This design comes from an exercise in tuning for small area on the open sky130 flow, not from production work. In this exercise RTL edits were held to simulation tests only and were not proved equivalent to the original. Not every run is shown, and edits may drop behaviour that the tests do not exercise. No activity file was given, so power comes from the tool's default toggle rates.

File: design/flow/design.v
`timescale 1ns / 1ps
module display_controller(
	input clk,
	input rst,
	output hSync, vSync,
	output reg bright,
	output reg[9:0] hCount, 
	output reg [9:0] vCount  
	);
	always @ (posedge clk)
		begin
		if (rst)
			begin
			hCount <= 0;
			vCount <= 0;
			end
		else if (hCount < 10'd799)  
			begin
			hCount <= hCount + 1;
			end
		else if (vCount < 10'd524)  
			begin
			hCount <= 0;
			vCount <= vCount + 1;
			end
		else
			begin
			hCount <= 0;
			vCount <= 0;
			end
		end
	assign hSync = (hCount < 96) ? 0:1;
	assign vSync = (vCount < 2) ? 0:1;
	always @(posedge clk)
		begin
		if (rst)
			bright <= 0;
		else if(hCount > 10'd143 && hCount < 10'd784 && vCount > 10'd34 && vCount < 10'd516)
			bright <= 1;
		else
			bright <= 0;
		end	
endmodule
`timescale 1ns / 1ps
module block_controller(
	input clk,   
	input tick,  
	input bright,
	input rst,
	input up, input down, input left, input right,
	input [9:0] hCount, vCount,
	output reg [11:0] rgb,
	output reg [11:0] background,
	output reg [11:0] health,
	output reg [15:0] score
   );
	reg [3:0] state; 
	localparam
    	START		    =   4'b0001,
	    GAME	        =   4'b0010,
	    WIN	            =   4'b0100,
	    LOSE 	        =   4'b1000;
	wire block_fill;
	wire pipe_fill;
	wire pipe_fill_long;
	wire pipe_fill_3;
	wire coin_fill;
	wire coin2_fill;
	wire coin3_fill;
	wire coin4_fill;
	wire coin5_fill;
	wire coin6_fill;
	wire coin7_fill;
	wire coin8_fill;
	wire coin9_fill;
	wire coin10_fill;
	wire coin11_fill;
	wire coin12_fill;
	wire coin13_fill;
	wire coin14_fill;
	wire coin15_fill;
	wire coin16_fill;
	wire coin17_fill;
	wire coin18_fill;
	wire coin19_fill;
	wire coin20_fill;
	wire coin21_fill;
	wire coin22_fill;
	wire coin23_fill;
	wire coin24_fill;
	wire coin25_fill;
	wire coin26_fill;
	wire coin27_fill;
	wire coin28_fill;
	wire ground_fill;
	wire floating_block_fill;
	wire cloud_fill2;
	wire cloud_fill3;
	wire cloud_fill4;
	wire brick_fill;
	wire brick2_fill;
	wire brick3_fill;
	wire brick4_fill;
	wire brick5_fill;
	wire brick6_fill;
	wire goomba_fill;
	wire flag_fill;
	wire goal_fill;
	reg jump_flag;
	reg [9:0] counter;
	reg [9:0] prevcounter;
    reg count;
	reg [6:0] coin_count;
	reg coin_flag;
	reg coin_flag2;
	reg coin_flag3;
	reg coin_flag4;
	reg coin_flag5;
	reg coin_flag6;
	reg coin_flag7;
	reg coin_flag8;
	reg coin_flag9;
	reg coin_flag10;
	reg score_flag;
	reg fall_flag;
	reg [9:0] xpos, ypos;
    reg [10:0] pipe_xpos, pipe_ypos;
	reg [9:0] cloud_xpos, cloud_ypos;
	reg [10:0] brick_xpos, brick_ypos;
	reg [10:0] coin_xpos, coin_ypos;
	reg [10:0] goomba_xpos, goomba_ypos;
	reg goomba_flag;
	reg [10:0] goal_xpos, goal_ypos; 
	reg [10:0] flag_xpos, flag_ypos;
    parameter SPRITE_WIDTH = 50;
    parameter SPRITE_HEIGHT = 100;
	parameter FLAG_WIDTH = 5;
	parameter FLAG_HEIGHT = 100;
    parameter GOAL_WIDTH = 80;
    parameter GOAL_HEIGHT = 60;
	parameter GROUND_WIDTH = 800;
	parameter GROUND_HEIGHT = 50;
	parameter BRICK_WIDTH = 50;
	parameter BRICK_HEIGHT = 20;
	parameter COIN_WIDTH = 6;
	parameter COIN_HEIGHT = 6;
	parameter GOOMBA_WIDTH = 10;
	parameter GOOMBA_HEIGHT = 10;
	parameter RED   = 12'b1111_0000_0000;
	parameter GREEN = 12'b0000_1111_0000;
	parameter WHITE = 12'b1111_1111_1111;
	parameter BROWN = 12'b1100_0010_0000;
	parameter YELLOW = 12'b1111_1111_0000;
	parameter SKYBLUE = 12'b0000_1111_1111;
	always@ (*) begin
    	if(~bright )	 
			rgb = 12'b0000_0000_0000;
		else if (block_fill) 
			rgb = RED;  
		else if (pipe_fill)
			rgb = 12'b0000_1111_0000;  
		else if (pipe_fill_long)
			rgb = GREEN;  
		else if (pipe_fill_3)
			rgb = GREEN;  
		else if (floating_block_fill)
			rgb = WHITE;
		else if (cloud_fill2)
			rgb = WHITE;
		else if (cloud_fill3)
			rgb = WHITE;
		else if (cloud_fill4)
			rgb = WHITE;
		else if (brick_fill)
			rgb = BROWN;
		else if (brick2_fill)
			rgb = BROWN;
		else if (brick3_fill)
			rgb = BROWN;
		else if (brick4_fill)
			rgb = BROWN;
		else if (brick5_fill)
			rgb = BROWN;
		else if (brick6_fill)
			rgb = BROWN;
		else if (goal_fill)
			rgb = BROWN;
		else if (flag_fill)
			rgb = WHITE;  
		else if (coin_fill)
			begin
				if(coin_flag == 1)
					rgb = 12'b0000_1111_1111;
				else  
					rgb = YELLOW;
			end
		else if (coin2_fill) 
			begin
				if(coin_flag == 1)
					rgb = 12'b0000_1111_1111;
				else  
					rgb = YELLOW;
			end
		else if (coin3_fill) 
			begin
				if(coin_flag == 1)
					rgb = 12'b0000_1111_1111;
				else  
					rgb = YELLOW;
			end
		else if (coin4_fill) 
			begin
				if(coin_flag2 == 1)
					rgb = 12'b0000_1111_1111;
				else  
					rgb = YELLOW;
			end
		else if (coin5_fill) 
			begin
				if(coin_flag2 == 1)
					rgb = 12'b0000_1111_1111;
				else  
					rgb = YELLOW;
			end
		else if (coin6_fill) 
			begin
				if(coin_flag2 == 1)
					rgb = 12'b0000_1111_1111;
				else  
					rgb = YELLOW;
			end
		else if (coin7_fill) 
			begin
				if(coin_flag3 == 1)
					rgb = 12'b0000_1111_1111;
				else  
					rgb = YELLOW;
			end
		else if (coin8_fill) 
			begin
				if(coin_flag3 == 1)
					rgb = 12'b0000_1111_1111;
				else  
					rgb = YELLOW;
			end
		else if (coin9_fill) 
			begin
				if(coin_flag3 == 1)
					rgb = 12'b0000_1111_1111;
				else  
					rgb = YELLOW;
			end
		else if (coin10_fill) 
			begin
				if(coin_flag4 == 1)
					rgb = 12'b0000_1111_1111;
				else  
					rgb = YELLOW;
			end
		else if (coin11_fill) 
			begin
				if(coin_flag4 == 1)
					rgb = 12'b0000_1111_1111;
				else  
					rgb = YELLOW;
			end
		else if (coin12_fill) 
			begin
				if(coin_flag4 == 1)
					rgb = 12'b0000_1111_1111;
				else  
					rgb = YELLOW;
			end
		else if (coin13_fill) 
			begin
				if(coin_flag5 == 1)
					rgb = 12'b0000_1111_1111;
				else  
					rgb = YELLOW;
			end
		else if (coin14_fill) 
			begin
				if(coin_flag5 == 1)
					rgb = 12'b0000_1111_1111;
				else  
					rgb = YELLOW;
			end
		else if (coin15_fill) 
			begin
				if(coin_flag5 == 1)
					rgb = 12'b0000_1111_1111;
				else  
					rgb = YELLOW;
			end
		else if (coin16_fill) 
			begin
				if(coin_flag6 == 1)
					rgb = 12'b0000_1111_1111;
				else  
					rgb = YELLOW;
			end
		else if (coin17_fill) 
			begin
				if(coin_flag6 == 1)
					rgb = 12'b0000_1111_1111;
				else  
					rgb = YELLOW;
			end
		else if (coin18_fill) 
			begin
				if(coin_flag6 == 1)
					rgb = 12'b0000_1111_1111;
				else  
					rgb = YELLOW;
			end
		else if (coin19_fill) 
			begin
				if(coin_flag7 == 1)
					rgb = 12'b0000_1111_1111;
				else  
					rgb = YELLOW;
			end
		else if (coin20_fill) 
			begin
				if(coin_flag7 == 1)
					rgb = 12'b0000_1111_1111;
				else  
					rgb = YELLOW;
			end
		else if (coin21_fill) 
			begin
				if(coin_flag8 == 1)
					rgb = 12'b0000_1111_1111;
				else  
					rgb = YELLOW;
			end
		else if (coin22_fill) 
			begin
				if(coin_flag8 == 1)
					rgb = 12'b0000_1111_1111;
				else  
					rgb = YELLOW;
			end
		else if (coin23_fill) 
			begin
				if(coin_flag9 == 1)
					rgb = 12'b0000_1111_1111;
				else  
					rgb = YELLOW;
			end
		else if (coin24_fill) 
			begin
				if(coin_flag9 == 1)
					rgb = 12'b0000_1111_1111;
				else  
					rgb = YELLOW;
			end
		else if (coin25_fill) 
			begin
				if(coin_flag9 == 1)
					rgb = 12'b0000_1111_1111;
				else  
					rgb = YELLOW;
			end
		else if (coin26_fill) 
			begin
				if(coin_flag10 == 1)
					rgb = 12'b0000_1111_1111;
				else  
					rgb = YELLOW;
			end
		else if (coin27_fill) 
			begin
				if(coin_flag10 == 1)
					rgb = 12'b0000_1111_1111;
				else  
					rgb = YELLOW;
			end
		else if (coin28_fill) 
			begin
				if(coin_flag10 == 1)
					rgb = 12'b0000_1111_1111;
				else  
					rgb = YELLOW;
			end
		else if (goomba_fill)
			rgb = BROWN;
		else if (vCount >= 450)
			rgb = BROWN;
		else	
			rgb=background;
	end
	assign block_fill = vCount>=(ypos-5) && vCount<=(ypos+5) && hCount>=(xpos-5) && hCount<=(xpos+5);
	assign coin_fill  = (vCount >= (coin_ypos + 60)) && (vCount <= (coin_ypos + 60) + COIN_HEIGHT) && (hCount >= (515 - coin_xpos)) && (hCount <= ((515 - coin_xpos) + COIN_WIDTH));
	assign coin2_fill = (vCount >= (coin_ypos + 60)) && (vCount <= ((coin_ypos + 60) + COIN_HEIGHT)) && (hCount >= (525 - coin_xpos)) && (hCount <= (525 - coin_xpos) + COIN_WIDTH);
	assign coin3_fill = (vCount >= (coin_ypos + 60)) && (vCount <= ((coin_ypos + 60) + COIN_HEIGHT)) && (hCount >= (535 - coin_xpos)) && (hCount <= (535 - coin_xpos) + COIN_WIDTH);
	assign coin4_fill = (vCount >= (coin_ypos + 50)) && (vCount <= ((coin_ypos + 50) + COIN_HEIGHT)) && (hCount >= (625 - coin_xpos)) && (hCount <= ((625 - coin_xpos) + COIN_WIDTH));
	assign coin5_fill = (vCount >= (coin_ypos + 50)) && (vCount <= ((coin_ypos + 50) + COIN_HEIGHT)) && (hCount >= (635 - coin_xpos)) && (hCount <= ((635 - coin_xpos) + COIN_WIDTH));
	assign coin6_fill = (vCount >= (coin_ypos + 50)) && (vCount <= ((coin_ypos + 50) + COIN_HEIGHT)) && (hCount >= (645 - coin_xpos)) && (hCount <= ((645 - coin_xpos) + COIN_WIDTH));
	assign coin7_fill = (vCount >= (coin_ypos + 130)) && (vCount <= ((coin_ypos + 130) + COIN_HEIGHT)) && (hCount >= (695 - coin_xpos)) && (hCount <= ((695 - coin_xpos) + COIN_WIDTH));
	assign coin8_fill = (vCount >= (coin_ypos + 130)) && (vCount <= ((coin_ypos + 130) + COIN_HEIGHT)) && (hCount >= (705 - coin_xpos)) && (hCount <= ((705 - coin_xpos) + COIN_WIDTH));
	assign coin9_fill = (vCount >= (coin_ypos + 130)) && (vCount <= ((coin_ypos + 130) + COIN_HEIGHT)) && (hCount >= (715 - coin_xpos)) && (hCount <= ((715 - coin_xpos) + COIN_WIDTH));
	assign coin10_fill = (vCount >= (coin_ypos + 50)) && (vCount <= ((coin_ypos + 50) + COIN_HEIGHT)) && (hCount >= (775 - coin_xpos)) && (hCount <= ((775 - coin_xpos) + COIN_WIDTH));
	assign coin11_fill = (vCount >= (coin_ypos + 50)) && (vCount <= ((coin_ypos + 50) + COIN_HEIGHT)) && (hCount >= (785 - coin_xpos)) && (hCount <= ((785 - coin_xpos) + COIN_WIDTH));
	assign coin12_fill = (vCount >= (coin_ypos + 50)) && (vCount <= ((coin_ypos + 50) + COIN_HEIGHT)) && (hCount >= (795 - coin_xpos)) && (hCount <= ((795 - coin_xpos) + COIN_WIDTH));
	assign coin13_fill = (vCount >= (coin_ypos - 50)) && (vCount <= ((coin_ypos - 50) + COIN_HEIGHT)) && (hCount >= (875 - coin_xpos)) && (hCount <= ((875 - coin_xpos) + COIN_WIDTH));
	assign coin14_fill = (vCount >= (coin_ypos - 50)) && (vCount <= ((coin_ypos - 50) + COIN_HEIGHT)) && (hCount >= (885 - coin_xpos)) && (hCount <= ((885 - coin_xpos) + COIN_WIDTH));
	assign coin15_fill = (vCount >= (coin_ypos - 50)) && (vCount <= ((coin_ypos - 50) + COIN_HEIGHT)) && (hCount >= (895 - coin_xpos)) && (hCount <= ((895 - coin_xpos) + COIN_WIDTH));
	assign coin16_fill = (vCount >= (coin_ypos + 110)) && (vCount <= ((coin_ypos + 110) + COIN_HEIGHT)) && (hCount >= (865 - coin_xpos)) && (hCount <= ((865 - coin_xpos) + COIN_WIDTH));
	assign coin17_fill = (vCount >= (coin_ypos + 110)) && (vCount <= ((coin_ypos + 110) + COIN_HEIGHT)) && (hCount >= (885 - coin_xpos)) && (hCount <= ((885 - coin_xpos) + COIN_WIDTH));
	assign coin18_fill = (vCount >= (coin_ypos + 110)) && (vCount <= ((coin_ypos + 110) + COIN_HEIGHT)) && (hCount >= (905 - coin_xpos)) && (hCount <= ((905 - coin_xpos) + COIN_WIDTH));
	assign coin19_fill = (vCount >= (coin_ypos - 10)) && (vCount <= ((coin_ypos - 10) + COIN_HEIGHT)) && (hCount >= (965 - coin_xpos)) && (hCount <= ((965 - coin_xpos) + COIN_WIDTH));
	assign coin20_fill = (vCount >= (coin_ypos - 10)) && (vCount <= ((coin_ypos - 10) + COIN_HEIGHT)) && (hCount >= (975 - coin_xpos)) && (hCount <= ((975 - coin_xpos) + COIN_WIDTH));
	assign coin21_fill = (vCount >= (coin_ypos - 60)) && (vCount <= ((coin_ypos - 60) + COIN_HEIGHT)) && (hCount >= (1035 - coin_xpos)) && (hCount <= ((1035 - coin_xpos) + COIN_WIDTH));
	assign coin22_fill = (vCount >= (coin_ypos - 60)) && (vCount <= ((coin_ypos - 60) + COIN_HEIGHT)) && (hCount >= (1045 - coin_xpos)) && (hCount <= ((1045 - coin_xpos) + COIN_WIDTH));
	assign coin23_fill = (vCount >= (coin_ypos - 10)) && (vCount <= ((coin_ypos - 10) + COIN_HEIGHT)) && (hCount >= (715 - coin_xpos)) && (hCount <= ((715 - coin_xpos) + COIN_WIDTH));
	assign coin24_fill = (vCount >= (coin_ypos - 10)) && (vCount <= ((coin_ypos - 10) + COIN_HEIGHT)) && (hCount >= (725 - coin_xpos)) && (hCount <= ((725 - coin_xpos) + COIN_WIDTH));
	assign coin25_fill = (vCount >= (coin_ypos - 10)) && (vCount <= ((coin_ypos - 10) + COIN_HEIGHT)) && (hCount >= (735 - coin_xpos)) && (hCount <= ((735 - coin_xpos) + COIN_WIDTH));
	assign coin26_fill = (vCount >= (coin_ypos + 40)) && (vCount <= ((coin_ypos + 40) + COIN_HEIGHT)) && (hCount >= (365 - coin_xpos)) && (hCount <= ((365 - coin_xpos) + COIN_WIDTH));
	assign coin27_fill = (vCount >= (coin_ypos + 40)) && (vCount <= ((coin_ypos + 40) + COIN_HEIGHT)) && (hCount >= (375 - coin_xpos)) && (hCount <= ((375 - coin_xpos) + COIN_WIDTH));
	assign coin28_fill = (vCount >= (coin_ypos + 40)) && (vCount <= ((coin_ypos + 40) + COIN_HEIGHT)) && (hCount >= (385 - coin_xpos)) && (hCount <= ((385 - coin_xpos) + COIN_WIDTH));
	assign pipe_fill = (vCount >= pipe_ypos) && (vCount <= (pipe_ypos + SPRITE_HEIGHT)) && (hCount >= (610 - pipe_xpos)) && (hCount <= ((610 - pipe_xpos) + SPRITE_WIDTH));
	assign pipe_fill_long = (vCount >= pipe_ypos) && (vCount <= (pipe_ypos + SPRITE_HEIGHT)) && (hCount >= (760 - pipe_xpos)) && (hCount <= ((760 - pipe_xpos) + SPRITE_WIDTH));
	assign pipe_fill_3 = (vCount >= pipe_ypos) && (vCount <= (pipe_ypos + SPRITE_HEIGHT)) && (hCount >= (960 - pipe_xpos)) && (hCount <= ((960 - pipe_xpos) + SPRITE_WIDTH));
	assign floating_block_fill = (vCount >= cloud_ypos-5) && (vCount <= cloud_ypos+5) && (hCount >= cloud_xpos - 20) && (hCount <= cloud_xpos + 20);
	assign cloud_fill2 = (vCount >= (cloud_ypos - 80)) && (vCount <= (cloud_ypos - 80) + 10) && (hCount >= (cloud_xpos + 120) - 25) && (hCount <= (cloud_xpos + 120) + 25);
	assign cloud_fill3 = (vCount >= (cloud_ypos - 5)) && (vCount <= (cloud_ypos - 5) + 10) && (hCount >= (cloud_xpos + 200) - 15) && (hCount <= (cloud_xpos + 200) + 15);
	assign cloud_fill4 = (vCount >= (cloud_ypos + 40)) && (vCount <= (cloud_ypos + 40) + 10) && (hCount >= (cloud_xpos + 100) - 15) && (hCount <= (cloud_xpos + 100) + 15);
	assign brick_fill  = (vCount >= (brick_ypos + 60)) && (vCount <= ((brick_ypos + 60) + BRICK_HEIGHT)) && (hCount >= (500 - brick_xpos)) && (hCount <= ((500 - brick_xpos) + BRICK_WIDTH));
	assign brick2_fill = (vCount >= (brick_ypos - 10)) && (vCount <= ((brick_ypos - 10) + BRICK_HEIGHT)) && (hCount >= (700 - brick_xpos)) && (hCount <= ((700 - brick_xpos) + BRICK_WIDTH));
	assign brick3_fill = (vCount >= (brick_ypos - 40)) && (vCount <= ((brick_ypos - 40) + BRICK_HEIGHT)) && (hCount >= (820 - brick_xpos)) && (hCount <= ((820 - brick_xpos) + (BRICK_WIDTH + 80)));
	assign brick4_fill = (vCount >= brick_ypos) && (vCount <= (brick_ypos + BRICK_HEIGHT)) && (hCount >= (950 - brick_xpos)) && (hCount <= ((950 - brick_xpos) + BRICK_WIDTH));
	assign brick5_fill = (vCount >= (brick_ypos - 50)) && (vCount <= ((brick_ypos - 50) + BRICK_HEIGHT)) && (hCount >= (1050 - brick_xpos)) && (hCount <= ((1050 - brick_xpos) + (BRICK_WIDTH - 20)));
	assign brick6_fill  = (vCount >= (brick_ypos + 40)) && (vCount <= ((brick_ypos + 40) + BRICK_HEIGHT)) && (hCount >= (350 - brick_xpos)) && (hCount <= ((350 - brick_xpos) + (BRICK_WIDTH + 60)));
	assign goomba_fill = (vCount >= (goomba_ypos-10)) && (vCount <= (goomba_ypos + 10)) && (hCount >= (780 - goomba_xpos) - 10) && (hCount <= ((780 - goomba_xpos) + 10));
	assign goal_fill = (vCount >= goal_ypos) && (vCount <= (goal_ypos + GOAL_HEIGHT)) && (hCount >= (1250 - goal_xpos)) && (hCount <= ((1250 - goal_xpos) + GOAL_WIDTH));
	assign flag_fill = (vCount >= flag_ypos) && (vCount <= (flag_ypos + FLAG_HEIGHT)) && (hCount >= (1290 - flag_xpos)) && (hCount <= ((1290 - flag_xpos) + FLAG_WIDTH));
	always@(posedge clk) 
	begin
		if(rst)
		begin 
			state <= START;
						xpos <= 400;  
						ypos <= 450;  
						cloud_xpos <= 450;
						cloud_ypos <= 150;
						brick_xpos <= 0;
						brick_ypos <= 300;
						pipe_xpos <= 0;
						pipe_ypos <= 350; 
						coin_xpos <= 0;
						coin_ypos <= 290; 
						coin_flag <= 0;
						coin_flag2 <= 0;
						coin_flag3 <= 0;
						coin_flag4 <= 0;
						coin_flag5 <= 0;
						coin_flag6 <= 0;
						coin_flag7 <= 0;
						coin_flag8 <= 0;
						coin_flag9 <= 0;
						coin_flag10 <= 0;
						score <= 0;
						goomba_xpos <= 820;
						goomba_ypos <= 440;
						goomba_flag <= 0;
						health <= 4'b0001;
						goal_xpos <= 0;
						goal_ypos <= 390;
						flag_xpos <= 0;
						flag_ypos <= 290;
						counter <= 0;
						jump_flag <= 0;
						prevcounter <= 0;
						score_flag <= 0;
						coin_count <= 0;
		end
		else if (tick) begin
			case (state)
				START:
					begin
						state <= GAME;
						xpos <= 400;  
						ypos <= 450;  
						cloud_xpos <= 450;
						cloud_ypos <= 150;
						brick_xpos <= 0;
						brick_ypos <= 300;
						pipe_xpos <= 0;
						pipe_ypos <= 350; 
						coin_xpos <= 0;
						coin_ypos <= 290; 
						coin_flag <= 0;
						coin_flag2 <= 0;
						coin_flag3 <= 0;
						coin_flag4 <= 0;
						coin_flag5 <= 0;
						coin_flag6 <= 0;
						coin_flag7 <= 0;
						coin_flag8 <= 0;
						coin_flag9 <= 0;
						coin_flag10 <= 0;
						score <= 0;
						goomba_xpos <= 820;
						goomba_ypos <= 440;
						goomba_flag <= 0;
						health <= 4'b0001;
						goal_xpos <= 0;
						goal_ypos <= 390;
						flag_xpos <= 0;
						flag_ypos <= 290;
						counter <= 0;
						jump_flag <= 0;
						prevcounter <= 0;
						score_flag <= 0;
						coin_count <= 0;
					end
				GAME:
					begin
						if(health == 0)
							state <= LOSE;
						if(xpos == (1290 - flag_xpos))
							state <= WIN;
						cloud_xpos <= cloud_xpos - 1;
						if(right) begin
							pipe_xpos <= pipe_xpos + 2;
							brick_xpos <= brick_xpos + 2; 
							coin_xpos <= coin_xpos + 2;
							goal_xpos <= goal_xpos + 2;
							flag_xpos <= flag_xpos + 2;
							goomba_xpos <= goomba_xpos + 2;
							if((xpos == (610 - pipe_xpos)) && (ypos > pipe_ypos))  
								begin
									pipe_xpos <= pipe_xpos;
									brick_xpos <= brick_xpos;
									coin_xpos <= coin_xpos;
									goal_xpos <= goal_xpos;
									flag_xpos <= flag_xpos;
								end 
							if((xpos == (760 - pipe_xpos)) && (ypos > pipe_ypos))
								begin
									pipe_xpos <= pipe_xpos;
									brick_xpos <= brick_xpos;
									coin_xpos <= coin_xpos;
									goal_xpos <= goal_xpos;
									flag_xpos <= flag_xpos;
								end 
							if((xpos == (960 - pipe_xpos)) && (ypos > pipe_ypos))
								begin
									pipe_xpos <= pipe_xpos;
									brick_xpos <= brick_xpos;
									coin_xpos <= coin_xpos;
									goal_xpos <= goal_xpos;
									flag_xpos <= flag_xpos;
								end 
							if((xpos == (1250 - goal_xpos)) && (ypos > goal_ypos))
								begin
									pipe_xpos <= pipe_xpos;
									brick_xpos <= brick_xpos;
									coin_xpos <= coin_xpos;
									goal_xpos <= goal_xpos;
									flag_xpos <= flag_xpos;
								end 
							if((xpos == (350 - brick_xpos)) && ((ypos >= (brick_ypos + 40)) && (ypos <= ((brick_ypos + 40) + BRICK_HEIGHT))))  
								begin
									pipe_xpos <= pipe_xpos;
									brick_xpos <= brick_xpos;
									coin_xpos <= coin_xpos;
									goal_xpos <= goal_xpos;
									flag_xpos <= flag_xpos;
								end
							if((xpos == (500 - brick_xpos)) && ((ypos >= (brick_ypos + 60)) && (ypos <= ((brick_ypos + 60) + BRICK_HEIGHT))))  
								begin
									pipe_xpos <= pipe_xpos;
									brick_xpos <= brick_xpos;
									coin_xpos <= coin_xpos;
									goal_xpos <= goal_xpos;
									flag_xpos <= flag_xpos;
								end 
							if((xpos == (700 - brick_xpos)) && ((ypos >= (brick_ypos - 10)) && (ypos <= ((brick_ypos - 10) + BRICK_HEIGHT))))  
								begin
									pipe_xpos <= pipe_xpos;
									brick_xpos <= brick_xpos;
									coin_xpos <= coin_xpos;
									goal_xpos <= goal_xpos;
									flag_xpos <= flag_xpos;
								end
							if((xpos == (820 - brick_xpos)) && ((ypos >= (brick_ypos - 40)) && (ypos <= ((brick_ypos - 40) + BRICK_HEIGHT))))  
								begin
									pipe_xpos <= pipe_xpos;
									brick_xpos <= brick_xpos;
									coin_xpos <= coin_xpos;
									goal_xpos <= goal_xpos;
									flag_xpos <= flag_xpos;
								end 
							if((xpos == (950 - brick_xpos)) && ((ypos >= (brick_ypos)) && (ypos <= ((brick_ypos) + BRICK_HEIGHT))))  
								begin
									pipe_xpos <= pipe_xpos;
									brick_xpos <= brick_xpos;
									coin_xpos <= coin_xpos;
									goal_xpos <= goal_xpos;
									flag_xpos <= flag_xpos;
								end 
							if((xpos == (1050 - brick_xpos)) && ((ypos >= (brick_ypos - 50)) && (ypos <= ((brick_ypos - 50) + BRICK_HEIGHT))))  
								begin
									pipe_xpos <= pipe_xpos;
									brick_xpos <= brick_xpos;
									coin_xpos <= coin_xpos;
									goal_xpos <= goal_xpos;
									flag_xpos <= flag_xpos;
								end				
						end
						else if(left) begin
						    if (pipe_xpos >= 2)
							    pipe_xpos <= pipe_xpos - 2;
							if (brick_xpos >= 2)
    							brick_xpos <= brick_xpos - 2; 
    						if (coin_xpos >= 2)
						        coin_xpos <= coin_xpos - 2;
							if (goal_xpos >= 2)
						        goal_xpos <= goal_xpos - 2;
							if (flag_xpos >= 2)
						        flag_xpos <= flag_xpos - 2;
							if(goomba_xpos >= 2)
								goomba_xpos <= goomba_xpos - 2;
							if((xpos == ((610 - pipe_xpos) + SPRITE_WIDTH)) && (ypos > pipe_ypos))
								begin
									pipe_xpos <= pipe_xpos;
									brick_xpos <= brick_xpos;
									coin_xpos <= coin_xpos;
									goal_xpos <= goal_xpos;
									flag_xpos <= flag_xpos;
								end 
							if((xpos == ((760 - pipe_xpos) + SPRITE_WIDTH)) && (ypos > pipe_ypos))
								begin
									pipe_xpos <= pipe_xpos;
									brick_xpos <= brick_xpos;
									coin_xpos <= coin_xpos;
									goal_xpos <= goal_xpos;
									flag_xpos <= flag_xpos;
								end 
							if((xpos == ((960 - pipe_xpos) + SPRITE_WIDTH)) && (ypos > pipe_ypos))
								begin
									pipe_xpos <= pipe_xpos;
									brick_xpos <= brick_xpos;
									coin_xpos <= coin_xpos;
									goal_xpos <= goal_xpos;
									flag_xpos <= flag_xpos;
								end 
							if((xpos == ((1250 - goal_xpos) + GOAL_WIDTH)) && (ypos > goal_ypos))
								begin
									pipe_xpos <= pipe_xpos;
									brick_xpos <= brick_xpos;
									coin_xpos <= coin_xpos;
									goal_xpos <= goal_xpos;
									flag_xpos <= flag_xpos;
								end 
							if((xpos == ((350 - brick_xpos)  + BRICK_WIDTH)) && ((ypos >= (brick_ypos + 40)) && (ypos <= ((brick_ypos + 40) + BRICK_HEIGHT))))  
								begin
									pipe_xpos <= pipe_xpos;
									brick_xpos <= brick_xpos;
									coin_xpos <= coin_xpos;
									goal_xpos <= goal_xpos;
									flag_xpos <= flag_xpos;
								end
							if((xpos == ((500 - brick_xpos) + BRICK_WIDTH)) && ((ypos >= (brick_ypos + 60)) && (ypos <= ((brick_ypos + 60) + BRICK_HEIGHT))))  
								begin
									pipe_xpos <= pipe_xpos;
									brick_xpos <= brick_xpos;
									coin_xpos <= coin_xpos;
									goal_xpos <= goal_xpos;
									flag_xpos <= flag_xpos;
								end 
							if((xpos == ((700 - brick_xpos) + BRICK_WIDTH)) && ((ypos >= (brick_ypos - 10)) && (ypos <= ((brick_ypos - 10) + BRICK_HEIGHT))))  
								begin
									pipe_xpos <= pipe_xpos;
									brick_xpos <= brick_xpos;
									coin_xpos <= coin_xpos;
									goal_xpos <= goal_xpos;
									flag_xpos <= flag_xpos;
								end
							if((xpos == ((820 - brick_xpos) + BRICK_WIDTH)) && ((ypos >= (brick_ypos - 40)) && (ypos <= ((brick_ypos - 40) + BRICK_HEIGHT))))  
								begin
									pipe_xpos <= pipe_xpos;
									brick_xpos <= brick_xpos;
									coin_xpos <= coin_xpos;
									goal_xpos <= goal_xpos;
									flag_xpos <= flag_xpos;
								end 
							if((xpos == ((950 - brick_xpos) + BRICK_WIDTH)) && ((ypos >= (brick_ypos)) && (ypos <= ((brick_ypos) + BRICK_HEIGHT))))  
								begin
									pipe_xpos <= pipe_xpos;
									brick_xpos <= brick_xpos;
									coin_xpos <= coin_xpos;
									goal_xpos <= goal_xpos;
									flag_xpos <= flag_xpos;
								end 
							if((xpos == ((1050 - brick_xpos) + BRICK_WIDTH)) && ((ypos >= (brick_ypos - 50)) && (ypos <= ((brick_ypos - 50) + (BRICK_HEIGHT - 20)))))  
								begin
									pipe_xpos <= pipe_xpos;
									brick_xpos <= brick_xpos;
									coin_xpos <= coin_xpos;
									goal_xpos <= goal_xpos;
									flag_xpos <= flag_xpos;
								end
						end
						else if(up) begin
							jump_flag = 1;
							if(ypos==34)
								ypos<=514;	
						end
						else if(down) begin
							ypos <= ypos + 2;
							jump_flag = 0;
							if(((xpos > (610 - pipe_xpos)) && (xpos < ((610 - pipe_xpos) + SPRITE_WIDTH))) && (ypos == pipe_ypos))
								ypos <= ypos;
							if(((xpos > (760 - pipe_xpos)) && (xpos < ((760 - pipe_xpos) + SPRITE_WIDTH))) && (ypos == pipe_ypos))
								ypos <= ypos;
							if(((xpos > (960 - pipe_xpos)) && (xpos < ((960 - pipe_xpos) + SPRITE_WIDTH))) && (ypos == pipe_ypos))
								ypos <= ypos;
							if(((xpos > (1250 - goal_xpos)) && (xpos < ((1250 - goal_xpos) + GOAL_WIDTH))) && (ypos == goal_ypos))
								ypos <= ypos;
							if(((xpos > (350 - brick_xpos)) && (xpos < ((350 - brick_xpos)  + (BRICK_WIDTH + 60)))) && (ypos == (brick_ypos + 40)))
								ypos <= ypos;
							if(((xpos > (500 - brick_xpos)) && (xpos < ((500 - brick_xpos) + BRICK_WIDTH))) && (ypos == (brick_ypos + 60)))
								ypos <= ypos;
							if(((xpos > (700 - brick_xpos)) && (xpos < ((700 - brick_xpos) + BRICK_WIDTH))) && (ypos == (brick_ypos - 10)))
								ypos <= ypos;
							if(((xpos > (820 - brick_xpos)) && (xpos < ((820 - brick_xpos)  + (BRICK_WIDTH + 80)))) && (ypos == (brick_ypos - 40)))
								ypos <= ypos;
							if(((xpos > (950 - brick_xpos)) && (xpos < ((950 - brick_xpos)  + BRICK_WIDTH))) && (ypos == brick_ypos))
								ypos <= ypos;
							if(((xpos > (1050 - brick_xpos)) && (xpos < ((1050 - brick_xpos) + BRICK_WIDTH))) && (ypos == (brick_ypos - 50)))
								ypos <= ypos;
							if(ypos > 450)
								ypos <= ypos;
							if(ypos==514)
								ypos<=34;		
						end
			if (jump_flag == 1 && counter < prevcounter + 128)
                begin 
                    ypos <= ypos - 1;
                    counter = counter + 1;
					if(((xpos > (350 - brick_xpos))  && (xpos < ((350 - brick_xpos)  + (BRICK_WIDTH + 60)))) && (ypos == ((brick_ypos + 40) + BRICK_HEIGHT)))
								ypos <= ypos;
                    if(((xpos > (500 - brick_xpos))  && (xpos < ((500 - brick_xpos)  + BRICK_WIDTH))) && (ypos == ((brick_ypos + 60) + BRICK_HEIGHT)))
								ypos <= ypos;
					if(((xpos > (700 - brick_xpos))  && (xpos < ((700 - brick_xpos)  + BRICK_WIDTH))) && (ypos == ((brick_ypos - 10) + BRICK_HEIGHT)))
								ypos <= ypos;
					if(((xpos > (820 - brick_xpos))  && (xpos < ((820 - brick_xpos)  + (BRICK_WIDTH + 80)))) && (ypos == ((brick_ypos - 40) + BRICK_HEIGHT)))
								ypos <= ypos;
					if(((xpos > (950 - brick_xpos))  && (xpos < ((950 - brick_xpos)  + BRICK_WIDTH))) && (ypos == (brick_ypos + BRICK_HEIGHT)))
								ypos <= ypos;
					if(((xpos > (1050 - brick_xpos)) && (xpos < ((1050 - brick_xpos) + BRICK_WIDTH))) && (ypos == ((brick_ypos - 50) + BRICK_HEIGHT)))
								ypos <= ypos;
                end
            if (counter == prevcounter + 127)
                begin 
                    jump_flag <= 0;
                end
            if (jump_flag == 0 && counter >= 1)
                begin 
                    ypos <= ypos + 1;
                    if(((xpos > (610 - pipe_xpos)) && (xpos < ((610 - pipe_xpos) + SPRITE_WIDTH))) && (ypos == pipe_ypos))
								begin
									ypos <= ypos;
									prevcounter<= counter;
								end
					else if(((xpos > (760 - pipe_xpos)) && (xpos < ((760 - pipe_xpos) + SPRITE_WIDTH))) && (ypos == pipe_ypos))
								begin
									ypos <= ypos;
									prevcounter<= counter;
								end
					else if(((xpos > (960 - pipe_xpos)) && (xpos < ((960 - pipe_xpos) + SPRITE_WIDTH))) && (ypos == pipe_ypos))
								begin
									ypos <= ypos;
									prevcounter<= counter;
								end
					else if(((xpos > (1250 - goal_xpos)) && (xpos < ((1250 - goal_xpos) + GOAL_WIDTH))) && (ypos <= (goal_ypos + GOAL_HEIGHT)))
								begin
									ypos <= ypos;
									prevcounter<= counter;
								end
					else if(((xpos > (350 - brick_xpos)) && (xpos < ((350 - brick_xpos)  + (BRICK_WIDTH + 60)))) && (ypos == (brick_ypos + 40)))
								begin
									ypos <= ypos;
									prevcounter<= counter;
								end		
					else if(((xpos > (500 - brick_xpos)) && (xpos < ((500 - brick_xpos) + BRICK_WIDTH))) && (ypos == (brick_ypos + 60)))
								begin
									ypos <= ypos;
									prevcounter<= counter;
								end
					else if(((xpos > (700 - brick_xpos)) && (xpos < ((700 - brick_xpos) + BRICK_WIDTH))) && (ypos == (brick_ypos - 10)))
								begin
									ypos <= ypos;
									prevcounter<= counter;
								end
					else if(((xpos > (820 - brick_xpos)) && (xpos < ((820 - brick_xpos)  + (BRICK_WIDTH + 80)))) && (ypos == (brick_ypos - 40)))
								begin
									ypos <= ypos;
									prevcounter<= counter;
								end
					else if(((xpos > (950 - brick_xpos))  && (xpos < ((950 - brick_xpos)  + BRICK_WIDTH))) && (ypos == brick_ypos))
								begin
									ypos <= ypos;
									prevcounter<= counter;
								end
					else if(((xpos > (1050 - brick_xpos)) && (xpos < ((1050 - brick_xpos) + BRICK_WIDTH))) && (ypos == (brick_ypos - 50)))
								begin
									ypos <= ypos;
									prevcounter <= counter;
								end
					else 
						counter = counter - 1;
						prevcounter <= counter;
					if(ypos > 450)
					begin 
						ypos <= ypos;
						prevcounter <= 0;
					end 
                end
						if(goomba_xpos == (960 - pipe_xpos))
							goomba_flag <= 1;
						if((xpos == goomba_xpos) && (ypos > goomba_ypos))
								health <= health - 1;
						if(goomba_flag == 0)
							goomba_xpos <= goomba_xpos + 1;
						else begin
							goomba_xpos <= goomba_xpos - 1;
							if(goomba_xpos == ((760 - pipe_xpos) + SPRITE_WIDTH))
								goomba_flag <= 0;
						end
						if(((xpos > (350 - brick_xpos)) && (xpos < ((350 - brick_xpos)  + (BRICK_WIDTH + 60)))) && (ypos == (brick_ypos + 40)))
							begin
								coin_flag10 <= 1;
								score_flag <= 1;
							end
						if(((xpos > (500 - brick_xpos)) && (xpos < ((500 - brick_xpos) + BRICK_WIDTH))) && (ypos == (brick_ypos + 60)))
							begin
								coin_flag <= 1;
								score_flag <= 1;
							end
						if(((xpos > (610 - pipe_xpos)) && (xpos < ((610 - pipe_xpos) + SPRITE_WIDTH))) && (ypos == pipe_ypos))
							begin
								coin_flag2 <= 1;
								score_flag <= 1;
							end
						if((xpos == (760 - pipe_xpos)) && (ypos > pipe_ypos))
							begin
								coin_flag3 <= 1;
								score_flag <= 1;
							end
						if(((xpos > (760 - pipe_xpos)) && (xpos < ((760 - pipe_xpos) + SPRITE_WIDTH))) && (ypos == pipe_ypos))
							begin
								coin_flag4 <= 1;
								score_flag <= 1;
							end
						if(((xpos > (820 - brick_xpos)) && (xpos < ((820 - brick_xpos)  + (BRICK_WIDTH + 80)))) && (ypos == (brick_ypos - 40)))
							begin
								coin_flag5 <= 1;
								score_flag <= 1;
							end
						if((xpos == (960 - pipe_xpos)) && (ypos > pipe_ypos))
							begin
								coin_flag6 <= 1;
								score_flag <= 1;
							end
						if(((xpos > (950 - brick_xpos))  && (xpos < ((950 - brick_xpos)  + BRICK_WIDTH))) && (ypos == brick_ypos))
							begin
								coin_flag7 <= 1;
								score_flag <= 1;
							end
						if(((xpos > (1050 - brick_xpos)) && (xpos < ((1050 - brick_xpos) + BRICK_WIDTH))) && (ypos == (brick_ypos - 50)))
							begin
								coin_flag8 <= 1;
								score_flag <= 1;
							end
						if(((xpos > (700 - brick_xpos)) && (xpos < ((700 - brick_xpos) + BRICK_WIDTH))) && (ypos == (brick_ypos - 10)))
							begin
								coin_flag9 <= 1;
								score_flag <= 1;
							end
						if(score_flag == 1)
							begin
								coin_count <= coin_count + 1;
								if(coin_count == 15)
									begin
										score <= score + 10;
										score_flag <= 0;
										coin_count <= 0;
									end
							end
					end
				LOSE:
					begin 
						state <= START;
					end
				WIN:
					begin 
						state <= START;
					end
			endcase
		end
	end
	always@(posedge clk) begin
		if(rst)
			background <= 12'b0000_1111_1111;
		else if (tick)
			if(right)
				background <= 12'b0000_1111_1111;
			else if(left)
				background <= 12'b0000_1111_1111;
			else if(down)
				background <= 12'b0000_1111_1111;
			else if(up)
				background <= 12'b0000_1111_1111;
	end
endmodule
`timescale 1ns / 1ps
module vga_top(
	input ClkPort,  
	input BtnC,     
	input BtnU,
	input BtnR,
	input BtnL,
	input BtnD,
	output hSync, vSync,
	output [3:0] vgaR, vgaG, vgaB,
	output An0, An1, An2, An3, An4, An5, An6, An7,
	output Ca, Cb, Cc, Cd, Ce, Cf, Cg, Dp,
	output MemOE, MemWR, RamCS, QuadSpiFlashCS
	);
	wire Reset;
	assign Reset=BtnC;
	wire bright;
	wire[9:0] hc, vc;
	wire[15:0] score;
	wire[11:0] health;
	wire up,down,left,right;
	wire [3:0] anode;
	wire [11:0] rgb;
	wire rst;
	reg [3:0]	SSD;
	wire [3:0] SSD7, SSD6, SSD5, SSD4, SSD3, SSD2, SSD1, SSD0;
	reg [7:0]  	SSD_CATHODES;
	wire [2:0] 	ssdscan_clk;
	reg [11:0]	DIV_CLK;
	always @ (posedge ClkPort)  
	begin : CLOCK_DIVIDER
      if (Reset)
			DIV_CLK <= 0;
	  else
			DIV_CLK <= DIV_CLK + 1'b1;
	end
	wire move_tick;
	assign move_tick = (DIV_CLK == 12'h7FF);  
	wire [11:0] background;
	display_controller dc(.clk(ClkPort), .rst(Reset), .hSync(hSync), .vSync(vSync), .bright(bright), .hCount(hc), .vCount(vc));
	block_controller sc(.clk(ClkPort), .tick(move_tick), .bright(bright), .rst(BtnC), .up(BtnU), .down(BtnD),.left(BtnL),.right(BtnR),.hCount(hc), .vCount(vc), .rgb(rgb), .background(background), .health(health), .score(score));
	assign vgaR = rgb[11 : 8];
	assign vgaG = rgb[7  : 4];
	assign vgaB = rgb[3  : 0];
	assign {MemOE, MemWR, RamCS, QuadSpiFlashCS} = 4'b1111;
	assign SSD0 = health[3:0];
	assign SSD1 = 4'b0000;
	assign SSD2 = 4'b0000;
	assign SSD3 = 4'b0000;
	assign SSD4 = score[3:0];
	assign SSD5 = score[7:4];
	assign SSD6 = score[11:8];
	assign SSD7 = score[15:12];
	assign ssdscan_clk = DIV_CLK[11:9];
	assign An0	= ~(~(ssdscan_clk[2]) && ~(ssdscan_clk[1]) && ~(ssdscan_clk[0]));   
	assign An1	= ~(~(ssdscan_clk[2]) && ~(ssdscan_clk[1]) &&  (ssdscan_clk[0]));   
	assign An2	= ~(~(ssdscan_clk[2]) &&  (ssdscan_clk[1]) && ~(ssdscan_clk[0]));   
	assign An3	= ~(~(ssdscan_clk[2]) &&  (ssdscan_clk[1]) &&  (ssdscan_clk[0]));
	assign An4	= ~( (ssdscan_clk[2]) && ~(ssdscan_clk[1]) && ~(ssdscan_clk[0]));   
	assign An5	= ~( (ssdscan_clk[2]) && ~(ssdscan_clk[1]) &&  (ssdscan_clk[0]));   
	assign An6	= ~( (ssdscan_clk[2]) &&  (ssdscan_clk[1]) && ~(ssdscan_clk[0]));   
	assign An7	= ~( (ssdscan_clk[2]) &&  (ssdscan_clk[1]) &&  (ssdscan_clk[0]));   
	always @ (ssdscan_clk, SSD0, SSD1, SSD2, SSD3, SSD4, SSD5, SSD6, SSD7)
	begin : SSD_SCAN_OUT
		case (ssdscan_clk) 
				  3'b000: SSD = SSD0;
				  3'b001: SSD = SSD1;
				  3'b010: SSD = SSD2;
				  3'b011: SSD = SSD3;
				  3'b100: SSD = SSD4;
				  3'b101: SSD = SSD5;
				  3'b110: SSD = SSD6;
				  3'b111: SSD = SSD7;
		endcase 
	end
	always @ (SSD) 
	begin : HEX_TO_SSD
		case (SSD)  
			4'b0000: SSD_CATHODES = 8'b00000011;  
			4'b0001: SSD_CATHODES = 8'b10011111;  
			4'b0010: SSD_CATHODES = 8'b00100101;  
			4'b0011: SSD_CATHODES = 8'b00001101;  
			4'b0100: SSD_CATHODES = 8'b10011001;  
			4'b0101: SSD_CATHODES = 8'b01001001;  
			4'b0110: SSD_CATHODES = 8'b01000001;  
			4'b0111: SSD_CATHODES = 8'b00011111;  
			4'b1000: SSD_CATHODES = 8'b00000001;  
			4'b1001: SSD_CATHODES = 8'b00001001;  
			4'b1010: SSD_CATHODES = 8'b00010001;  
			4'b1011: SSD_CATHODES = 8'b11000001;  
			4'b1100: SSD_CATHODES = 8'b01100011;  
			4'b1101: SSD_CATHODES = 8'b10000101;  
			4'b1110: SSD_CATHODES = 8'b01100001;  
			4'b1111: SSD_CATHODES = 8'b01110001;  
			default: SSD_CATHODES = 8'b11111111;  
		endcase
	end	
	assign {Ca, Cb, Cc, Cd, Ce, Cf, Cg, Dp} = {SSD_CATHODES};
endmodule
File: design/flow/run.sh
#!/bin/bash
# synth_recipe.tcl (not shown) runs the flow's synth.tcl, then flattens the netlist and writes it again
# the make line also repeats each setting of config.mk as NAME=value (left out here)
make -C /OpenROAD-flow-scripts/flow DESIGN_CONFIG=/design/flow/config.mk WORK_HOME=/design/flow/orfs CLKGATE_MAP_FILE= SYNTH_SCRIPT=/design/flow/synth_recipe.tcl finish
File: design/flow/config.mk
export PLATFORM = sky130hd
export DESIGN_NAME = vga_top
export DESIGN_NICKNAME = vga_top
export VERILOG_FILES = /design/flow/design.v
export SDC_FILE = /design/flow/constraint.sdc
export NUM_CORES = 4
export LEC_CHECK = 0
export CAP_MARGIN = 20
export CORE_MARGIN = 2
export CORE_UTILIZATION = 40
export SLEW_MARGIN = 20
File: design/flow/constraint.sdc
create_clock -name core_clock -period 12.0 [get_ports {ClkPort}]
set_input_delay 2.4000 -clock core_clock [delete_from_list [all_inputs] [get_ports {ClkPort}]]
set_output_delay 2.4000 -clock core_clock [all_outputs]
set_load 0.01 [all_outputs]
Figure 1. Sequential cells colored by netlist name (run 1).
Bar = 100 um. Other sequential cells in the stronger gray, the rest of the logic in the fainter gray.
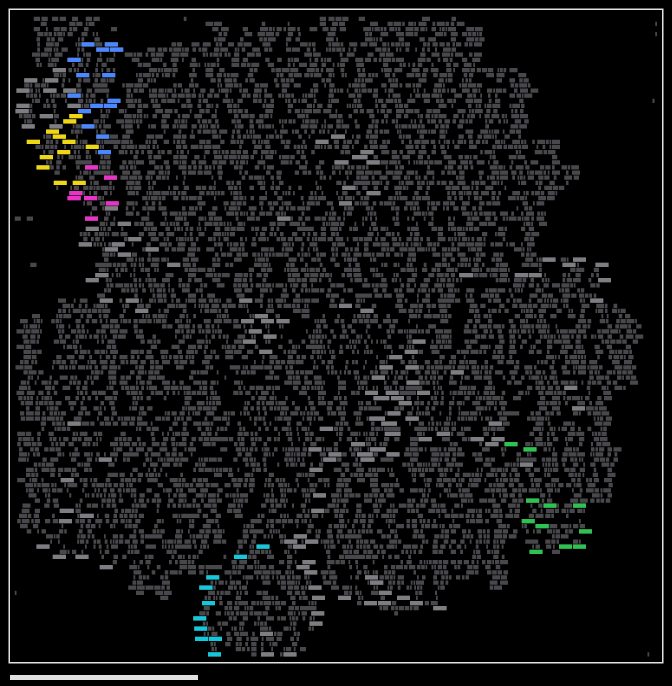
Cyan stands for sc.counter, flops 10. Blue stands for sc.score, flops 15, where north-west. Yellow stands for sc.health, flops 12, where north-west. Green stands for sc.goomba_xpos, flops 11, where south-east. Magenta stands for sc.coin_count, flops 7.
Another 130 sequential cells are not colored.

Figure 2. Gate families picked out (run 1).
Bar = 100 um.
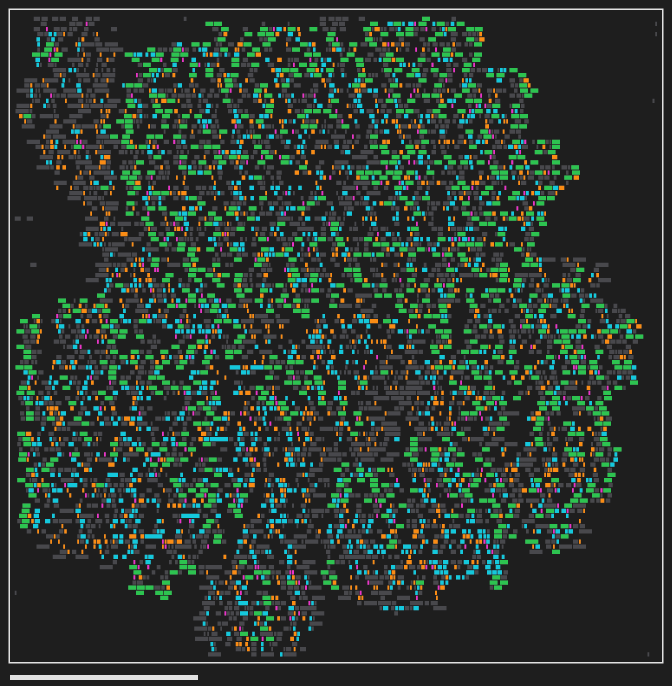
Cyan stands for inverting AOI/OAI gates, cells 1128, most used a21oi_1, where spread over the die. Orange stands for NOR gates, cells 976, most used nor2_1, where spread over the die. Magenta stands for inverters, cells 272, most used inv_1, where spread over the die. Green stands for adder and majority cells, cells 915, most used ha_1, where spread over the die.

Figure 3. Routing congestion (run 1).
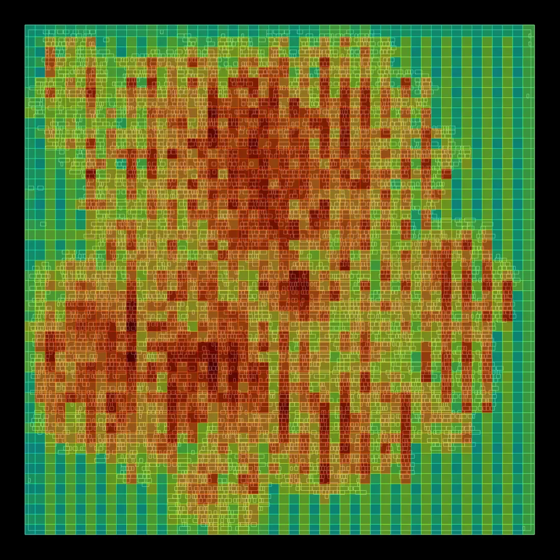
GR peak layer: met2
DR WL/cell: 22.50 um
met3 Resource Use GR: 4.329%
GRT Total Usage: 27.94%

==> reports/qor.yml, run 1 <==
status: "no timing/DRC/antenna violations"
cts_resized: 0
slew_headroom_pct: 13.28
layout_setup_ws_ns: 0.6000
io_buffer_count: 34
htreeDepth: 4
powerDensity_mw_per_mm2: 28.29
power_frac_comb_pct: 9.7
dp_slack_ns: 1.344
p_int_mw: 0.9676
nNetsFinal: 7089
drc: 0
finish.instance_area_mm2: 0.04914
swShare_pct: 30.39
hpwl_um: 131600
cts.sinks: 185
clkPwrFrac_pct: 45.9
drt-vias-per-instance: 6.285
stdcell_count: 7707
root_buffer: "clkbuf_16"
yosysTopAreaCell: "ha_1"
power.leakage_nw: 21.25
p_switching_mw: 0.4225
fmax_mhz: 87.72
syn2layout_area_growth_pct: 4.991
setup_viol: 0
hp-start: "sc.prevcounter[4]"
r2r_setup_slack_ns: 4.00
cp_max_fo: 19
synth_area_per_cell_um2: 7.384
place.gp.congestion: 1.006
final_common_cell: "ha_1"
crit_end: "vgaB[0]"
coreArea_mm2: 0.1160
grt_max_degree: 81
timing.rr.start: "sc.pipe_xpos[1]"
multi_input_area_mm2: 0.04074
maxCapViolCount: 0
ys_async_sr_fraction_pct: 0
wl_um: 173400
reg2regPathDepth: 22
finalCriticalPeriod_ns: 11.40
ys_seq_elements: 185
ant_nets: 0
start_util_pct: 40.33
dpl_cell_area_mm2: 0.04852
grt_first_pass_wirelength_um: 266900
ys_top_cells_by_count: "913 x ha_1, 534 x nor2_1, 479 x nand2_1, 450 x xnor2_1, 315 x a21oi_1"
cts.clk_slew.worst_paths_ns: 0.09
placed_cells: 7674
chipWidth_um: 346.1
skew_ns: 0.02584
cp.depth: 19
globalRouteMet1Util_pct: 37.80
critPathCaptureType: "primary output"
vdd_ir_drop_max_uv: 97.14
synth.distinct_cells: 114
power_clock_mw: 0.638
tightest_slew_ns: 1.290
final_layout_size_suffix_gt1_share_pct: 4.756
holdBufCountCts: 0
critical_path_class: "reg -> out"
dr_wl_met3_um: 14120
power_leader: "clock"
power.total_mw: 1.390
cts_made_buffers: 17
dr_wl_met2_um: 74310
vias: 48440
## run 1: kinds of logic (layout without fill, tap and decap cells)
kind of cell | after synthesis | after routing | synth area share [%]
xor gates and xnor gates | 631 | 631 | 11.86
other | 1 | 6 | 0.008013
buffers and inverters | 597 | 437 | 5.155
adders and majority gates | 915 | 915 | 24.47
AOI/OAI and AO/OA | 1532 | 1532 | 22.39
and+or+nand+nor | 2415 | 2415 | 26.77
muxes | 62 | 62 | 1.436
DFF | 185 | 185 | 7.914
## run 1: flip-flops by register name, summed over array words and instances, names as in the netlist, 7 cells and up
register,flops
sc.coin_count,7
dc.hCount,10
sc.prevcounter,10
sc.health,12
DIV_CLK,12
dc.vCount,10
sc.pipe_xpos,10
sc.brick_xpos,10
sc.goomba_xpos,11
sc.flag_xpos,10
sc.counter,10
sc.score,15
sc.ypos,10
sc.goal_xpos,10
sc.coin_xpos,10
sc.cloud_xpos,10
## run 1: cell type report
type | count | area share [%]
Clock inverter | 14 | 0.3361
Sequential cell | 185 | 7.611
Antenna cell | 1 | 0.005093
Tap cell | 1524 | 3.881
Multi-Input combinational cell | 5560 | 82.91
Inverter | 272 | 2.078
Clock buffer | 18 | 0.9167
Timing Repair Buffer | 133 | 2.261
Figure 4. Metal layers overlaid (run 1).
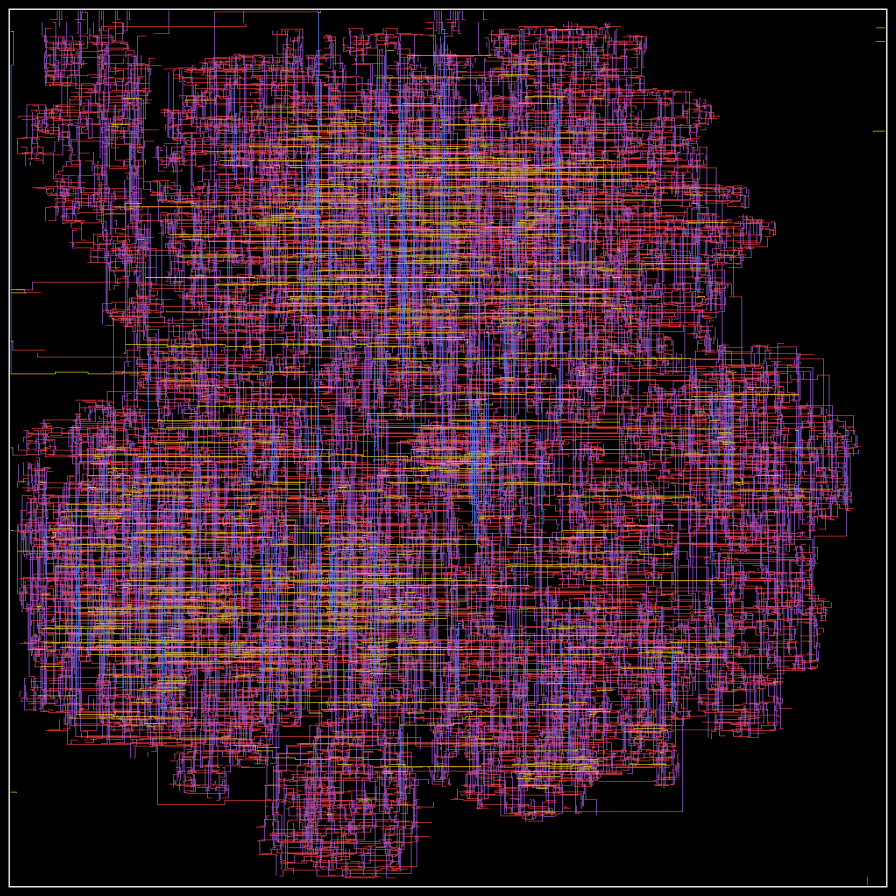

--- run 2 (changed files replaced; the others as in run 1) ---
==> design/flow/design.v <==
`timescale 1ns / 1ps
module display_controller(
	input clk,
	input rst,
	output hSync, vSync,
	output bright,
	output reg [9:0] hCount,
	output reg [9:0] vCount
	);
	wire h_end = (hCount == 10'd799);
	wire v_end = (vCount == 10'd524);
	always @ (posedge clk)
		begin
		if (rst)
			begin
			hCount <= 0;
			vCount <= 0;
			end
		else if (!h_end)
			hCount <= hCount + 1'b1;
		else
			begin
			hCount <= 0;
			vCount <= v_end ? 10'd0 : vCount + 1'b1;
			end
		end
	assign hSync = (hCount >= 10'd96);
	assign vSync = (vCount >= 10'd2);
	assign bright = (hCount >= 10'd145) && (hCount <= 10'd784) &&
	                (vCount >= 10'd35) && (vCount <= 10'd515);
endmodule
`timescale 1ns / 1ps
module block_controller(
	input clk,   
	input tick,  
	input bright,
	input rst,
	input up, input down, input left, input right,
	input [9:0] hCount, vCount,
	output reg [11:0] rgb,
	output health0,
	output [15:0] score
   );
	reg        st_game, st_end;    
	reg [9:0]  ypos;
	reg [9:0]  cloud_xpos;
	reg [10:1] xs;                 
	reg [10:0] goomba_xpos;
	reg        goomba_flag;
	reg        health;
	reg [15:1] sc;
	reg [3:0]  coin_count;
	reg        score_flag;
	reg [10:1] coin_flag;          
	reg [9:0]  counter, prevcounter;
	reg        jump_flag;
	wire [10:0] X = {xs, 1'b0};
	assign score = {sc, 1'b0};
	assign health0 = health;
	wire y_gt350 = (ypos > 10'd350);
	wire y_gt390 = (ypos > 10'd390);
	wire y_gt440 = (ypos > 10'd440);
	wire y_gt450 = (ypos > 10'd450);
	wire xb6 = (X <= 11'd59);
	wire xb1 = (X >= 11'd101) && (X <= 11'd149);
	wire xp1 = (X >= 11'd211) && (X <= 11'd259);
	wire xb2 = (X >= 11'd301) && (X <= 11'd349);
	wire xp2 = (X >= 11'd361) && (X <= 11'd409);
	wire xb3 = (X >= 11'd421) && (X <= 11'd549);
	wire xb4 = (X >= 11'd551) && (X <= 11'd599);
	wire xp3 = (X >= 11'd561) && (X <= 11'd609);
	wire xb5 = (X >= 11'd651) && (X <= 11'd699);
	wire xgl = (X >= 11'd851) && (X <= 11'd929);
	wire on_b6 = xb6 && (ypos == 10'd340);
	wire on_b1 = xb1 && (ypos == 10'd360);
	wire on_p1 = xp1 && (ypos == 10'd350);
	wire on_b2 = xb2 && (ypos == 10'd290);
	wire on_p2 = xp2 && (ypos == 10'd350);
	wire on_b3 = xb3 && (ypos == 10'd260);
	wire on_b4 = xb4 && (ypos == 10'd300);
	wire on_p3 = xp3 && (ypos == 10'd350);
	wire on_b5 = xb5 && (ypos == 10'd250);
	wire on_bricks = on_b6 | on_b1 | on_b2 | on_b3 | on_b4 | on_b5;
	wire on_pipes  = on_p1 | on_p2 | on_p3;
	wire hit_below = (xb6 && (ypos == 10'd360)) | (xb1 && (ypos == 10'd380)) |
	                 (xb2 && (ypos == 10'd310)) | (xb3 && (ypos == 10'd280)) |
	                 (xb4 && (ypos == 10'd320)) | (xb5 && (ypos == 10'd270));
	wire col_down = on_pipes | on_bricks | (xgl && (ypos == 10'd390));
	wire col_fall = on_pipes | on_bricks | (xgl && !y_gt450);
	wire y_in_b1 = (ypos >= 10'd360) && (ypos <= 10'd380);
	wire y_in_b2 = (ypos >= 10'd290) && (ypos <= 10'd310);
	wire y_in_b3 = (ypos >= 10'd260) && (ypos <= 10'd280);
	wire y_in_b4 = (ypos >= 10'd300) && (ypos <= 10'd320);
	wire y_in_b5 = (ypos >= 10'd250) && (ypos <= 10'd270);
	wire x360 = (X == 11'd360);
	wire x560 = (X == 11'd560);
	wire col_right = ((X == 11'd210) | x360 | x560) & y_gt350 |
	                 (X == 11'd850) & y_gt390 |
	                 (X == 11'd100) & y_in_b1 |
	                 (X == 11'd300) & y_in_b2 |
	                 (X == 11'd420) & y_in_b3 |
	                 (X == 11'd550) & y_in_b4 |
	                 (X == 11'd650) & y_in_b5;
	wire col_left  = ((X == 11'd260) | (X == 11'd410) | (X == 11'd610)) & y_gt350 |
	                 (X == 11'd930) & y_gt390 |
	                 (X == 11'd150) & y_in_b1 |
	                 (X == 11'd350) & y_in_b2 |
	                 (X == 11'd470) & y_in_b3 |
	                 (X == 11'd600) & y_in_b4 |
	                 (X == 11'd700) & (ypos == 10'd250);
	wire [10:1] coin_hit;
	assign coin_hit[1]  = on_b1;
	assign coin_hit[2]  = on_p1;
	assign coin_hit[3]  = x360 & y_gt350;
	assign coin_hit[4]  = on_p2;
	assign coin_hit[5]  = on_b3;
	assign coin_hit[6]  = x560 & y_gt350;
	assign coin_hit[7]  = on_b4;
	assign coin_hit[8]  = on_b5;
	assign coin_hit[9]  = on_b2;
	assign coin_hit[10] = on_b6;
	wire [11:0] gx = {1'b0, goomba_xpos} + {1'b0, X};
	reg        jf;
	reg        rise, fall;
	reg [9:0]  cnt;
	reg [9:0]  ynext;
	always @(*) begin
		jf = jump_flag;
		ynext = ypos;
		if (right || left) begin
		end
		else if (up) begin
			jf = 1'b1;
			if (ypos == 10'd34)
				ynext = 10'd514;
		end
		else if (down) begin
			jf = 1'b0;
			if (!(col_down || y_gt450))
				ynext = ypos + 10'd2;
			if (ypos == 10'd514)
				ynext = 10'd34;
		end
		rise = jf && ({1'b0, counter} < ({1'b0, prevcounter} + 11'd128));
		cnt = counter;
		if (rise) begin
			cnt = counter + 1'b1;
			ynext = hit_below ? ypos : ypos - 1'b1;
		end
		fall = !jf && (cnt != 10'd0);
		if (fall) begin
			ynext = (col_fall || y_gt450) ? ypos : ypos + 1'b1;
			if (!col_fall)
				cnt = cnt - 1'b1;
		end
	end
	wire jf_clear = ({1'b0, cnt} == ({1'b0, prevcounter} + 11'd127));
	wire st_start = !st_game && !st_end;
	wire load = rst || (tick && st_start);
	always @(posedge clk) begin
		if (load) begin
			st_game <= !rst;
			st_end <= 1'b0;
			ypos <= 10'd450;
			cloud_xpos <= 10'd450;
			xs <= 0;
			goomba_xpos <= 11'd820;
			goomba_flag <= 1'b0;
			health <= 1'b1;
			sc <= 0;
			coin_count <= 0;
			score_flag <= 1'b0;
			coin_flag <= 0;
			counter <= 0;
			prevcounter <= 0;
			jump_flag <= 1'b0;
		end
		else if (tick) begin
			if (st_end)
				st_end <= 1'b0;
			if (st_game) begin
				if (!health || (X == 11'd890)) begin
					st_game <= 1'b0;
					st_end <= 1'b1;
				end
				cloud_xpos <= cloud_xpos - 1'b1;
				if (right) begin
					if (!col_right)
						xs <= xs + 1'b1;
				end
				else if (left) begin
					if (!col_left && (xs != 0))
						xs <= xs - 1'b1;
				end
				ypos <= ynext;
				counter <= cnt;
				jump_flag <= jf_clear ? 1'b0 : jf;
				if (fall)
					prevcounter <= y_gt450 ? 10'd0 : cnt;
				if (gx == 12'd960)
					goomba_flag <= 1'b1;
				else if (goomba_flag && (gx == 12'd810))
					goomba_flag <= 1'b0;
				goomba_xpos <= goomba_flag ? goomba_xpos - 1'b1 : goomba_xpos + 1'b1;
				if ((goomba_xpos == 11'd400) && y_gt440)
					health <= 1'b0;
				coin_flag <= coin_flag | coin_hit;
				if (score_flag)
					coin_count <= coin_count + 1'b1;
				if (score_flag && (coin_count == 4'd15)) begin
					sc <= sc + 15'd5;
					score_flag <= 1'b0;
				end
				else if (|coin_hit)
					score_flag <= 1'b1;
			end
		end
	end
	wire [11:0] S  = {2'b0, hCount} + {1'b0, X};            
	wire [11:0] SG = {2'b0, hCount} + {1'b0, goomba_xpos};  
	wire [10:0] DC = {1'b0, hCount} - {1'b0, cloud_xpos};   
	wire [10:0] DY = {1'b0, vCount} - {1'b0, ypos};         
	wire sDC = DC[10];
	wire sDY = DY[10];
	wire player = !sDY ? (DY <= 11'd5) : (DY >= 11'h7FB) ;
	wire player_fill = player && (hCount >= 10'd395) && (hCount <= 10'd405);
	wire pipe_fill = ((vCount >= 350) && (vCount <= 450)) && (((S >= 610) && (S <= 660)) || ((S >= 760) && (S <= 810)) || ((S >= 960) && (S <= 1010)));
	wire cloud_fill =
		(((vCount >= 145) && (vCount <= 155)) && ((!sDC && DC <= 11'd20) || (sDC && DC >= 11'h7EC))) ||
		(((vCount >= 70) && (vCount <= 80))   && !sDC && DC >= 11'd95  && DC <= 11'd145) ||
		(((vCount >= 145) && (vCount <= 155)) && !sDC && DC >= 11'd185 && DC <= 11'd215) ||
		(((vCount >= 190) && (vCount <= 200)) && !sDC && DC >= 11'd85  && DC <= 11'd115);
	wire brick_fill =
		(((vCount >= 360) && (vCount <= 380)) && ((S >= 500) && (S <= 550))) ||
		(((vCount >= 290) && (vCount <= 310)) && ((S >= 700) && (S <= 750))) ||
		(((vCount >= 260) && (vCount <= 280)) && ((S >= 820) && (S <= 950))) ||
		(((vCount >= 300) && (vCount <= 320)) && ((S >= 950) && (S <= 1000))) ||
		(((vCount >= 250) && (vCount <= 270)) && ((S >= 1050) && (S <= 1080))) ||
		(((vCount >= 340) && (vCount <= 360)) && ((S >= 350) && (S <= 460))) ||
		(((vCount >= 390) && (vCount <= 450)) && ((S >= 1250) && (S <= 1330)));
	wire flag_fill = ((vCount >= 290) && (vCount <= 390)) && ((S >= 1290) && (S <= 1295));
	wire coin_y =
		(((vCount >= 350) && (vCount <= 356)) && !coin_flag[1]  && (((S >= 515) && (S <= 521)) || ((S >= 525) && (S <= 531)) || ((S >= 535) && (S <= 541)))) ||
		(((vCount >= 340) && (vCount <= 346)) && !coin_flag[2]  && (((S >= 625) && (S <= 631)) || ((S >= 635) && (S <= 641)) || ((S >= 645) && (S <= 651)))) ||
		(((vCount >= 420) && (vCount <= 426)) && !coin_flag[3]  && (((S >= 695) && (S <= 701)) || ((S >= 705) && (S <= 711)) || ((S >= 715) && (S <= 721)))) ||
		(((vCount >= 340) && (vCount <= 346)) && !coin_flag[4]  && (((S >= 775) && (S <= 781)) || ((S >= 785) && (S <= 791)) || ((S >= 795) && (S <= 801)))) ||
		(((vCount >= 240) && (vCount <= 246)) && !coin_flag[5]  && (((S >= 875) && (S <= 881)) || ((S >= 885) && (S <= 891)) || ((S >= 895) && (S <= 901)))) ||
		(((vCount >= 400) && (vCount <= 406)) && !coin_flag[6]  && (((S >= 865) && (S <= 871)) || ((S >= 885) && (S <= 891)) || ((S >= 905) && (S <= 911)))) ||
		(((vCount >= 280) && (vCount <= 286)) && !coin_flag[7]  && (((S >= 965) && (S <= 971)) || ((S >= 975) && (S <= 981)))) ||
		(((vCount >= 230) && (vCount <= 236)) && !coin_flag[8]  && (((S >= 1035) && (S <= 1041)) || ((S >= 1045) && (S <= 1051)))) ||
		(((vCount >= 280) && (vCount <= 286)) && !coin_flag[9]  && (((S >= 715) && (S <= 721)) || ((S >= 725) && (S <= 731)) || ((S >= 735) && (S <= 741)))) ||
		(((vCount >= 330) && (vCount <= 336)) && !coin_flag[10] && (((S >= 365) && (S <= 371)) || ((S >= 375) && (S <= 381)) || ((S >= 385) && (S <= 391))));
	wire ground_fill = (((vCount >= 430) && (vCount <= 450)) && (SG >= 12'd770) && (SG <= 12'd790)) || (vCount >= 10'd450);
	localparam RED    = 12'hF00;
	localparam GREEN  = 12'h0F0;
	localparam WHITE  = 12'hFFF;
	localparam BROWN  = 12'hC20;
	localparam YELLOW = 12'hFF0;
	localparam SKY    = 12'h0FF;
	always @(*) begin
		if (!bright)           rgb = 12'h000;
		else if (player_fill)  rgb = RED;
		else if (pipe_fill)    rgb = GREEN;
		else if (cloud_fill)   rgb = WHITE;
		else if (brick_fill)   rgb = BROWN;
		else if (flag_fill)    rgb = WHITE;
		else if (coin_y)       rgb = YELLOW;
		else if (ground_fill)  rgb = BROWN;
		else                   rgb = SKY;
	end
endmodule
`timescale 1ns / 1ps
module vga_top(
	input ClkPort,  
	input BtnC,     
	input BtnU,
	input BtnR,
	input BtnL,
	input BtnD,
	output hSync, vSync,
	output [3:0] vgaR, vgaG, vgaB,
	output An0, An1, An2, An3, An4, An5, An6, An7,
	output Ca, Cb, Cc, Cd, Ce, Cf, Cg, Dp,
	output MemOE, MemWR, RamCS, QuadSpiFlashCS
	);
	wire Reset = BtnC;
	wire bright;
	wire [9:0] hc, vc;
	wire [15:0] score;
	wire health0;
	wire [11:0] rgb;
	reg [11:0] DIV_CLK;
	always @ (posedge ClkPort)
	begin : CLOCK_DIVIDER
		if (Reset)
			DIV_CLK <= 0;
		else
			DIV_CLK <= DIV_CLK + 1'b1;
	end
	wire move_tick = (DIV_CLK == 12'h7FF);
	display_controller dc(.clk(ClkPort), .rst(Reset), .hSync(hSync), .vSync(vSync), .bright(bright), .hCount(hc), .vCount(vc));
	block_controller sc(.clk(ClkPort), .tick(move_tick), .bright(bright), .rst(Reset), .up(BtnU), .down(BtnD), .left(BtnL), .right(BtnR),
		.hCount(hc), .vCount(vc), .rgb(rgb), .health0(health0), .score(score));
	assign vgaR = rgb[11 : 8];
	assign vgaG = rgb[7  : 4];
	assign vgaB = rgb[3  : 0];
	assign {MemOE, MemWR, RamCS, QuadSpiFlashCS} = 4'b1111;
	wire [2:0] ssdscan_clk = DIV_CLK[11:9];
	assign An0 = ~(ssdscan_clk == 3'd0);
	assign An1 = ~(ssdscan_clk == 3'd1);
	assign An2 = ~(ssdscan_clk == 3'd2);
	assign An3 = ~(ssdscan_clk == 3'd3);
	assign An4 = ~(ssdscan_clk == 3'd4);
	assign An5 = ~(ssdscan_clk == 3'd5);
	assign An6 = ~(ssdscan_clk == 3'd6);
	assign An7 = ~(ssdscan_clk == 3'd7);
	reg [3:0] SSD;
	always @(*) begin
		case (ssdscan_clk)
			3'd0: SSD = {3'b000, health0};
			3'd4: SSD = score[3:0];
			3'd5: SSD = score[7:4];
			3'd6: SSD = score[11:8];
			3'd7: SSD = score[15:12];
			default: SSD = 4'b0000;
		endcase
	end
	reg [7:0] SSD_CATHODES;
	always @(*) begin
		case (SSD)  
			4'b0000: SSD_CATHODES = 8'b00000011;
			4'b0001: SSD_CATHODES = 8'b10011111;
			4'b0010: SSD_CATHODES = 8'b00100101;
			4'b0011: SSD_CATHODES = 8'b00001101;
			4'b0100: SSD_CATHODES = 8'b10011001;
			4'b0101: SSD_CATHODES = 8'b01001001;
			4'b0110: SSD_CATHODES = 8'b01000001;
			4'b0111: SSD_CATHODES = 8'b00011111;
			4'b1000: SSD_CATHODES = 8'b00000001;
			4'b1001: SSD_CATHODES = 8'b00001001;
			4'b1010: SSD_CATHODES = 8'b00010001;
			4'b1011: SSD_CATHODES = 8'b11000001;
			4'b1100: SSD_CATHODES = 8'b01100011;
			4'b1101: SSD_CATHODES = 8'b10000101;
			4'b1110: SSD_CATHODES = 8'b01100001;
			default: SSD_CATHODES = 8'b01110001;
		endcase
	end
	assign {Ca, Cb, Cc, Cd, Ce, Cf, Cg, Dp} = SSD_CATHODES;
endmodule
Figure 5. Metal layers overlaid (run 2).
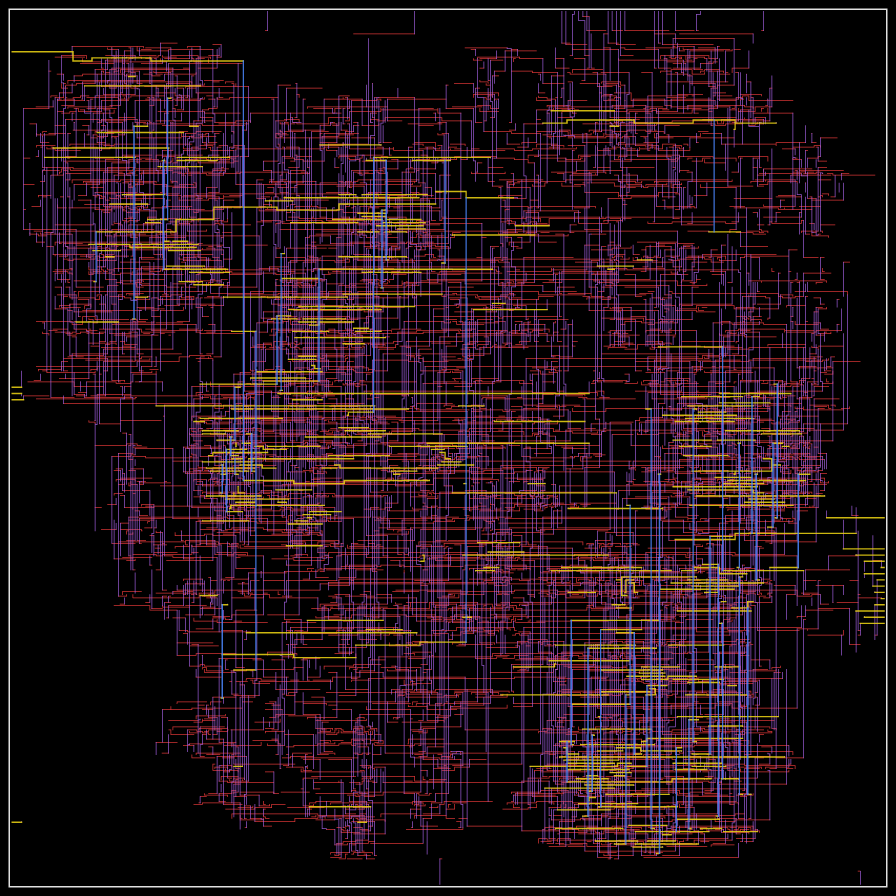
Red stands for metal 1, wire length 21.6 mm. Yellow stands for metal 3, wire length 3390 um. Purple stands for metal 2, wire length 21.4 mm. Blue stands for metal 4, wire length 1600 um.

Figure 6. Routing congestion (run 2).
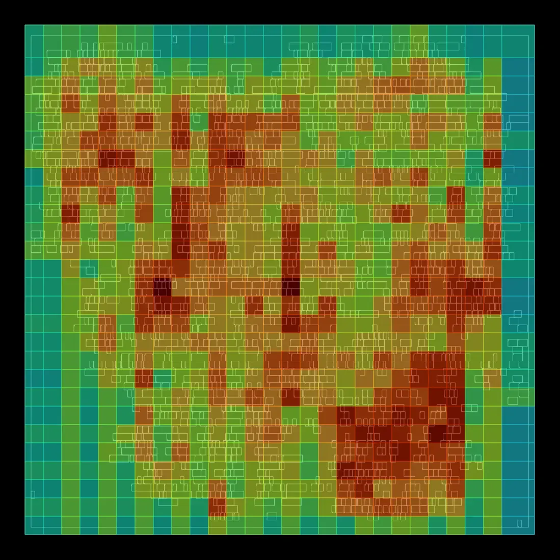
final core utilization: 44.18%
met2 usage: 40.70%
DR WL/cell: 19.89 um
M1 GR Usage: 35.94%
GRT Total Usage: 26.09%

==> run 2 against run 1 <==
Compared with the run above:
- combinational power decreased by 41%
- die area decreased by 69%
- non-clock buffer count decreased by 74
- global-route usage decreased by 1.9 points
- sequential share of layout area increased by 9.2 points
- synthesized cell count decreased by 69%
- register-to-register slack improved by 2.7 ns
- fmax increased by 35%
- via count decreased by 69%
- power decreased by 25%
- worst setup slack improved by 3.0 ns
==> reports/qor.yml, run 2 <==
hpwl_um: 35770
synth_fa_ha_area_share_pct: 10.39
ys_seq_elements: 128
fin_setup_tns_ns: 0
largest-register: "sc.sc"
start_kind: "flop"
worstPathArrival_ns: 6.04
crit_path_top_delay_cell: "dfxtp_1"
timing.rr.end: "sc.ypos[6]"
finalCriticalPeriod_ns: 8.444
finish.instance_area_mm2: 0.01530
netlist_instances: 1986
min_to: "DIV_CLK[0]"
final_common_cell: "nor2_1"
reg2regPathDepth: 15
dp_slack_ns: 4.020
coreArea_mm2: 0.03463
ys_async_sr_fraction_pct: 0
synth_compound_area_share_pct: 25.91
synth_flop_cell: "dfxtp_1"
crit_end: "vgaG[0]"
cts_tree: "built"
hp-start: "DIV_CLK[0]"
r2r_setup_slack_ns: 6.65
most-common-layout-cells: "225 x nor2_1, 171 x nand2_1, 157 x a21oi_1, 127 x dfxtp_1, 105 x ha_1"
grt_first_pass_wirelength_um: 75920
critPathTopFamily: "compound AO/OA/AOI/OAI gates"
ys_seq_area_share_pct: 18.25
slowest_delay_ns: 0.81
period_share_pct: 70.36
skew_ns: 0.01378
min_path_type: "reg -> reg"
power.leakage_nw: 5.825
holdBufCountCts: 0
slew_violations: 0
worst_skew_pair.late_latency_ns: 0.45
yosysMostFrequentCell: "nor2_1"
grt_overflow: 0
synth_area_per_cell_um2: 7.096
cts_resized: 0
power.total_mw: 1.045
synth-edff-count: 1
critical_path.most_common_cell: "a211oi_1"
min_path_cells: 1
nFillCells: 3525
drt-vias-per-instance: 6.195
fmax_mhz: 118.4
synth_area_mm2: 0.01409
io_pins: 40
largest_reg_flops: 15
ys_warn_count: 3
place.gp.congestion: 0.9953
cts_made_buffers: 17
timing.rr.start: "sc.prevcounter[7]"
synthXorXnorAreaFrac_pct: 8.008
maxCapViolCount: 0
rsz0062_at_grt: "no"
hold_viol_final: 0
slew_headroom_pct: 24.21
antenna_found_initial: 0
crit_start: "sc.xs[2]"
powerDensity_mw_per_mm2: 68.32
cp.required_ns: 9.60
ys_top_cells_by_count: "226 x nor2_1, 171 x nand2_1, 157 x a21oi_1, 127 x dfxtp_1, 105 x ha_1"
yosysTopAreaCell: "dfxtp_1"
placed_cells: 2383
nNetsFinal: 2066
yosys.area_share.simple_pct: 29.08
grt_pass1_vias: 13680
synth.distinct_cells: 95
drc: 0
status: "no timing/DRC/antenna violations"
timing.hold.ws_ns: 0.4351
crit_chain: "inv_1 -> fa_1 -> nor2b_1 -> o21a_1 -> o21ai_1 -> a211oi_1 -> or2_2 -> nor3_1 -> nor4_1 -> o32ai_1 -> a221oi_1 -> nand3_1 -> a211oi_1 -> clkdlybuf4s50_1"
drt-initial-drc-count: 1735
netlist.area_leader.share_pct: 18.04
critPathCaptureType: "primary output"
tightest_slew_ns: 1.129
vdd_ir_drop_max_uv: 99.22
layout_setup_ws_ns: 3.556
clock_path_buffers: 2
cp_num_buf_inv: 2
cts.clk_slew.worst_paths_ns: 0.06
rows: 68
reg_top3: "sc.sc (15), DIV_CLK (12), sc.goomba_xpos (11)"
setup_viol: 0
cp_max_fo: 23
ant_nets: 0
syn2layout_area_growth_pct: 8.541
final_layout_size_suffix_gt1_share_pct: 4.798
chipWidth_um: 191.7
cp.depth: 14
synth_top_family_by_area: "simple AND/OR/NAND/NOR gates"
yosys-top-cells-area: "dfxtp_1 18%, ha_1 9.3%, nor2_1 6.0%"
dpl_cell_area_mm2: 0.01468
grt_max_degree: 61
cts_post_setup_buffers_inserted: 0
io_buffer_count: 34
htreeDepth: 4
root_buffer: "clkbuf_16"
critical_path_class: "reg -> out"
synth.mux.area_fraction_pct: 1.882
first_pass_iters: 6
diodes: 0
start_util_pct: 40.70
stdcell_count: 2414
cts.sinks: 128
die_area_mm2: 0.03675
dieHeight_um: 191.7
Figure 7. Gate families picked out (run 2).
Bar = 50 um.
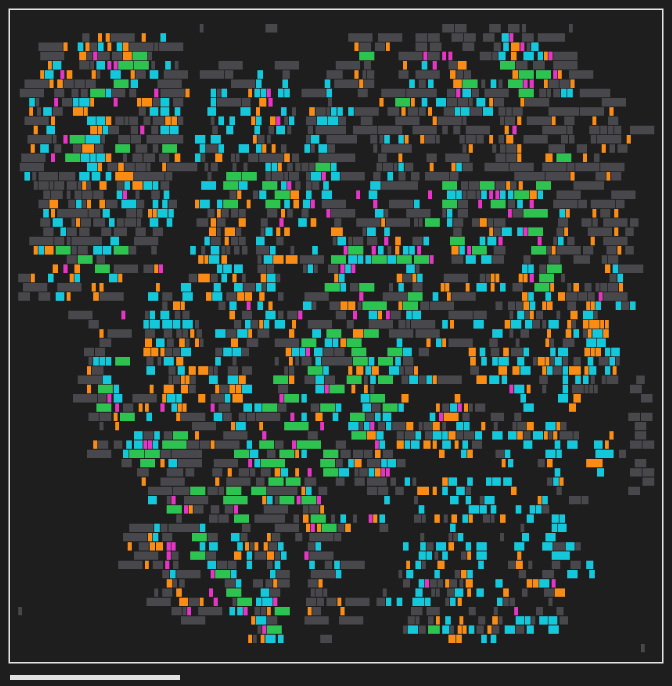
Green stands for adder and majority cells, cells 113, most used ha_1, where spread over the die. Orange stands for NOR gates, cells 383, most used nor2_1, where spread over the die. Magenta stands for inverters, cells 104, most used inv_1, where spread over the die. Cyan stands for inverting AOI/OAI gates, cells 490, most used a21oi_1, where spread over the die.

Figure 8. Metal 1 (run 2).
Cells faint in the background.
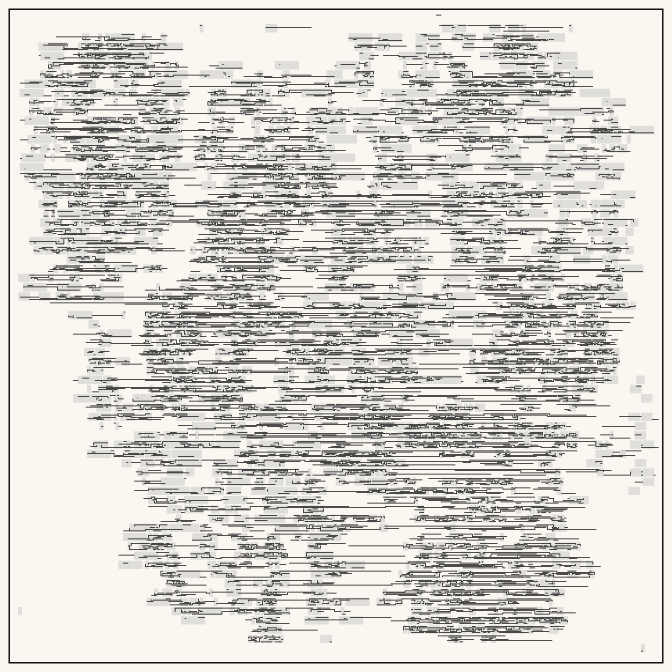
The layer holds 45% of the routed length. The wires run mostly horizontal.
WL final: 48020 um
Via Count: 14960

==> run 2: logic make-up (layout without fill, tap and decap cells) <==
kind of cell               after synthesis  after routing
AOI/OAI and AO/OA                      554            554
DFF                                    128            128
xor gates and xnor gates               128            128
and+or+nand+nor                        813            813
adders and majority gates              113            113
other                                    1              5
buffers and inverters                  224            193
muxes                                   25             25
==> run 2: routing by layer <==
metal / share of wire [%] / track usage [%]
met3: 7.1 / 4.221
met1: 45 / 35.94
met2: 45 / 40.70
met5: 0 / 0
met4: 3.3 / 9.882
==> run 2: final cells by class <==
cell class / instances / area (um^2) / area share [%]
Clock buffer: 26 / 519.2 / 3.394
Clock inverter: 4 / 73.82 / 0.4826
Inverter: 104 / 390.4 / 2.552
Multi-Input combinational cell: 1638 / 10650 / 69.60
Sequential cell: 128 / 2572 / 16.82
Tap cell: 455 / 569.3 / 3.722
Timing Repair Buffer: 59 / 525.5 / 3.435
==> run 2: report_power, final <==
| part | internal [mW] | leakage [nW] | switching, mW |
|---|---|---|---|
| registers | 0.428 | 1.03 | 0.00434 |
| logic | 0.0265 | 4.50 | 0.0525 |
| clock network | 0.337 | 0.292 | 0.198 |
| total | 0.791 | 5.83 | 0.254 |
Figure 9. Sequential cells colored by netlist name (run 2).
Bar = 50 um. Other sequential cells in the stronger gray, the rest of the logic in the fainter gray.
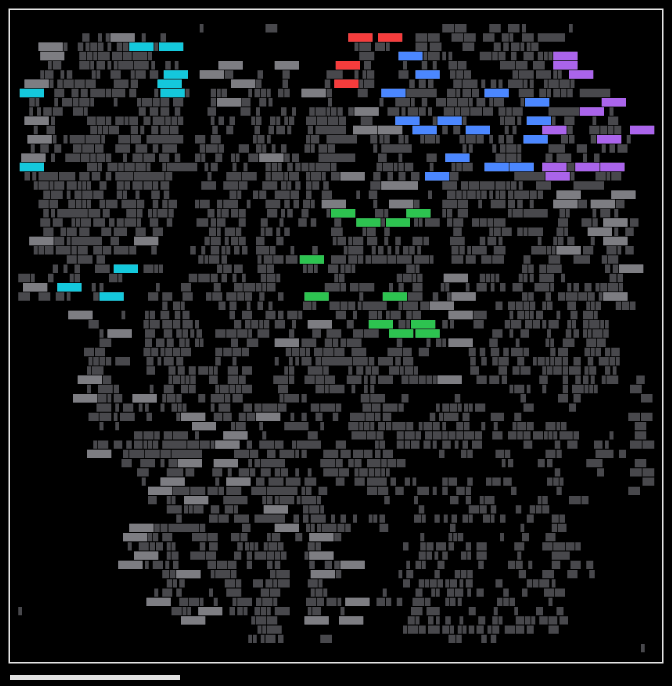

## Run 3: files that changed since run 2, shown whole
==> design/flow/design.v <==
`timescale 1ns / 1ps
module display_controller(
	input clk,
	input rst,
	output hSync, vSync,
	output bright,
	output reg [9:0] hCount,
	output reg [9:0] vCount
	);
	function ge10;
		input [9:0] x; input [9:0] k;
		integer i; reg r;
		begin
			r = 1'b1;
			for (i = 0; i < 10; i = i + 1) r = k[i] ? (x[i] & r) : (x[i] | r);
			ge10 = r;
		end
	endfunction
	function le10;
		input [9:0] x; input [9:0] k;
		integer i; reg r;
		begin
			r = 1'b1;
			for (i = 0; i < 10; i = i + 1) r = k[i] ? (~x[i] | r) : (~x[i] & r);
			le10 = r;
		end
	endfunction
	wire h_end = hCount[9] & hCount[8] & (&hCount[4:0]);    
	wire v_end = vCount[9] & vCount[3] & vCount[2];           
	always @ (posedge clk)
		begin
		if (rst)
			begin
			hCount <= 0;
			vCount <= 0;
			end
		else if (!h_end)
			hCount <= hCount + 1'b1;
		else
			begin
			hCount <= 0;
			vCount <= v_end ? 10'd0 : vCount + 1'b1;
			end
		end
	assign hSync = ge10(hCount, 10'd96);
	assign vSync = |vCount[9:1];
	assign bright = ge10(hCount, 10'd145) && le10(hCount, 10'd784) &&
	                ge10(vCount, 10'd35) && le10(vCount, 10'd515);
endmodule
`timescale 1ns / 1ps
module block_controller(
	input clk,   
	input tick,  
	input bright,
	input rst,
	input up, input down, input left, input right,
	input [9:0] hCount, vCount,
	output reg [11:0] rgb,
	output health0,
	output [15:0] score
   );
	function ge;
		input [11:0] x; input [11:0] k;
		integer i; reg r;
		begin
			r = 1'b1;
			for (i = 0; i < 12; i = i + 1) r = k[i] ? (x[i] & r) : (x[i] | r);
			ge = r;
		end
	endfunction
	function le;
		input [11:0] x; input [11:0] k;
		integer i; reg r;
		begin
			r = 1'b1;
			for (i = 0; i < 12; i = i + 1) r = k[i] ? (~x[i] | r) : (~x[i] & r);
			le = r;
		end
	endfunction
	function inr;
		input [11:0] x; input [11:0] lo; input [11:0] hi;
		inr = ge(x, lo) & le(x, hi);
	endfunction
	reg        st_game, st_end;    
	reg [9:0]  ypos;
	reg [9:0]  cloud_xpos;
	reg [10:1] xs;                 
	reg [10:0] goomba_xpos;
	reg        goomba_flag;
	reg        health;
	reg [15:1] sc;
	reg [3:0]  coin_count;
	reg        score_flag;
	reg [10:1] coin_flag;          
	reg [9:0]  counter, prevcounter;
	reg        jump_flag;
	wire [11:0] X = {1'b0, xs, 1'b0};
	wire [11:0] Y = {2'b0, ypos};
	assign score = {sc, 1'b0};
	assign health0 = health;
	wire y_gt350 = ge(Y, 351);
	wire y_gt390 = ge(Y, 391);
	wire y_gt440 = ge(Y, 441);
	wire y_gt450 = ge(Y, 451);
	wire xb6 = le(X, 59);
	wire xb1 = inr(X, 101, 149);
	wire xp1 = inr(X, 211, 259);
	wire xb2 = inr(X, 301, 349);
	wire xp2 = inr(X, 361, 409);
	wire xb3 = inr(X, 421, 549);
	wire xb4 = inr(X, 551, 599);
	wire xp3 = inr(X, 561, 609);
	wire xb5 = inr(X, 651, 699);
	wire xgl = inr(X, 851, 929);
	wire on_b6 = xb6 && (ypos == 10'd340);
	wire on_b1 = xb1 && (ypos == 10'd360);
	wire on_p1 = xp1 && (ypos == 10'd350);
	wire on_b2 = xb2 && (ypos == 10'd290);
	wire on_p2 = xp2 && (ypos == 10'd350);
	wire on_b3 = xb3 && (ypos == 10'd260);
	wire on_b4 = xb4 && (ypos == 10'd300);
	wire on_p3 = xp3 && (ypos == 10'd350);
	wire on_b5 = xb5 && (ypos == 10'd250);
	wire on_bricks = on_b6 | on_b1 | on_b2 | on_b3 | on_b4 | on_b5;
	wire on_pipes  = on_p1 | on_p2 | on_p3;
	wire hit_below = (xb6 && (ypos == 10'd360)) | (xb1 && (ypos == 10'd380)) |
	                 (xb2 && (ypos == 10'd310)) | (xb3 && (ypos == 10'd280)) |
	                 (xb4 && (ypos == 10'd320)) | (xb5 && (ypos == 10'd270));
	wire col_down = on_pipes | on_bricks | (xgl && (ypos == 10'd390));
	wire col_fall = on_pipes | on_bricks | (xgl && !y_gt450);
	wire y_in_b1 = inr(Y, 360, 380);
	wire y_in_b2 = inr(Y, 290, 310);
	wire y_in_b3 = inr(Y, 260, 280);
	wire y_in_b4 = inr(Y, 300, 320);
	wire y_in_b5 = inr(Y, 250, 270);
	wire x360 = (xs == 10'd180);
	wire x560 = (xs == 10'd280);
	wire col_right = ((xs == 10'd105) | x360 | x560) & y_gt350 |
	                 (xs == 10'd425) & y_gt390 |
	                 (xs == 10'd50)  & y_in_b1 |
	                 (xs == 10'd150) & y_in_b2 |
	                 (xs == 10'd210) & y_in_b3 |
	                 (xs == 10'd275) & y_in_b4 |
	                 (xs == 10'd325) & y_in_b5;
	wire col_left  = ((xs == 10'd130) | (xs == 10'd205) | (xs == 10'd305)) & y_gt350 |
	                 (xs == 10'd465) & y_gt390 |
	                 (xs == 10'd75)  & y_in_b1 |
	                 (xs == 10'd175) & y_in_b2 |
	                 (xs == 10'd235) & y_in_b3 |
	                 (xs == 10'd300) & y_in_b4 |
	                 (xs == 10'd350) & (ypos == 10'd250);
	wire [10:1] coin_hit;
	assign coin_hit[1]  = on_b1;
	assign coin_hit[2]  = on_p1;
	assign coin_hit[3]  = x360 & y_gt350;
	assign coin_hit[4]  = on_p2;
	assign coin_hit[5]  = on_b3;
	assign coin_hit[6]  = x560 & y_gt350;
	assign coin_hit[7]  = on_b4;
	assign coin_hit[8]  = on_b5;
	assign coin_hit[9]  = on_b2;
	assign coin_hit[10] = on_b6;
	wire [11:0] gx = {1'b0, goomba_xpos} + X;
	wire [10:0] d = {1'b0, counter} - {1'b0, prevcounter};
	wire d_lt128 = d[10] | ~(|d[9:7]);
	wire d_is126 = (d == 11'd126);
	wire no_lr = !right && !left;
	wire jf = no_lr ? (up ? 1'b1 : (down ? 1'b0 : jump_flag)) : jump_flag;
	wire rise = jf && d_lt128;
	wire fall = !jf && (counter != 10'd0);
	wire cnt_dec = fall && !col_fall;
	wire [9:0] cnt = counter + {{9{cnt_dec}}, rise | cnt_dec};
	wire jf_clear = rise && d_is126 && !(&counter);
	wire y_is34  = (ypos == 10'd34);
	wire y_is514 = (ypos == 10'd514);
	reg  [1:0] ydel;    
	reg        yset;
	reg  [9:0] yval;
	always @(*) begin
		ydel = 2'b00;
		yset = 1'b0;
		yval = 10'd514;
		if (rise) begin
			if (!hit_below) ydel = 2'b11;
		end
		else if (fall) begin
			if (!(col_fall || y_gt450)) ydel = 2'b01;
		end
		else if (no_lr && up) begin
			yset = y_is34;
			yval = 10'd514;
		end
		else if (no_lr && down) begin
			if (!(col_down || y_gt450)) ydel = 2'b10;
			yset = y_is514;
			yval = 10'd34;
		end
	end
	wire [9:0] yadd  = ypos + {{8{ydel[0] & ydel[1]}}, ydel};
	wire [9:0] ynext = yset ? yval : yadd;
	wire xs_inc = right && !col_right;
	wire xs_dec = !right && left && !col_left && (xs != 10'd0);
	wire [9:0] xs_next = xs + {{9{xs_dec}}, xs_inc | xs_dec};
	wire st_start = !st_game && !st_end;
	wire load = rst || (tick && st_start);
	wire step = tick && st_game;
	always @(posedge clk) begin
		if (load) begin
			st_game <= !rst;
			st_end <= 1'b0;
			ypos <= 10'd450;
			cloud_xpos <= 10'd450;
			xs <= 0;
			goomba_xpos <= 11'd820;
			goomba_flag <= 1'b0;
			health <= 1'b1;
			sc <= 0;
			coin_count <= 0;
			score_flag <= 1'b0;
			coin_flag <= 0;
			counter <= 0;
			prevcounter <= 0;
			jump_flag <= 1'b0;
		end
		else begin
			if (tick && st_end)
				st_end <= 1'b0;
			if (step) begin
				if (!health || (xs == 10'd445)) begin
					st_game <= 1'b0;
					st_end <= 1'b1;
				end
				cloud_xpos <= cloud_xpos - 1'b1;
				xs <= xs_next;
				ypos <= ynext;
				counter <= cnt;
				jump_flag <= jf && !jf_clear;
				if (fall)
					prevcounter <= y_gt450 ? 10'd0 : cnt;
				if (gx == 12'd960)
					goomba_flag <= 1'b1;
				else if (goomba_flag && (gx == 12'd810))
					goomba_flag <= 1'b0;
				goomba_xpos <= goomba_xpos + {{10{goomba_flag}}, 1'b1};
				if ((goomba_xpos == 11'd400) && y_gt440)
					health <= 1'b0;
				coin_flag <= coin_flag | coin_hit;
				if (score_flag)
					coin_count <= coin_count + 1'b1;
				if (score_flag && (&coin_count)) begin
					sc <= sc + 15'd5;
					score_flag <= 1'b0;
				end
				else if (|coin_hit)
					score_flag <= 1'b1;
			end
		end
	end
	wire [11:0] H  = {2'b0, hCount};
	wire [11:0] V  = {2'b0, vCount};
	wire [11:0] S  = H + X;                                 
	wire [11:0] SG = H + {1'b0, goomba_xpos};               
	wire [10:0] DC = {1'b0, hCount} - {1'b0, cloud_xpos};   
	wire [10:0] DY = {1'b0, vCount} - {1'b0, ypos};         
	wire [11:0] DCu = {1'b0, DC};
	wire [11:0] DYu = {1'b0, DY};
	wire player = DY[10] ? ge(DYu, 12'h7FB) : le(DYu, 5);
	wire player_fill = player && inr(H, 395, 405);
	wire pipe_fill = inr(V, 350, 450) && (inr(S, 610, 660) || inr(S, 760, 810) || inr(S, 960, 1010));
	wire cloud_fill =
		(inr(V, 145, 155) && (DC[10] ? ge(DCu, 12'h7EC) : le(DCu, 20))) ||
		(inr(V, 70, 80)   && !DC[10] && inr(DCu, 95, 145)) ||
		(inr(V, 145, 155) && !DC[10] && inr(DCu, 185, 215)) ||
		(inr(V, 190, 200) && !DC[10] && inr(DCu, 85, 115));
	wire brick_fill =
		(inr(V, 360, 380) && inr(S, 500, 550)) ||
		(inr(V, 290, 310) && inr(S, 700, 750)) ||
		(inr(V, 260, 280) && inr(S, 820, 950)) ||
		(inr(V, 300, 320) && inr(S, 950, 1000)) ||
		(inr(V, 250, 270) && inr(S, 1050, 1080)) ||
		(inr(V, 340, 360) && inr(S, 350, 460)) ||
		(inr(V, 390, 450) && inr(S, 1250, 1330));
	wire flag_fill = inr(V, 290, 390) && inr(S, 1290, 1295);
	wire coin_y =
		(inr(V, 350, 356) && !coin_flag[1]  && (inr(S, 515, 521) || inr(S, 525, 531) || inr(S, 535, 541))) ||
		(inr(V, 340, 346) && !coin_flag[2]  && (inr(S, 625, 631) || inr(S, 635, 641) || inr(S, 645, 651))) ||
		(inr(V, 420, 426) && !coin_flag[3]  && (inr(S, 695, 701) || inr(S, 705, 711) || inr(S, 715, 721))) ||
		(inr(V, 340, 346) && !coin_flag[4]  && (inr(S, 775, 781) || inr(S, 785, 791) || inr(S, 795, 801))) ||
		(inr(V, 240, 246) && !coin_flag[5]  && (inr(S, 875, 881) || inr(S, 885, 891) || inr(S, 895, 901))) ||
		(inr(V, 400, 406) && !coin_flag[6]  && (inr(S, 865, 871) || inr(S, 885, 891) || inr(S, 905, 911))) ||
		(inr(V, 280, 286) && !coin_flag[7]  && (inr(S, 965, 971) || inr(S, 975, 981))) ||
		(inr(V, 230, 236) && !coin_flag[8]  && (inr(S, 1035, 1041) || inr(S, 1045, 1051))) ||
		(inr(V, 280, 286) && !coin_flag[9]  && (inr(S, 715, 721) || inr(S, 725, 731) || inr(S, 735, 741))) ||
		(inr(V, 330, 336) && !coin_flag[10] && (inr(S, 365, 371) || inr(S, 375, 381) || inr(S, 385, 391)));
	wire ground_fill = (inr(V, 430, 450) && inr(SG, 770, 790)) || ge(V, 450);
	localparam RED    = 12'hF00;
	localparam GREEN  = 12'h0F0;
	localparam WHITE  = 12'hFFF;
	localparam BROWN  = 12'hC20;
	localparam YELLOW = 12'hFF0;
	localparam SKY    = 12'h0FF;
	always @(*) begin
		if (!bright)           rgb = 12'h000;
		else if (player_fill)  rgb = RED;
		else if (pipe_fill)    rgb = GREEN;
		else if (cloud_fill)   rgb = WHITE;
		else if (brick_fill)   rgb = BROWN;
		else if (flag_fill)    rgb = WHITE;
		else if (coin_y)       rgb = YELLOW;
		else if (ground_fill)  rgb = BROWN;
		else                   rgb = SKY;
	end
endmodule
`timescale 1ns / 1ps
module vga_top(
	input ClkPort,  
	input BtnC,     
	input BtnU,
	input BtnR,
	input BtnL,
	input BtnD,
	output hSync, vSync,
	output [3:0] vgaR, vgaG, vgaB,
	output An0, An1, An2, An3, An4, An5, An6, An7,
	output Ca, Cb, Cc, Cd, Ce, Cf, Cg, Dp,
	output MemOE, MemWR, RamCS, QuadSpiFlashCS
	);
	wire Reset = BtnC;
	wire bright;
	wire [9:0] hc, vc;
	wire [15:0] score;
	wire health0;
	wire [11:0] rgb;
	reg [11:0] DIV_CLK;
	always @ (posedge ClkPort)
	begin : CLOCK_DIVIDER
		if (Reset)
			DIV_CLK <= 0;
		else
			DIV_CLK <= DIV_CLK + 1'b1;
	end
	wire move_tick = (DIV_CLK == 12'h7FF);
	display_controller dc(.clk(ClkPort), .rst(Reset), .hSync(hSync), .vSync(vSync), .bright(bright), .hCount(hc), .vCount(vc));
	block_controller sc(.clk(ClkPort), .tick(move_tick), .bright(bright), .rst(Reset), .up(BtnU), .down(BtnD), .left(BtnL), .right(BtnR),
		.hCount(hc), .vCount(vc), .rgb(rgb), .health0(health0), .score(score));
	assign vgaR = rgb[11 : 8];
	assign vgaG = rgb[7  : 4];
	assign vgaB = rgb[3  : 0];
	assign {MemOE, MemWR, RamCS, QuadSpiFlashCS} = 4'b1111;
	wire [2:0] ssdscan_clk = DIV_CLK[11:9];
	assign An0 = ~(ssdscan_clk == 3'd0);
	assign An1 = ~(ssdscan_clk == 3'd1);
	assign An2 = ~(ssdscan_clk == 3'd2);
	assign An3 = ~(ssdscan_clk == 3'd3);
	assign An4 = ~(ssdscan_clk == 3'd4);
	assign An5 = ~(ssdscan_clk == 3'd5);
	assign An6 = ~(ssdscan_clk == 3'd6);
	assign An7 = ~(ssdscan_clk == 3'd7);
	reg [3:0] SSD;
	always @(*) begin
		case (ssdscan_clk)
			3'd0: SSD = {3'b000, health0};
			3'd4: SSD = score[3:0];
			3'd5: SSD = score[7:4];
			3'd6: SSD = score[11:8];
			3'd7: SSD = score[15:12];
			default: SSD = 4'b0000;
		endcase
	end
	reg [7:0] SSD_CATHODES;
	always @(*) begin
		case (SSD)  
			4'b0000: SSD_CATHODES = 8'b00000011;
			4'b0001: SSD_CATHODES = 8'b10011111;
			4'b0010: SSD_CATHODES = 8'b00100101;
			4'b0011: SSD_CATHODES = 8'b00001101;
			4'b0100: SSD_CATHODES = 8'b10011001;
			4'b0101: SSD_CATHODES = 8'b01001001;
			4'b0110: SSD_CATHODES = 8'b01000001;
			4'b0111: SSD_CATHODES = 8'b00011111;
			4'b1000: SSD_CATHODES = 8'b00000001;
			4'b1001: SSD_CATHODES = 8'b00001001;
			4'b1010: SSD_CATHODES = 8'b00010001;
			4'b1011: SSD_CATHODES = 8'b11000001;
			4'b1100: SSD_CATHODES = 8'b01100011;
			4'b1101: SSD_CATHODES = 8'b10000101;
			4'b1110: SSD_CATHODES = 8'b01100001;
			default: SSD_CATHODES = 8'b01110001;
		endcase
	end
	assign {Ca, Cb, Cc, Cd, Ce, Cf, Cg, Dp} = SSD_CATHODES;
endmodule
==> design/flow/config.mk <==
export PLATFORM = sky130hd
export DESIGN_NAME = vga_top
export DESIGN_NICKNAME = vga_top
export VERILOG_FILES = /design/flow/design.v
export SDC_FILE = /design/flow/constraint.sdc
export NUM_CORES = 4
export LEC_CHECK = 0
export ABC_AREA = 1
export CAP_MARGIN = 20
export CORE_MARGIN = 2
export CORE_UTILIZATION = 40
export SLEW_MARGIN = 20
Figure 10. Sequential cells colored by netlist name (run 3).
Bar = 50 um. Other sequential cells in the stronger gray, the rest of the logic in the fainter gray.
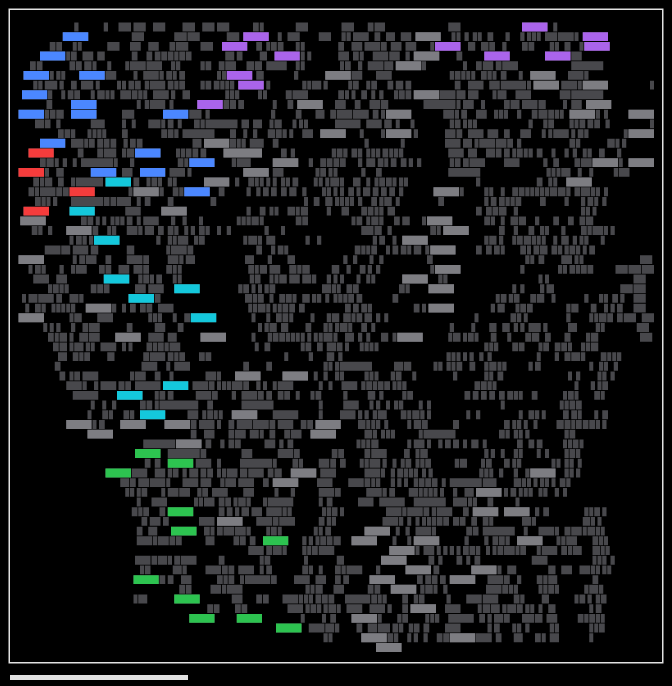
FF/Latch Area: 0.002572 mm^2
final core utilization: 44.38%

Figure 11. Gate families picked out (run 3).
Bar = 50 um.
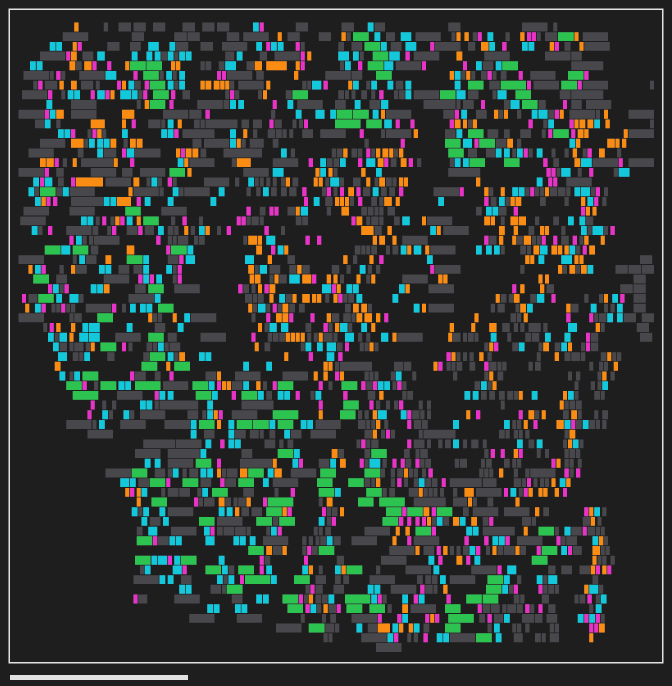
leading cell type in the layout, fill and taps excluded: nand2_1
multi-input combinational area share: 63.63%
Post-Layout Cell Count: 2503

Figure 12. Metal 1 (run 3).
Cells faint in the background.
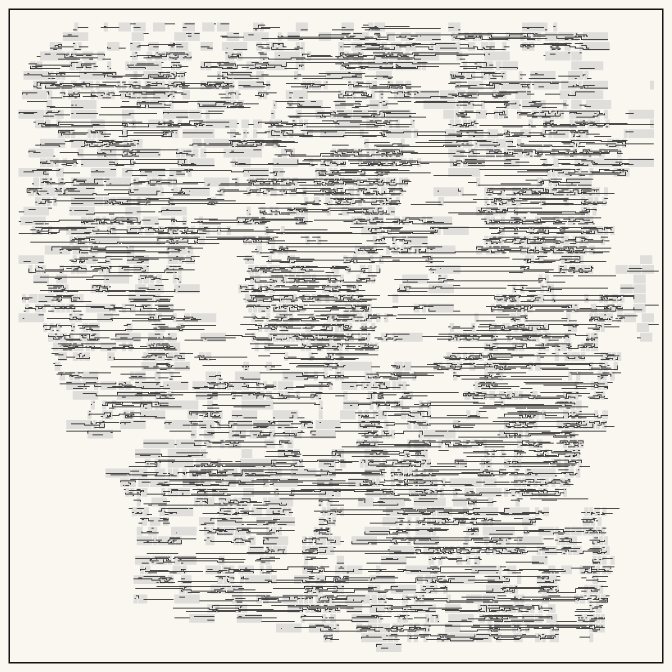
WL final: 40230 um
Via Count: 13840
M1 GR Usage: 31.45%

Figure 13. Routing congestion (run 3).
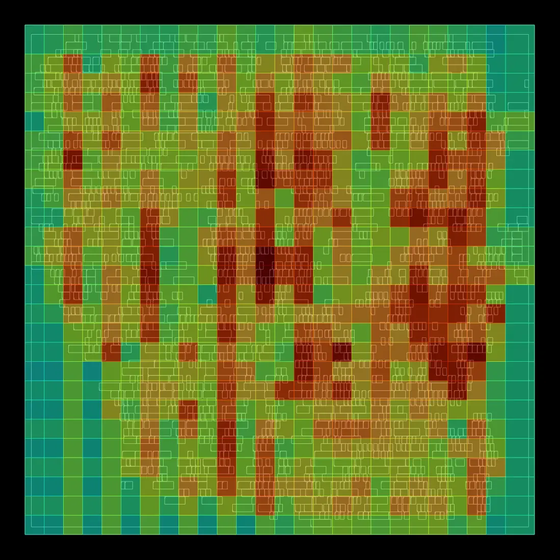
met3 Resource Use GR: 3.634%
GRT Total Usage: 24.38%

==> run 3 against run 2 <==
Compared with the run above:
- still clean
- synthesized cell count up 4.8%
- synthesized area is 9.2% lower
- via count shrank 7.4%
- combinational power down 25%
- power decreased by 3.3%
- routed wire length shrank 16%
- die area fell by 9.0%
- global-route usage fell by 1.7 points
- fmax increased by 23%
- clock power is 2% lower
==> reports/qor.yml, run 3 <==
syn2layout_area_growth_pct: 9.371
critical_path_class: "reg -> out"
powerDensity_mw_per_mm2: 72.17
ys_top_cells_by_count: "430 x nand2_1, 285 x inv_1, 253 x nor2_1, 187 x a21oi_1, 151 x nand3_1"
clock_path_buffers: 2
start_kind: "flop"
drt-vias-per-instance: 5.530
coreArea_mm2: 0.03156
multi_input_area_mm2: 0.008911
diodes: 0
critPathTopFamily: "simple AND/OR/NAND/NOR gates"
ant_nets: 0
hpwl_um: 31300
synth_area_mm2: 0.01280
ys_seq_elements: 128
grt_pass1_vias: 13060
setup_viol: 0
slowest_delay_ns: 0.59
ys_warn_count: 3
synth.mux.area_fraction_pct: 0
slew_violations: 0
cts_made_buffers: 17
largest_class: "multi-input gates"
timing.hold.ws_ns: 0.4539
start_util_pct: 40.57
synth-edff-count: 1
fin_setup_tns_ns: 0
ys_async_sr_fraction_pct: 0
layout_setup_ws_ns: 5.137
netlist.area_leader.share_pct: 19.86
maxCapViolCount: 0
buf_share_pct: 2.591
netlist_instances: 2082
synth_flop_cell: "dfxtp_1"
root_buffer: "clkbuf_16"
clk_share_pct: 4.092
yosys.area_share.simple_pct: 34.98
power.total_mw: 1.011
cts_tree: "built"
io_buffer_count: 34
rsz0062_at_grt: "no"
cts.sinks: 128
antenna_found_initial: 0
vdd_ir_drop_max_uv: 100.2
chipWidth_um: 182.9
min_path_type: "reg -> reg"
synth_fa_ha_area_share_pct: 12.61
dp_slack_ns: 5.534
drt-initial-drc-count: 979
power.leakage_nw: 6.511
place.gp.congestion: 0.9806
yosysTopAreaCell: "dfxtp_1"
multi_input_comb_cells: 1616
hold_viol_final: 0
final_layout_size_suffix_gt1_share_pct: 3.475
rows: 65
worst_skew_pair.late_latency_ns: 0.44
io_pins: 40
crit_path_top_delay_cell: "clkdlybuf4s50_1"
drc: 0
tap_cells: 402
nFillCells: 3361
worstPathArrival_ns: 4.46
holdBufCountCts: 0
n_all_buffers: 37
grt_max_degree: 59
tightest_slew_ns: 0.8123
grt_first_pass_wirelength_um: 65810
largest_reg_flops: 15
period_share_pct: 57.20
nNetsFinal: 2217
dieHeight_um: 182.9
synth_compound_area_share_pct: 17.78
seq_area_share_pct: 18.37
seq_cells: 128
die_area_mm2: 0.03346
placed_cells: 2471
cp_num_buf_inv: 2
slew_headroom_pct: 45.64
synth.distinct_cells: 60
htreeDepth: 4
largest-register: "sc.sc"
synth_top_family_by_area: "simple AND/OR/NAND/NOR gates"
cp_max_fo: 12
grt_overflow: 0
cts.clk_slew.worst_paths_ns: 0.06
critPathCaptureType: "primary output"
first_pass_iters: 7
synth_area_per_cell_um2: 6.150
inverters_excl_clock: 288
yosys-top-cells-area: "dfxtp_1 20%, nand2_1 13%, ha_1 11%"
crit_chain: "ha_1 -> fa_1 -> inv_1 -> nand2_1 -> nand2_1 -> o21ai_0 -> nand3_1 -> nor2_1 -> nand3_1 -> nand3_1 -> nand3_1 -> nand2_1 -> nand2_1 -> nand2_1 -> nor2_1 -> nand4_1 -> or2_1 -> nor2_1 -> clkdlybuf4s50_1"
skew_ns: 0.01051
most-common-layout-cells: "429 x nand2_1, 285 x inv_1, 253 x nor2_1, 187 x a21oi_1, 151 x nand3_1"
wire_per_inst_um: 16.07
cts_post_setup_buffers_inserted: 0
cts_resized: 0
finalCriticalPeriod_ns: 6.863
synthXorXnorAreaFrac_pct: 4.036
critical_path.most_common_cell: "nand2_1"
status: "no timing/DRC/antenna violations"
reg_top3: "sc.sc (15), DIV_CLK (12), sc.goomba_xpos (11)"
cp.required_ns: 9.60
yosysMostFrequentCell: "nand2_1"
n_clock_buffer: 17
ys_seq_area_share_pct: 20.09
fmax_mhz: 145.7
run 3: per-stage QoR:
step | area, um^2 | util [%]
finish | 14000 | 44.38
floorplan | 12820 | -
global route | 14000 | 44.38
global placement | 13430 | 42.55
detailed placement | 13430 | 42.55
CTS | 14000 | 44.36
run 3: power breakdown:
group	internal, mW	switching [mW]	leakage [nW]	total (mW)
Sequential	0.427	0.00354	1.03	0.431
Combinational	0.0188	0.0402	5.20	0.0590
Clock	0.291	0.230	0.280	0.521
run 3: layer usage:
layer  GRT usage [%]  vias up  wire (um)  share of wire, %
met3           3.634       80       1957               4.9
met1           31.45     6346      18740                47
met4           9.888        0       1493               3.7
met2           40.85      449      18040                45
li1                -     6966          -                 -
met5               0        -          0                 0
run 3: worst paths after layout:
path	startpoint	to	slack, ns	cells past startpoint
worst max-delay path	dc.hCount[1]	vgaB[3]	5.14	19
worst min-delay path	DIV_CLK[0]	DIV_CLK[0]	0.45	1
worst max register to register	sc.xs[5]	sc.counter[9]	7.36	25
worst min register to register	DIV_CLK[0]	DIV_CLK[0]	0.45	1
Figure 14. Metal layers overlaid (run 3).
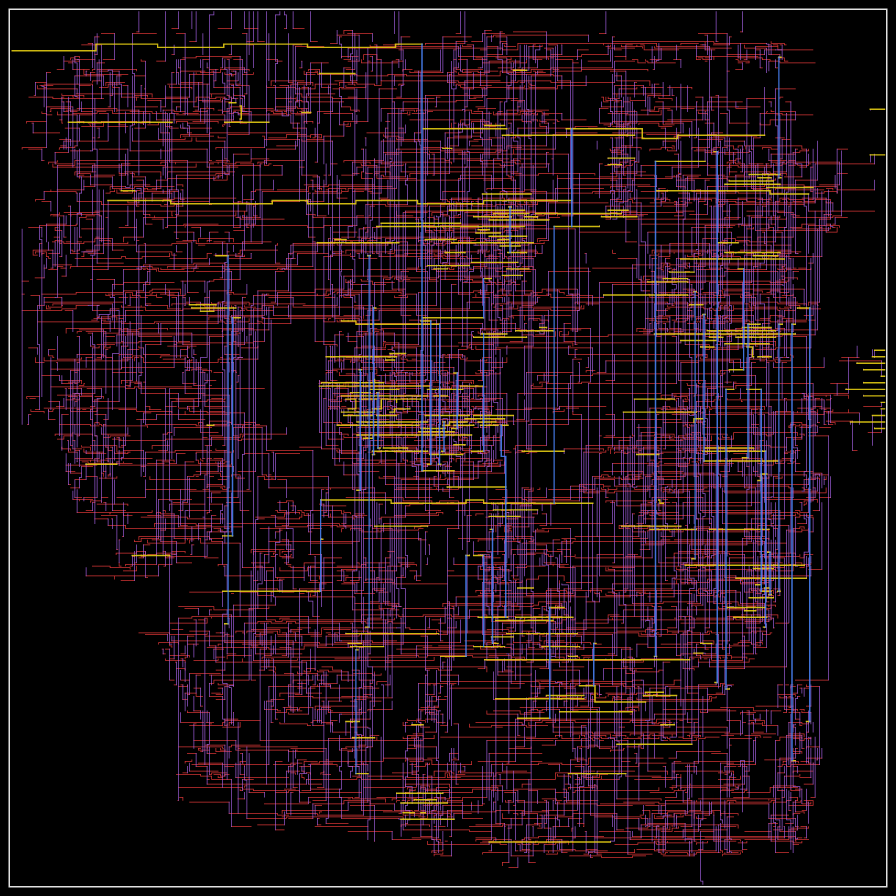

## Run 4: what changed since run 3
==> design/flow/flow/run.sh (new file) <==
#!/bin/bash
# Own layout flow:
#  1. the standard synthesis (standard.sh, up to 1_2_yosys.v);
#  2. the combinational logic between the registers re-mapped for area by
#     ABC (flow/resynth.tcl); every register instance, its name and its cell
#     are kept exactly as the standard synthesis made them;
#  3. the standard layout steps from that netlist on (standard.sh finish).
# Each tool writes its full output to a log file of its own in this folder.
set -euo pipefail
W=$(pwd)
R=$W/orfs/results/$FLOW_PLATFORM/vga_top/base

bash standard.sh "$R/1_2_yosys.v" > 1_synth_standard.log 2>&1
cp "$R/1_2_yosys.v" "$W/1_2_yosys_standard.v"

RS_IN="$W/1_2_yosys_standard.v" RS_OUT="$W/1_2_yosys_resynth.v" \
  yosys -c flow/resynth.tcl > 1_resynth_yosys.log 2>&1
cp "$W/1_2_yosys_resynth.v" "$R/1_2_yosys.v"
touch "$R/1_2_yosys.v"

bash standard.sh finish > 2_layout_standard.log 2>&1
test -f out/final.def
==> design/flow/flow/resynth.tcl (new file) <==
# Re-map the combinational logic of the standard synthesis netlist for area.
# Flip-flop cells are kept as instances (same names, same cells); everything
# else is read as its liberty function, flattened and mapped again by ABC.
set lib $::env(FLOW_HOME)/platforms/$::env(FLOW_PLATFORM)/lib/sky130_fd_sc_hd__tt_025C_1v80.lib
set top $::env(FLOW_TOP)

yosys read_liberty -ignore_miss_func $lib
yosys read_verilog $::env(RS_IN)
yosys hierarchy -top $top
yosys setattr -mod -set keep_hierarchy 1 sky130_fd_sc_hd__*df* sky130_fd_sc_hd__*dl*
yosys flatten
yosys rename -hide w:_*
yosys opt -purge $top
yosys stat -liberty $lib

set dont_use {}
foreach c {probe_p_8 probec_p_8 lpflow_bleeder_1 lpflow_clkbufkapwr_1 lpflow_clkbufkapwr_16
  lpflow_clkbufkapwr_2 lpflow_clkbufkapwr_4 lpflow_clkbufkapwr_8 lpflow_clkinvkapwr_1
  lpflow_clkinvkapwr_16 lpflow_clkinvkapwr_2 lpflow_clkinvkapwr_4 lpflow_clkinvkapwr_8
  lpflow_decapkapwr_12 lpflow_decapkapwr_3 lpflow_decapkapwr_4 lpflow_decapkapwr_6
  lpflow_decapkapwr_8 lpflow_inputiso0n_1 lpflow_inputiso0p_1 lpflow_inputiso1n_1
  lpflow_inputiso1p_1 lpflow_inputisolatch_1 lpflow_isobufsrc_1 lpflow_isobufsrc_16
  lpflow_isobufsrc_2 lpflow_isobufsrc_4 lpflow_isobufsrc_8 lpflow_isobufsrckapwr_16
  lpflow_lsbuf_lh_hl_isowell_tap_1 lpflow_lsbuf_lh_hl_isowell_tap_2
  lpflow_lsbuf_lh_hl_isowell_tap_4 lpflow_lsbuf_lh_isowell_4 lpflow_lsbuf_lh_isowell_tap_1
  lpflow_lsbuf_lh_isowell_tap_2 lpflow_lsbuf_lh_isowell_tap_4} {
  lappend dont_use -dont_use sky130_fd_sc_hd__$c
}

# area-oriented AIG optimisation, then the area mapper
yosys abc -liberty $lib {*}$dont_use -script "+strash;&get,-n;&deepsyn,-T,60;&put;dch,-f;amap;topo" $top
yosys opt_clean -purge

yosys hilomap -singleton -hicell sky130_fd_sc_hd__conb_1 HI -locell sky130_fd_sc_hd__conb_1 LO $top
yosys insbuf -buf sky130_fd_sc_hd__buf_4 A X $top
yosys splitnets $top
yosys opt_clean -purge
yosys stat -liberty $lib
yosys check $top
yosys select $top
yosys write_verilog -noattr -nohex -nodec -selected $::env(RS_OUT)
==> design/flow/standard.sh (new file) <==
#!/bin/bash
# synth_recipe.tcl (not shown) runs the flow's synth.tcl, then flattens the netlist and writes it again
# the make line also repeats each setting of config.mk as NAME=value (left out here)
make -C /OpenROAD-flow-scripts/flow DESIGN_CONFIG=/design/flow/config.mk WORK_HOME=/design/flow/orfs CLKGATE_MAP_FILE= SYNTH_SCRIPT=/design/flow/synth_recipe.tcl "${@:-finish}"
--- a/design/flow/config.mk
+++ b/design/flow/config.mk
@@ -6,5 +6,4 @@
 export NUM_CORES = 4
 export LEC_CHECK = 0
-export ABC_AREA = 1
 export CAP_MARGIN = 20
 export CORE_MARGIN = 2
removed: design/flow/run.sh
Figure 15. Metal layers overlaid (run 4).
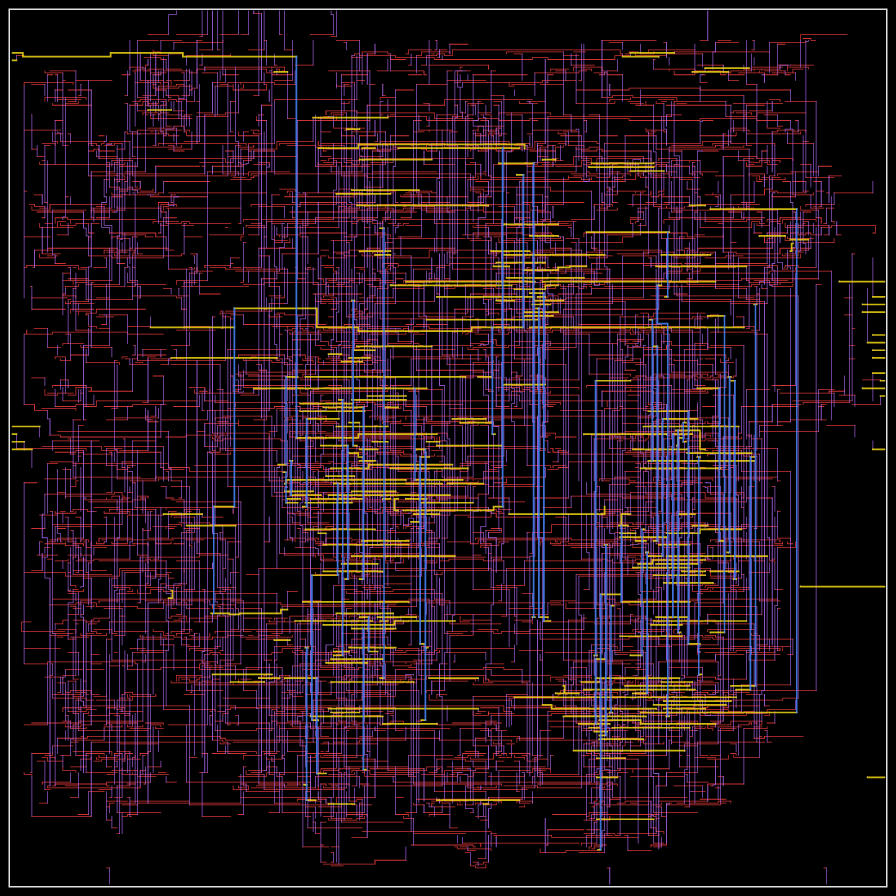
Yellow stands for metal 3, wire length 2200 um. Red stands for metal 1, wire length 14700 um. Blue stands for metal 4, wire length 1790 um. Purple stands for metal 2, wire length 15300 um.
WL final: 34030 um
DR WL/cell: 18.60 um

Figure 16. Gate families picked out (run 4).
Bar = 50 um.
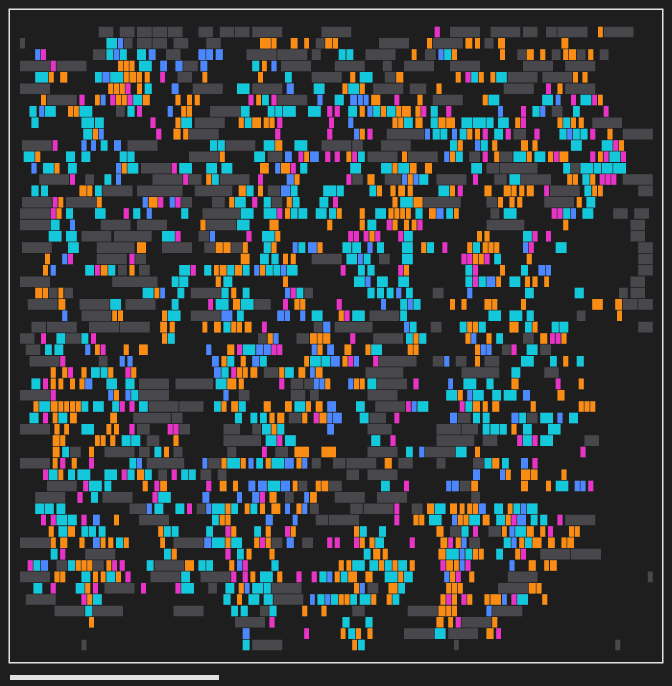
Blue stands for NAND gates, cells 168, most used nand2_1, where spread over the die. Magenta stands for inverters, cells 193, most used clkinv_1, where spread over the die. Orange stands for NOR gates, cells 481, most used nor2_1, where spread over the die. Cyan stands for inverting AOI/OAI gates, cells 400, most used o21ai_0, where spread over the die.
multi-input combinational area share: 55.63%
leading cell type in the layout, fill and taps excluded: nor2_1

Figure 17. Metal 1 (run 4).
Cells faint in the background.
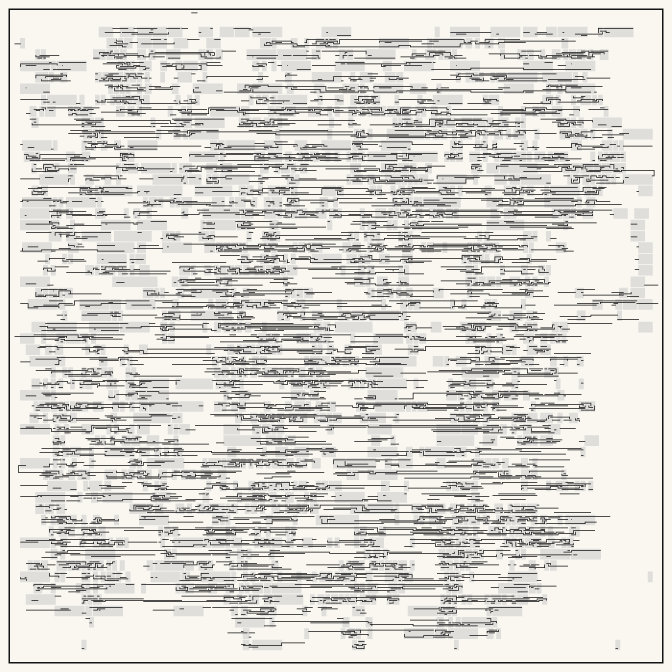
Via Count: 11010
M1 GR Usage: 36.39%

Figure 18. Routing congestion (run 4).
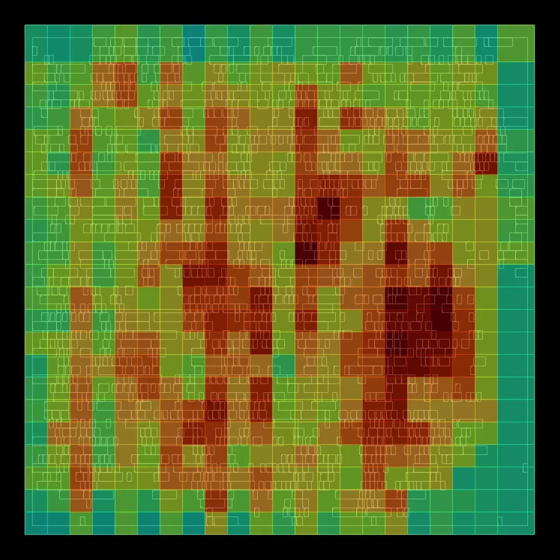
final core utilization: 46.69%
GRT Total Usage: 28.08%
met2 usage: 45.47%

==> run 4 against run 3 <==
Compared with the run above:
- via count is 20% lower
- combinational power is 57% higher
- clock-buffer cell count stayed put
- critical endpoint is now vgaB[1]
==> reports/qor.yml, run 4 <==
hpwl_um: 26060
start_kind: "flop"
cts_post_setup_buffers_inserted: 0
first_pass_iters: 5
finish.instance_area_mm2: 0.01060
cp.required_ns: 9.60
p_switching_mw: 0.3175
crit_end: "vgaB[1]"
io_buffer_count: 34
fmax_mhz: 115.7
status: "no timing/DRC/antenna violations"
cts.clk_slew.worst_paths_ns: 0.07
dr_wl_met3_um: 2195
grt_pass1_vias: 10080
dpl_cell_area_mm2: 0.009990
grt_first_pass_wirelength_um: 54120
reg2regPathDepth: 26
largest_reg_flops: 15
cts_tree: "built"
grt_max_degree: 43
busiest_layer: "met2"
dieHeight_um: 156.2
root_buffer: "clkbuf_16"
rsz0062_at_grt: "no"
r2r_setup_slack_ns: 6.12
clkPwrFrac_pct: 50.7
powerDensity_mw_per_mm2: 101.3
cts_made_buffers: 17
min_path_type: "reg -> reg"
power_clock_mw: 0.545
vdd_ir_drop_max_uv: 76.72
maxCapViolCount: 0
timing.hold.ws_ns: 0.4419
power.total_mw: 1.074
antenna_found_initial: 0
timing.rr.start: "sc.xs[6]"
tightest_slew_ns: 0.9638
slew_headroom_pct: 35.07
p_int_mw: 0.7560
io_pins: 40
min_to: "DIV_CLK[0]"
hp-start: "DIV_CLK[0]"
powerSeq_mw: 0.437
reg_top3: "sc.sc (15), DIV_CLK (12), sc.goomba_xpos (11)"
skew_ns: 0.01367
drc: 0
timing.rr.end: "sc.prevcounter[7]"
rows: 55
layout_setup_ws_ns: 3.356
place.gp.congestion: 1.018
min_path_cells: 1
dr_wl_met2_um: 15300
fin_setup_tns_ns: 0
holdBufCountCts: 0
power.leakage_nw: 3.392
worstPathArrival_ns: 6.24
slew_violations: 0
stdcell_count: 1830
maxUsedRoutingLayer: "met4"
finalCriticalPeriod_ns: 8.644
worst_skew_pair.late_latency_ns: 0.43
swShare_pct: 29.58
coreArea_mm2: 0.02271
cts.sinks: 128
hold_viol_final: 0
crit_start: "sc.xs[3]"
power_frac_comb_pct: 8.6
final_layout_size_suffix_gt1_share_pct: 2.977
synth_area_mm2: 0.009268
setup_viol: 0
grt_util_met3_pct: 3.766
most-common-layout-cells: "362 x nor2_1, 193 x clkinv_1, 127 x dfxtp_1, 115 x o21ai_0, 113 x nand2_1"
power_leader: "clock"
htreeDepth: 4
syn2layout_area_growth_pct: 14.41
nNetsFinal: 1538
diodes: 0
seqPwrFrac_pct: 40.7
largest-register: "sc.sc"
placed_cells: 1798
period_share_pct: 72.03
synth_area_per_cell_um2: 6.287
cp_max_fo: 12
grt_overflow: 0
drt-initial-drc-count: 1032
ys_warn_count: 3
powerComb_mw: 0.0925
cts_resized: 0
dp_slack_ns: 3.859
drt-vias-per-instance: 6.016
critical_path_class: "reg -> out"
clock_path_buffers: 2
routedLengthMet1_um: 14750
die_area_mm2: 0.02440
start_util_pct: 40.81
ant_nets: 0
critPathCaptureType: "primary output"
chipWidth_um: 156.2
netlist_instances: 1474
[run 4: layout make-up]
| type | count | area [um^2] |
|---|---|---|
| Multi-Input combinational cell | 1145 | 5898 |
| Timing Repair Buffer | 47 | 437.9 |
| Inverter | 193 | 724.4 |
| Fill cell | 2421 | 12110 |
| Sequential cell | 128 | 2572 |
| Clock inverter | 15 | 187.7 |
| Tap cell | 285 | 356.6 |
| Clock buffer | 17 | 425.4 |
[run 4: critical path, cell delays in order (launching register included)]
cell and delay [ns]:
dfxtp_1 0.62, clkinv_1 0.41, a22oi_1 0.29, nand2_1 0.09
o21ai_0 0.10, nand2_1 0.10, o21ai_0 0.12, nand2_1 0.10
o21ai_0 0.11, nand2_1 0.10, o21ai_0 0.10, nand2_1 0.09
o21ai_0 0.10, nand2_1 0.09, o21ai_0 0.11, nor2_1 0.06
a21oi_1 0.28, clkinv_1 0.14, or3_1 0.40, or4_1 0.40
nor3_1 0.24, or2_0 0.19, a31oi_1 0.08, nor3_1 0.36
nor3b_1 0.51, clkdlybuf4s50_1 0.64

afterwards: timing with drivers on the ports:
The results above use ideal ports. As a check the final layouts listed here were re-extracted and re-timed, cells and wires unchanged. Step 1, drivers: a clkbuf_16 drives ClkPort and a buf_2 each remaining input, both assumed. Step 2 also shifts input and output timing later by t, the mid clock arrival at the registers, as if the neighbouring blocks saw the same clock. Slacks: ideal ports / drivers / drivers and shift; pairs: ideal ports / drivers.
run | shift t [ns] | slack for setup (ns) | worst hold slack (ns) | worst setup path after step 2
run 1 | 0.586 | 0.600 / 0.532 / 1.118 | 0.450 / 0.450 / 0.450 | register to output
run 2 | 0.495 | 3.556 / 3.500 / 3.995 | 0.435 / 0.435 / 0.435 | register to output
run 3 | 0.492 | 5.137 / 5.082 / 5.496 | 0.454 / 0.454 / 0.454 | input to register
run 4 | 0.474 | 3.356 / 3.308 / 3.782 | 0.442 / 0.442 / 0.442 | register to output
After both steps setup and hold are still met in every run listed.
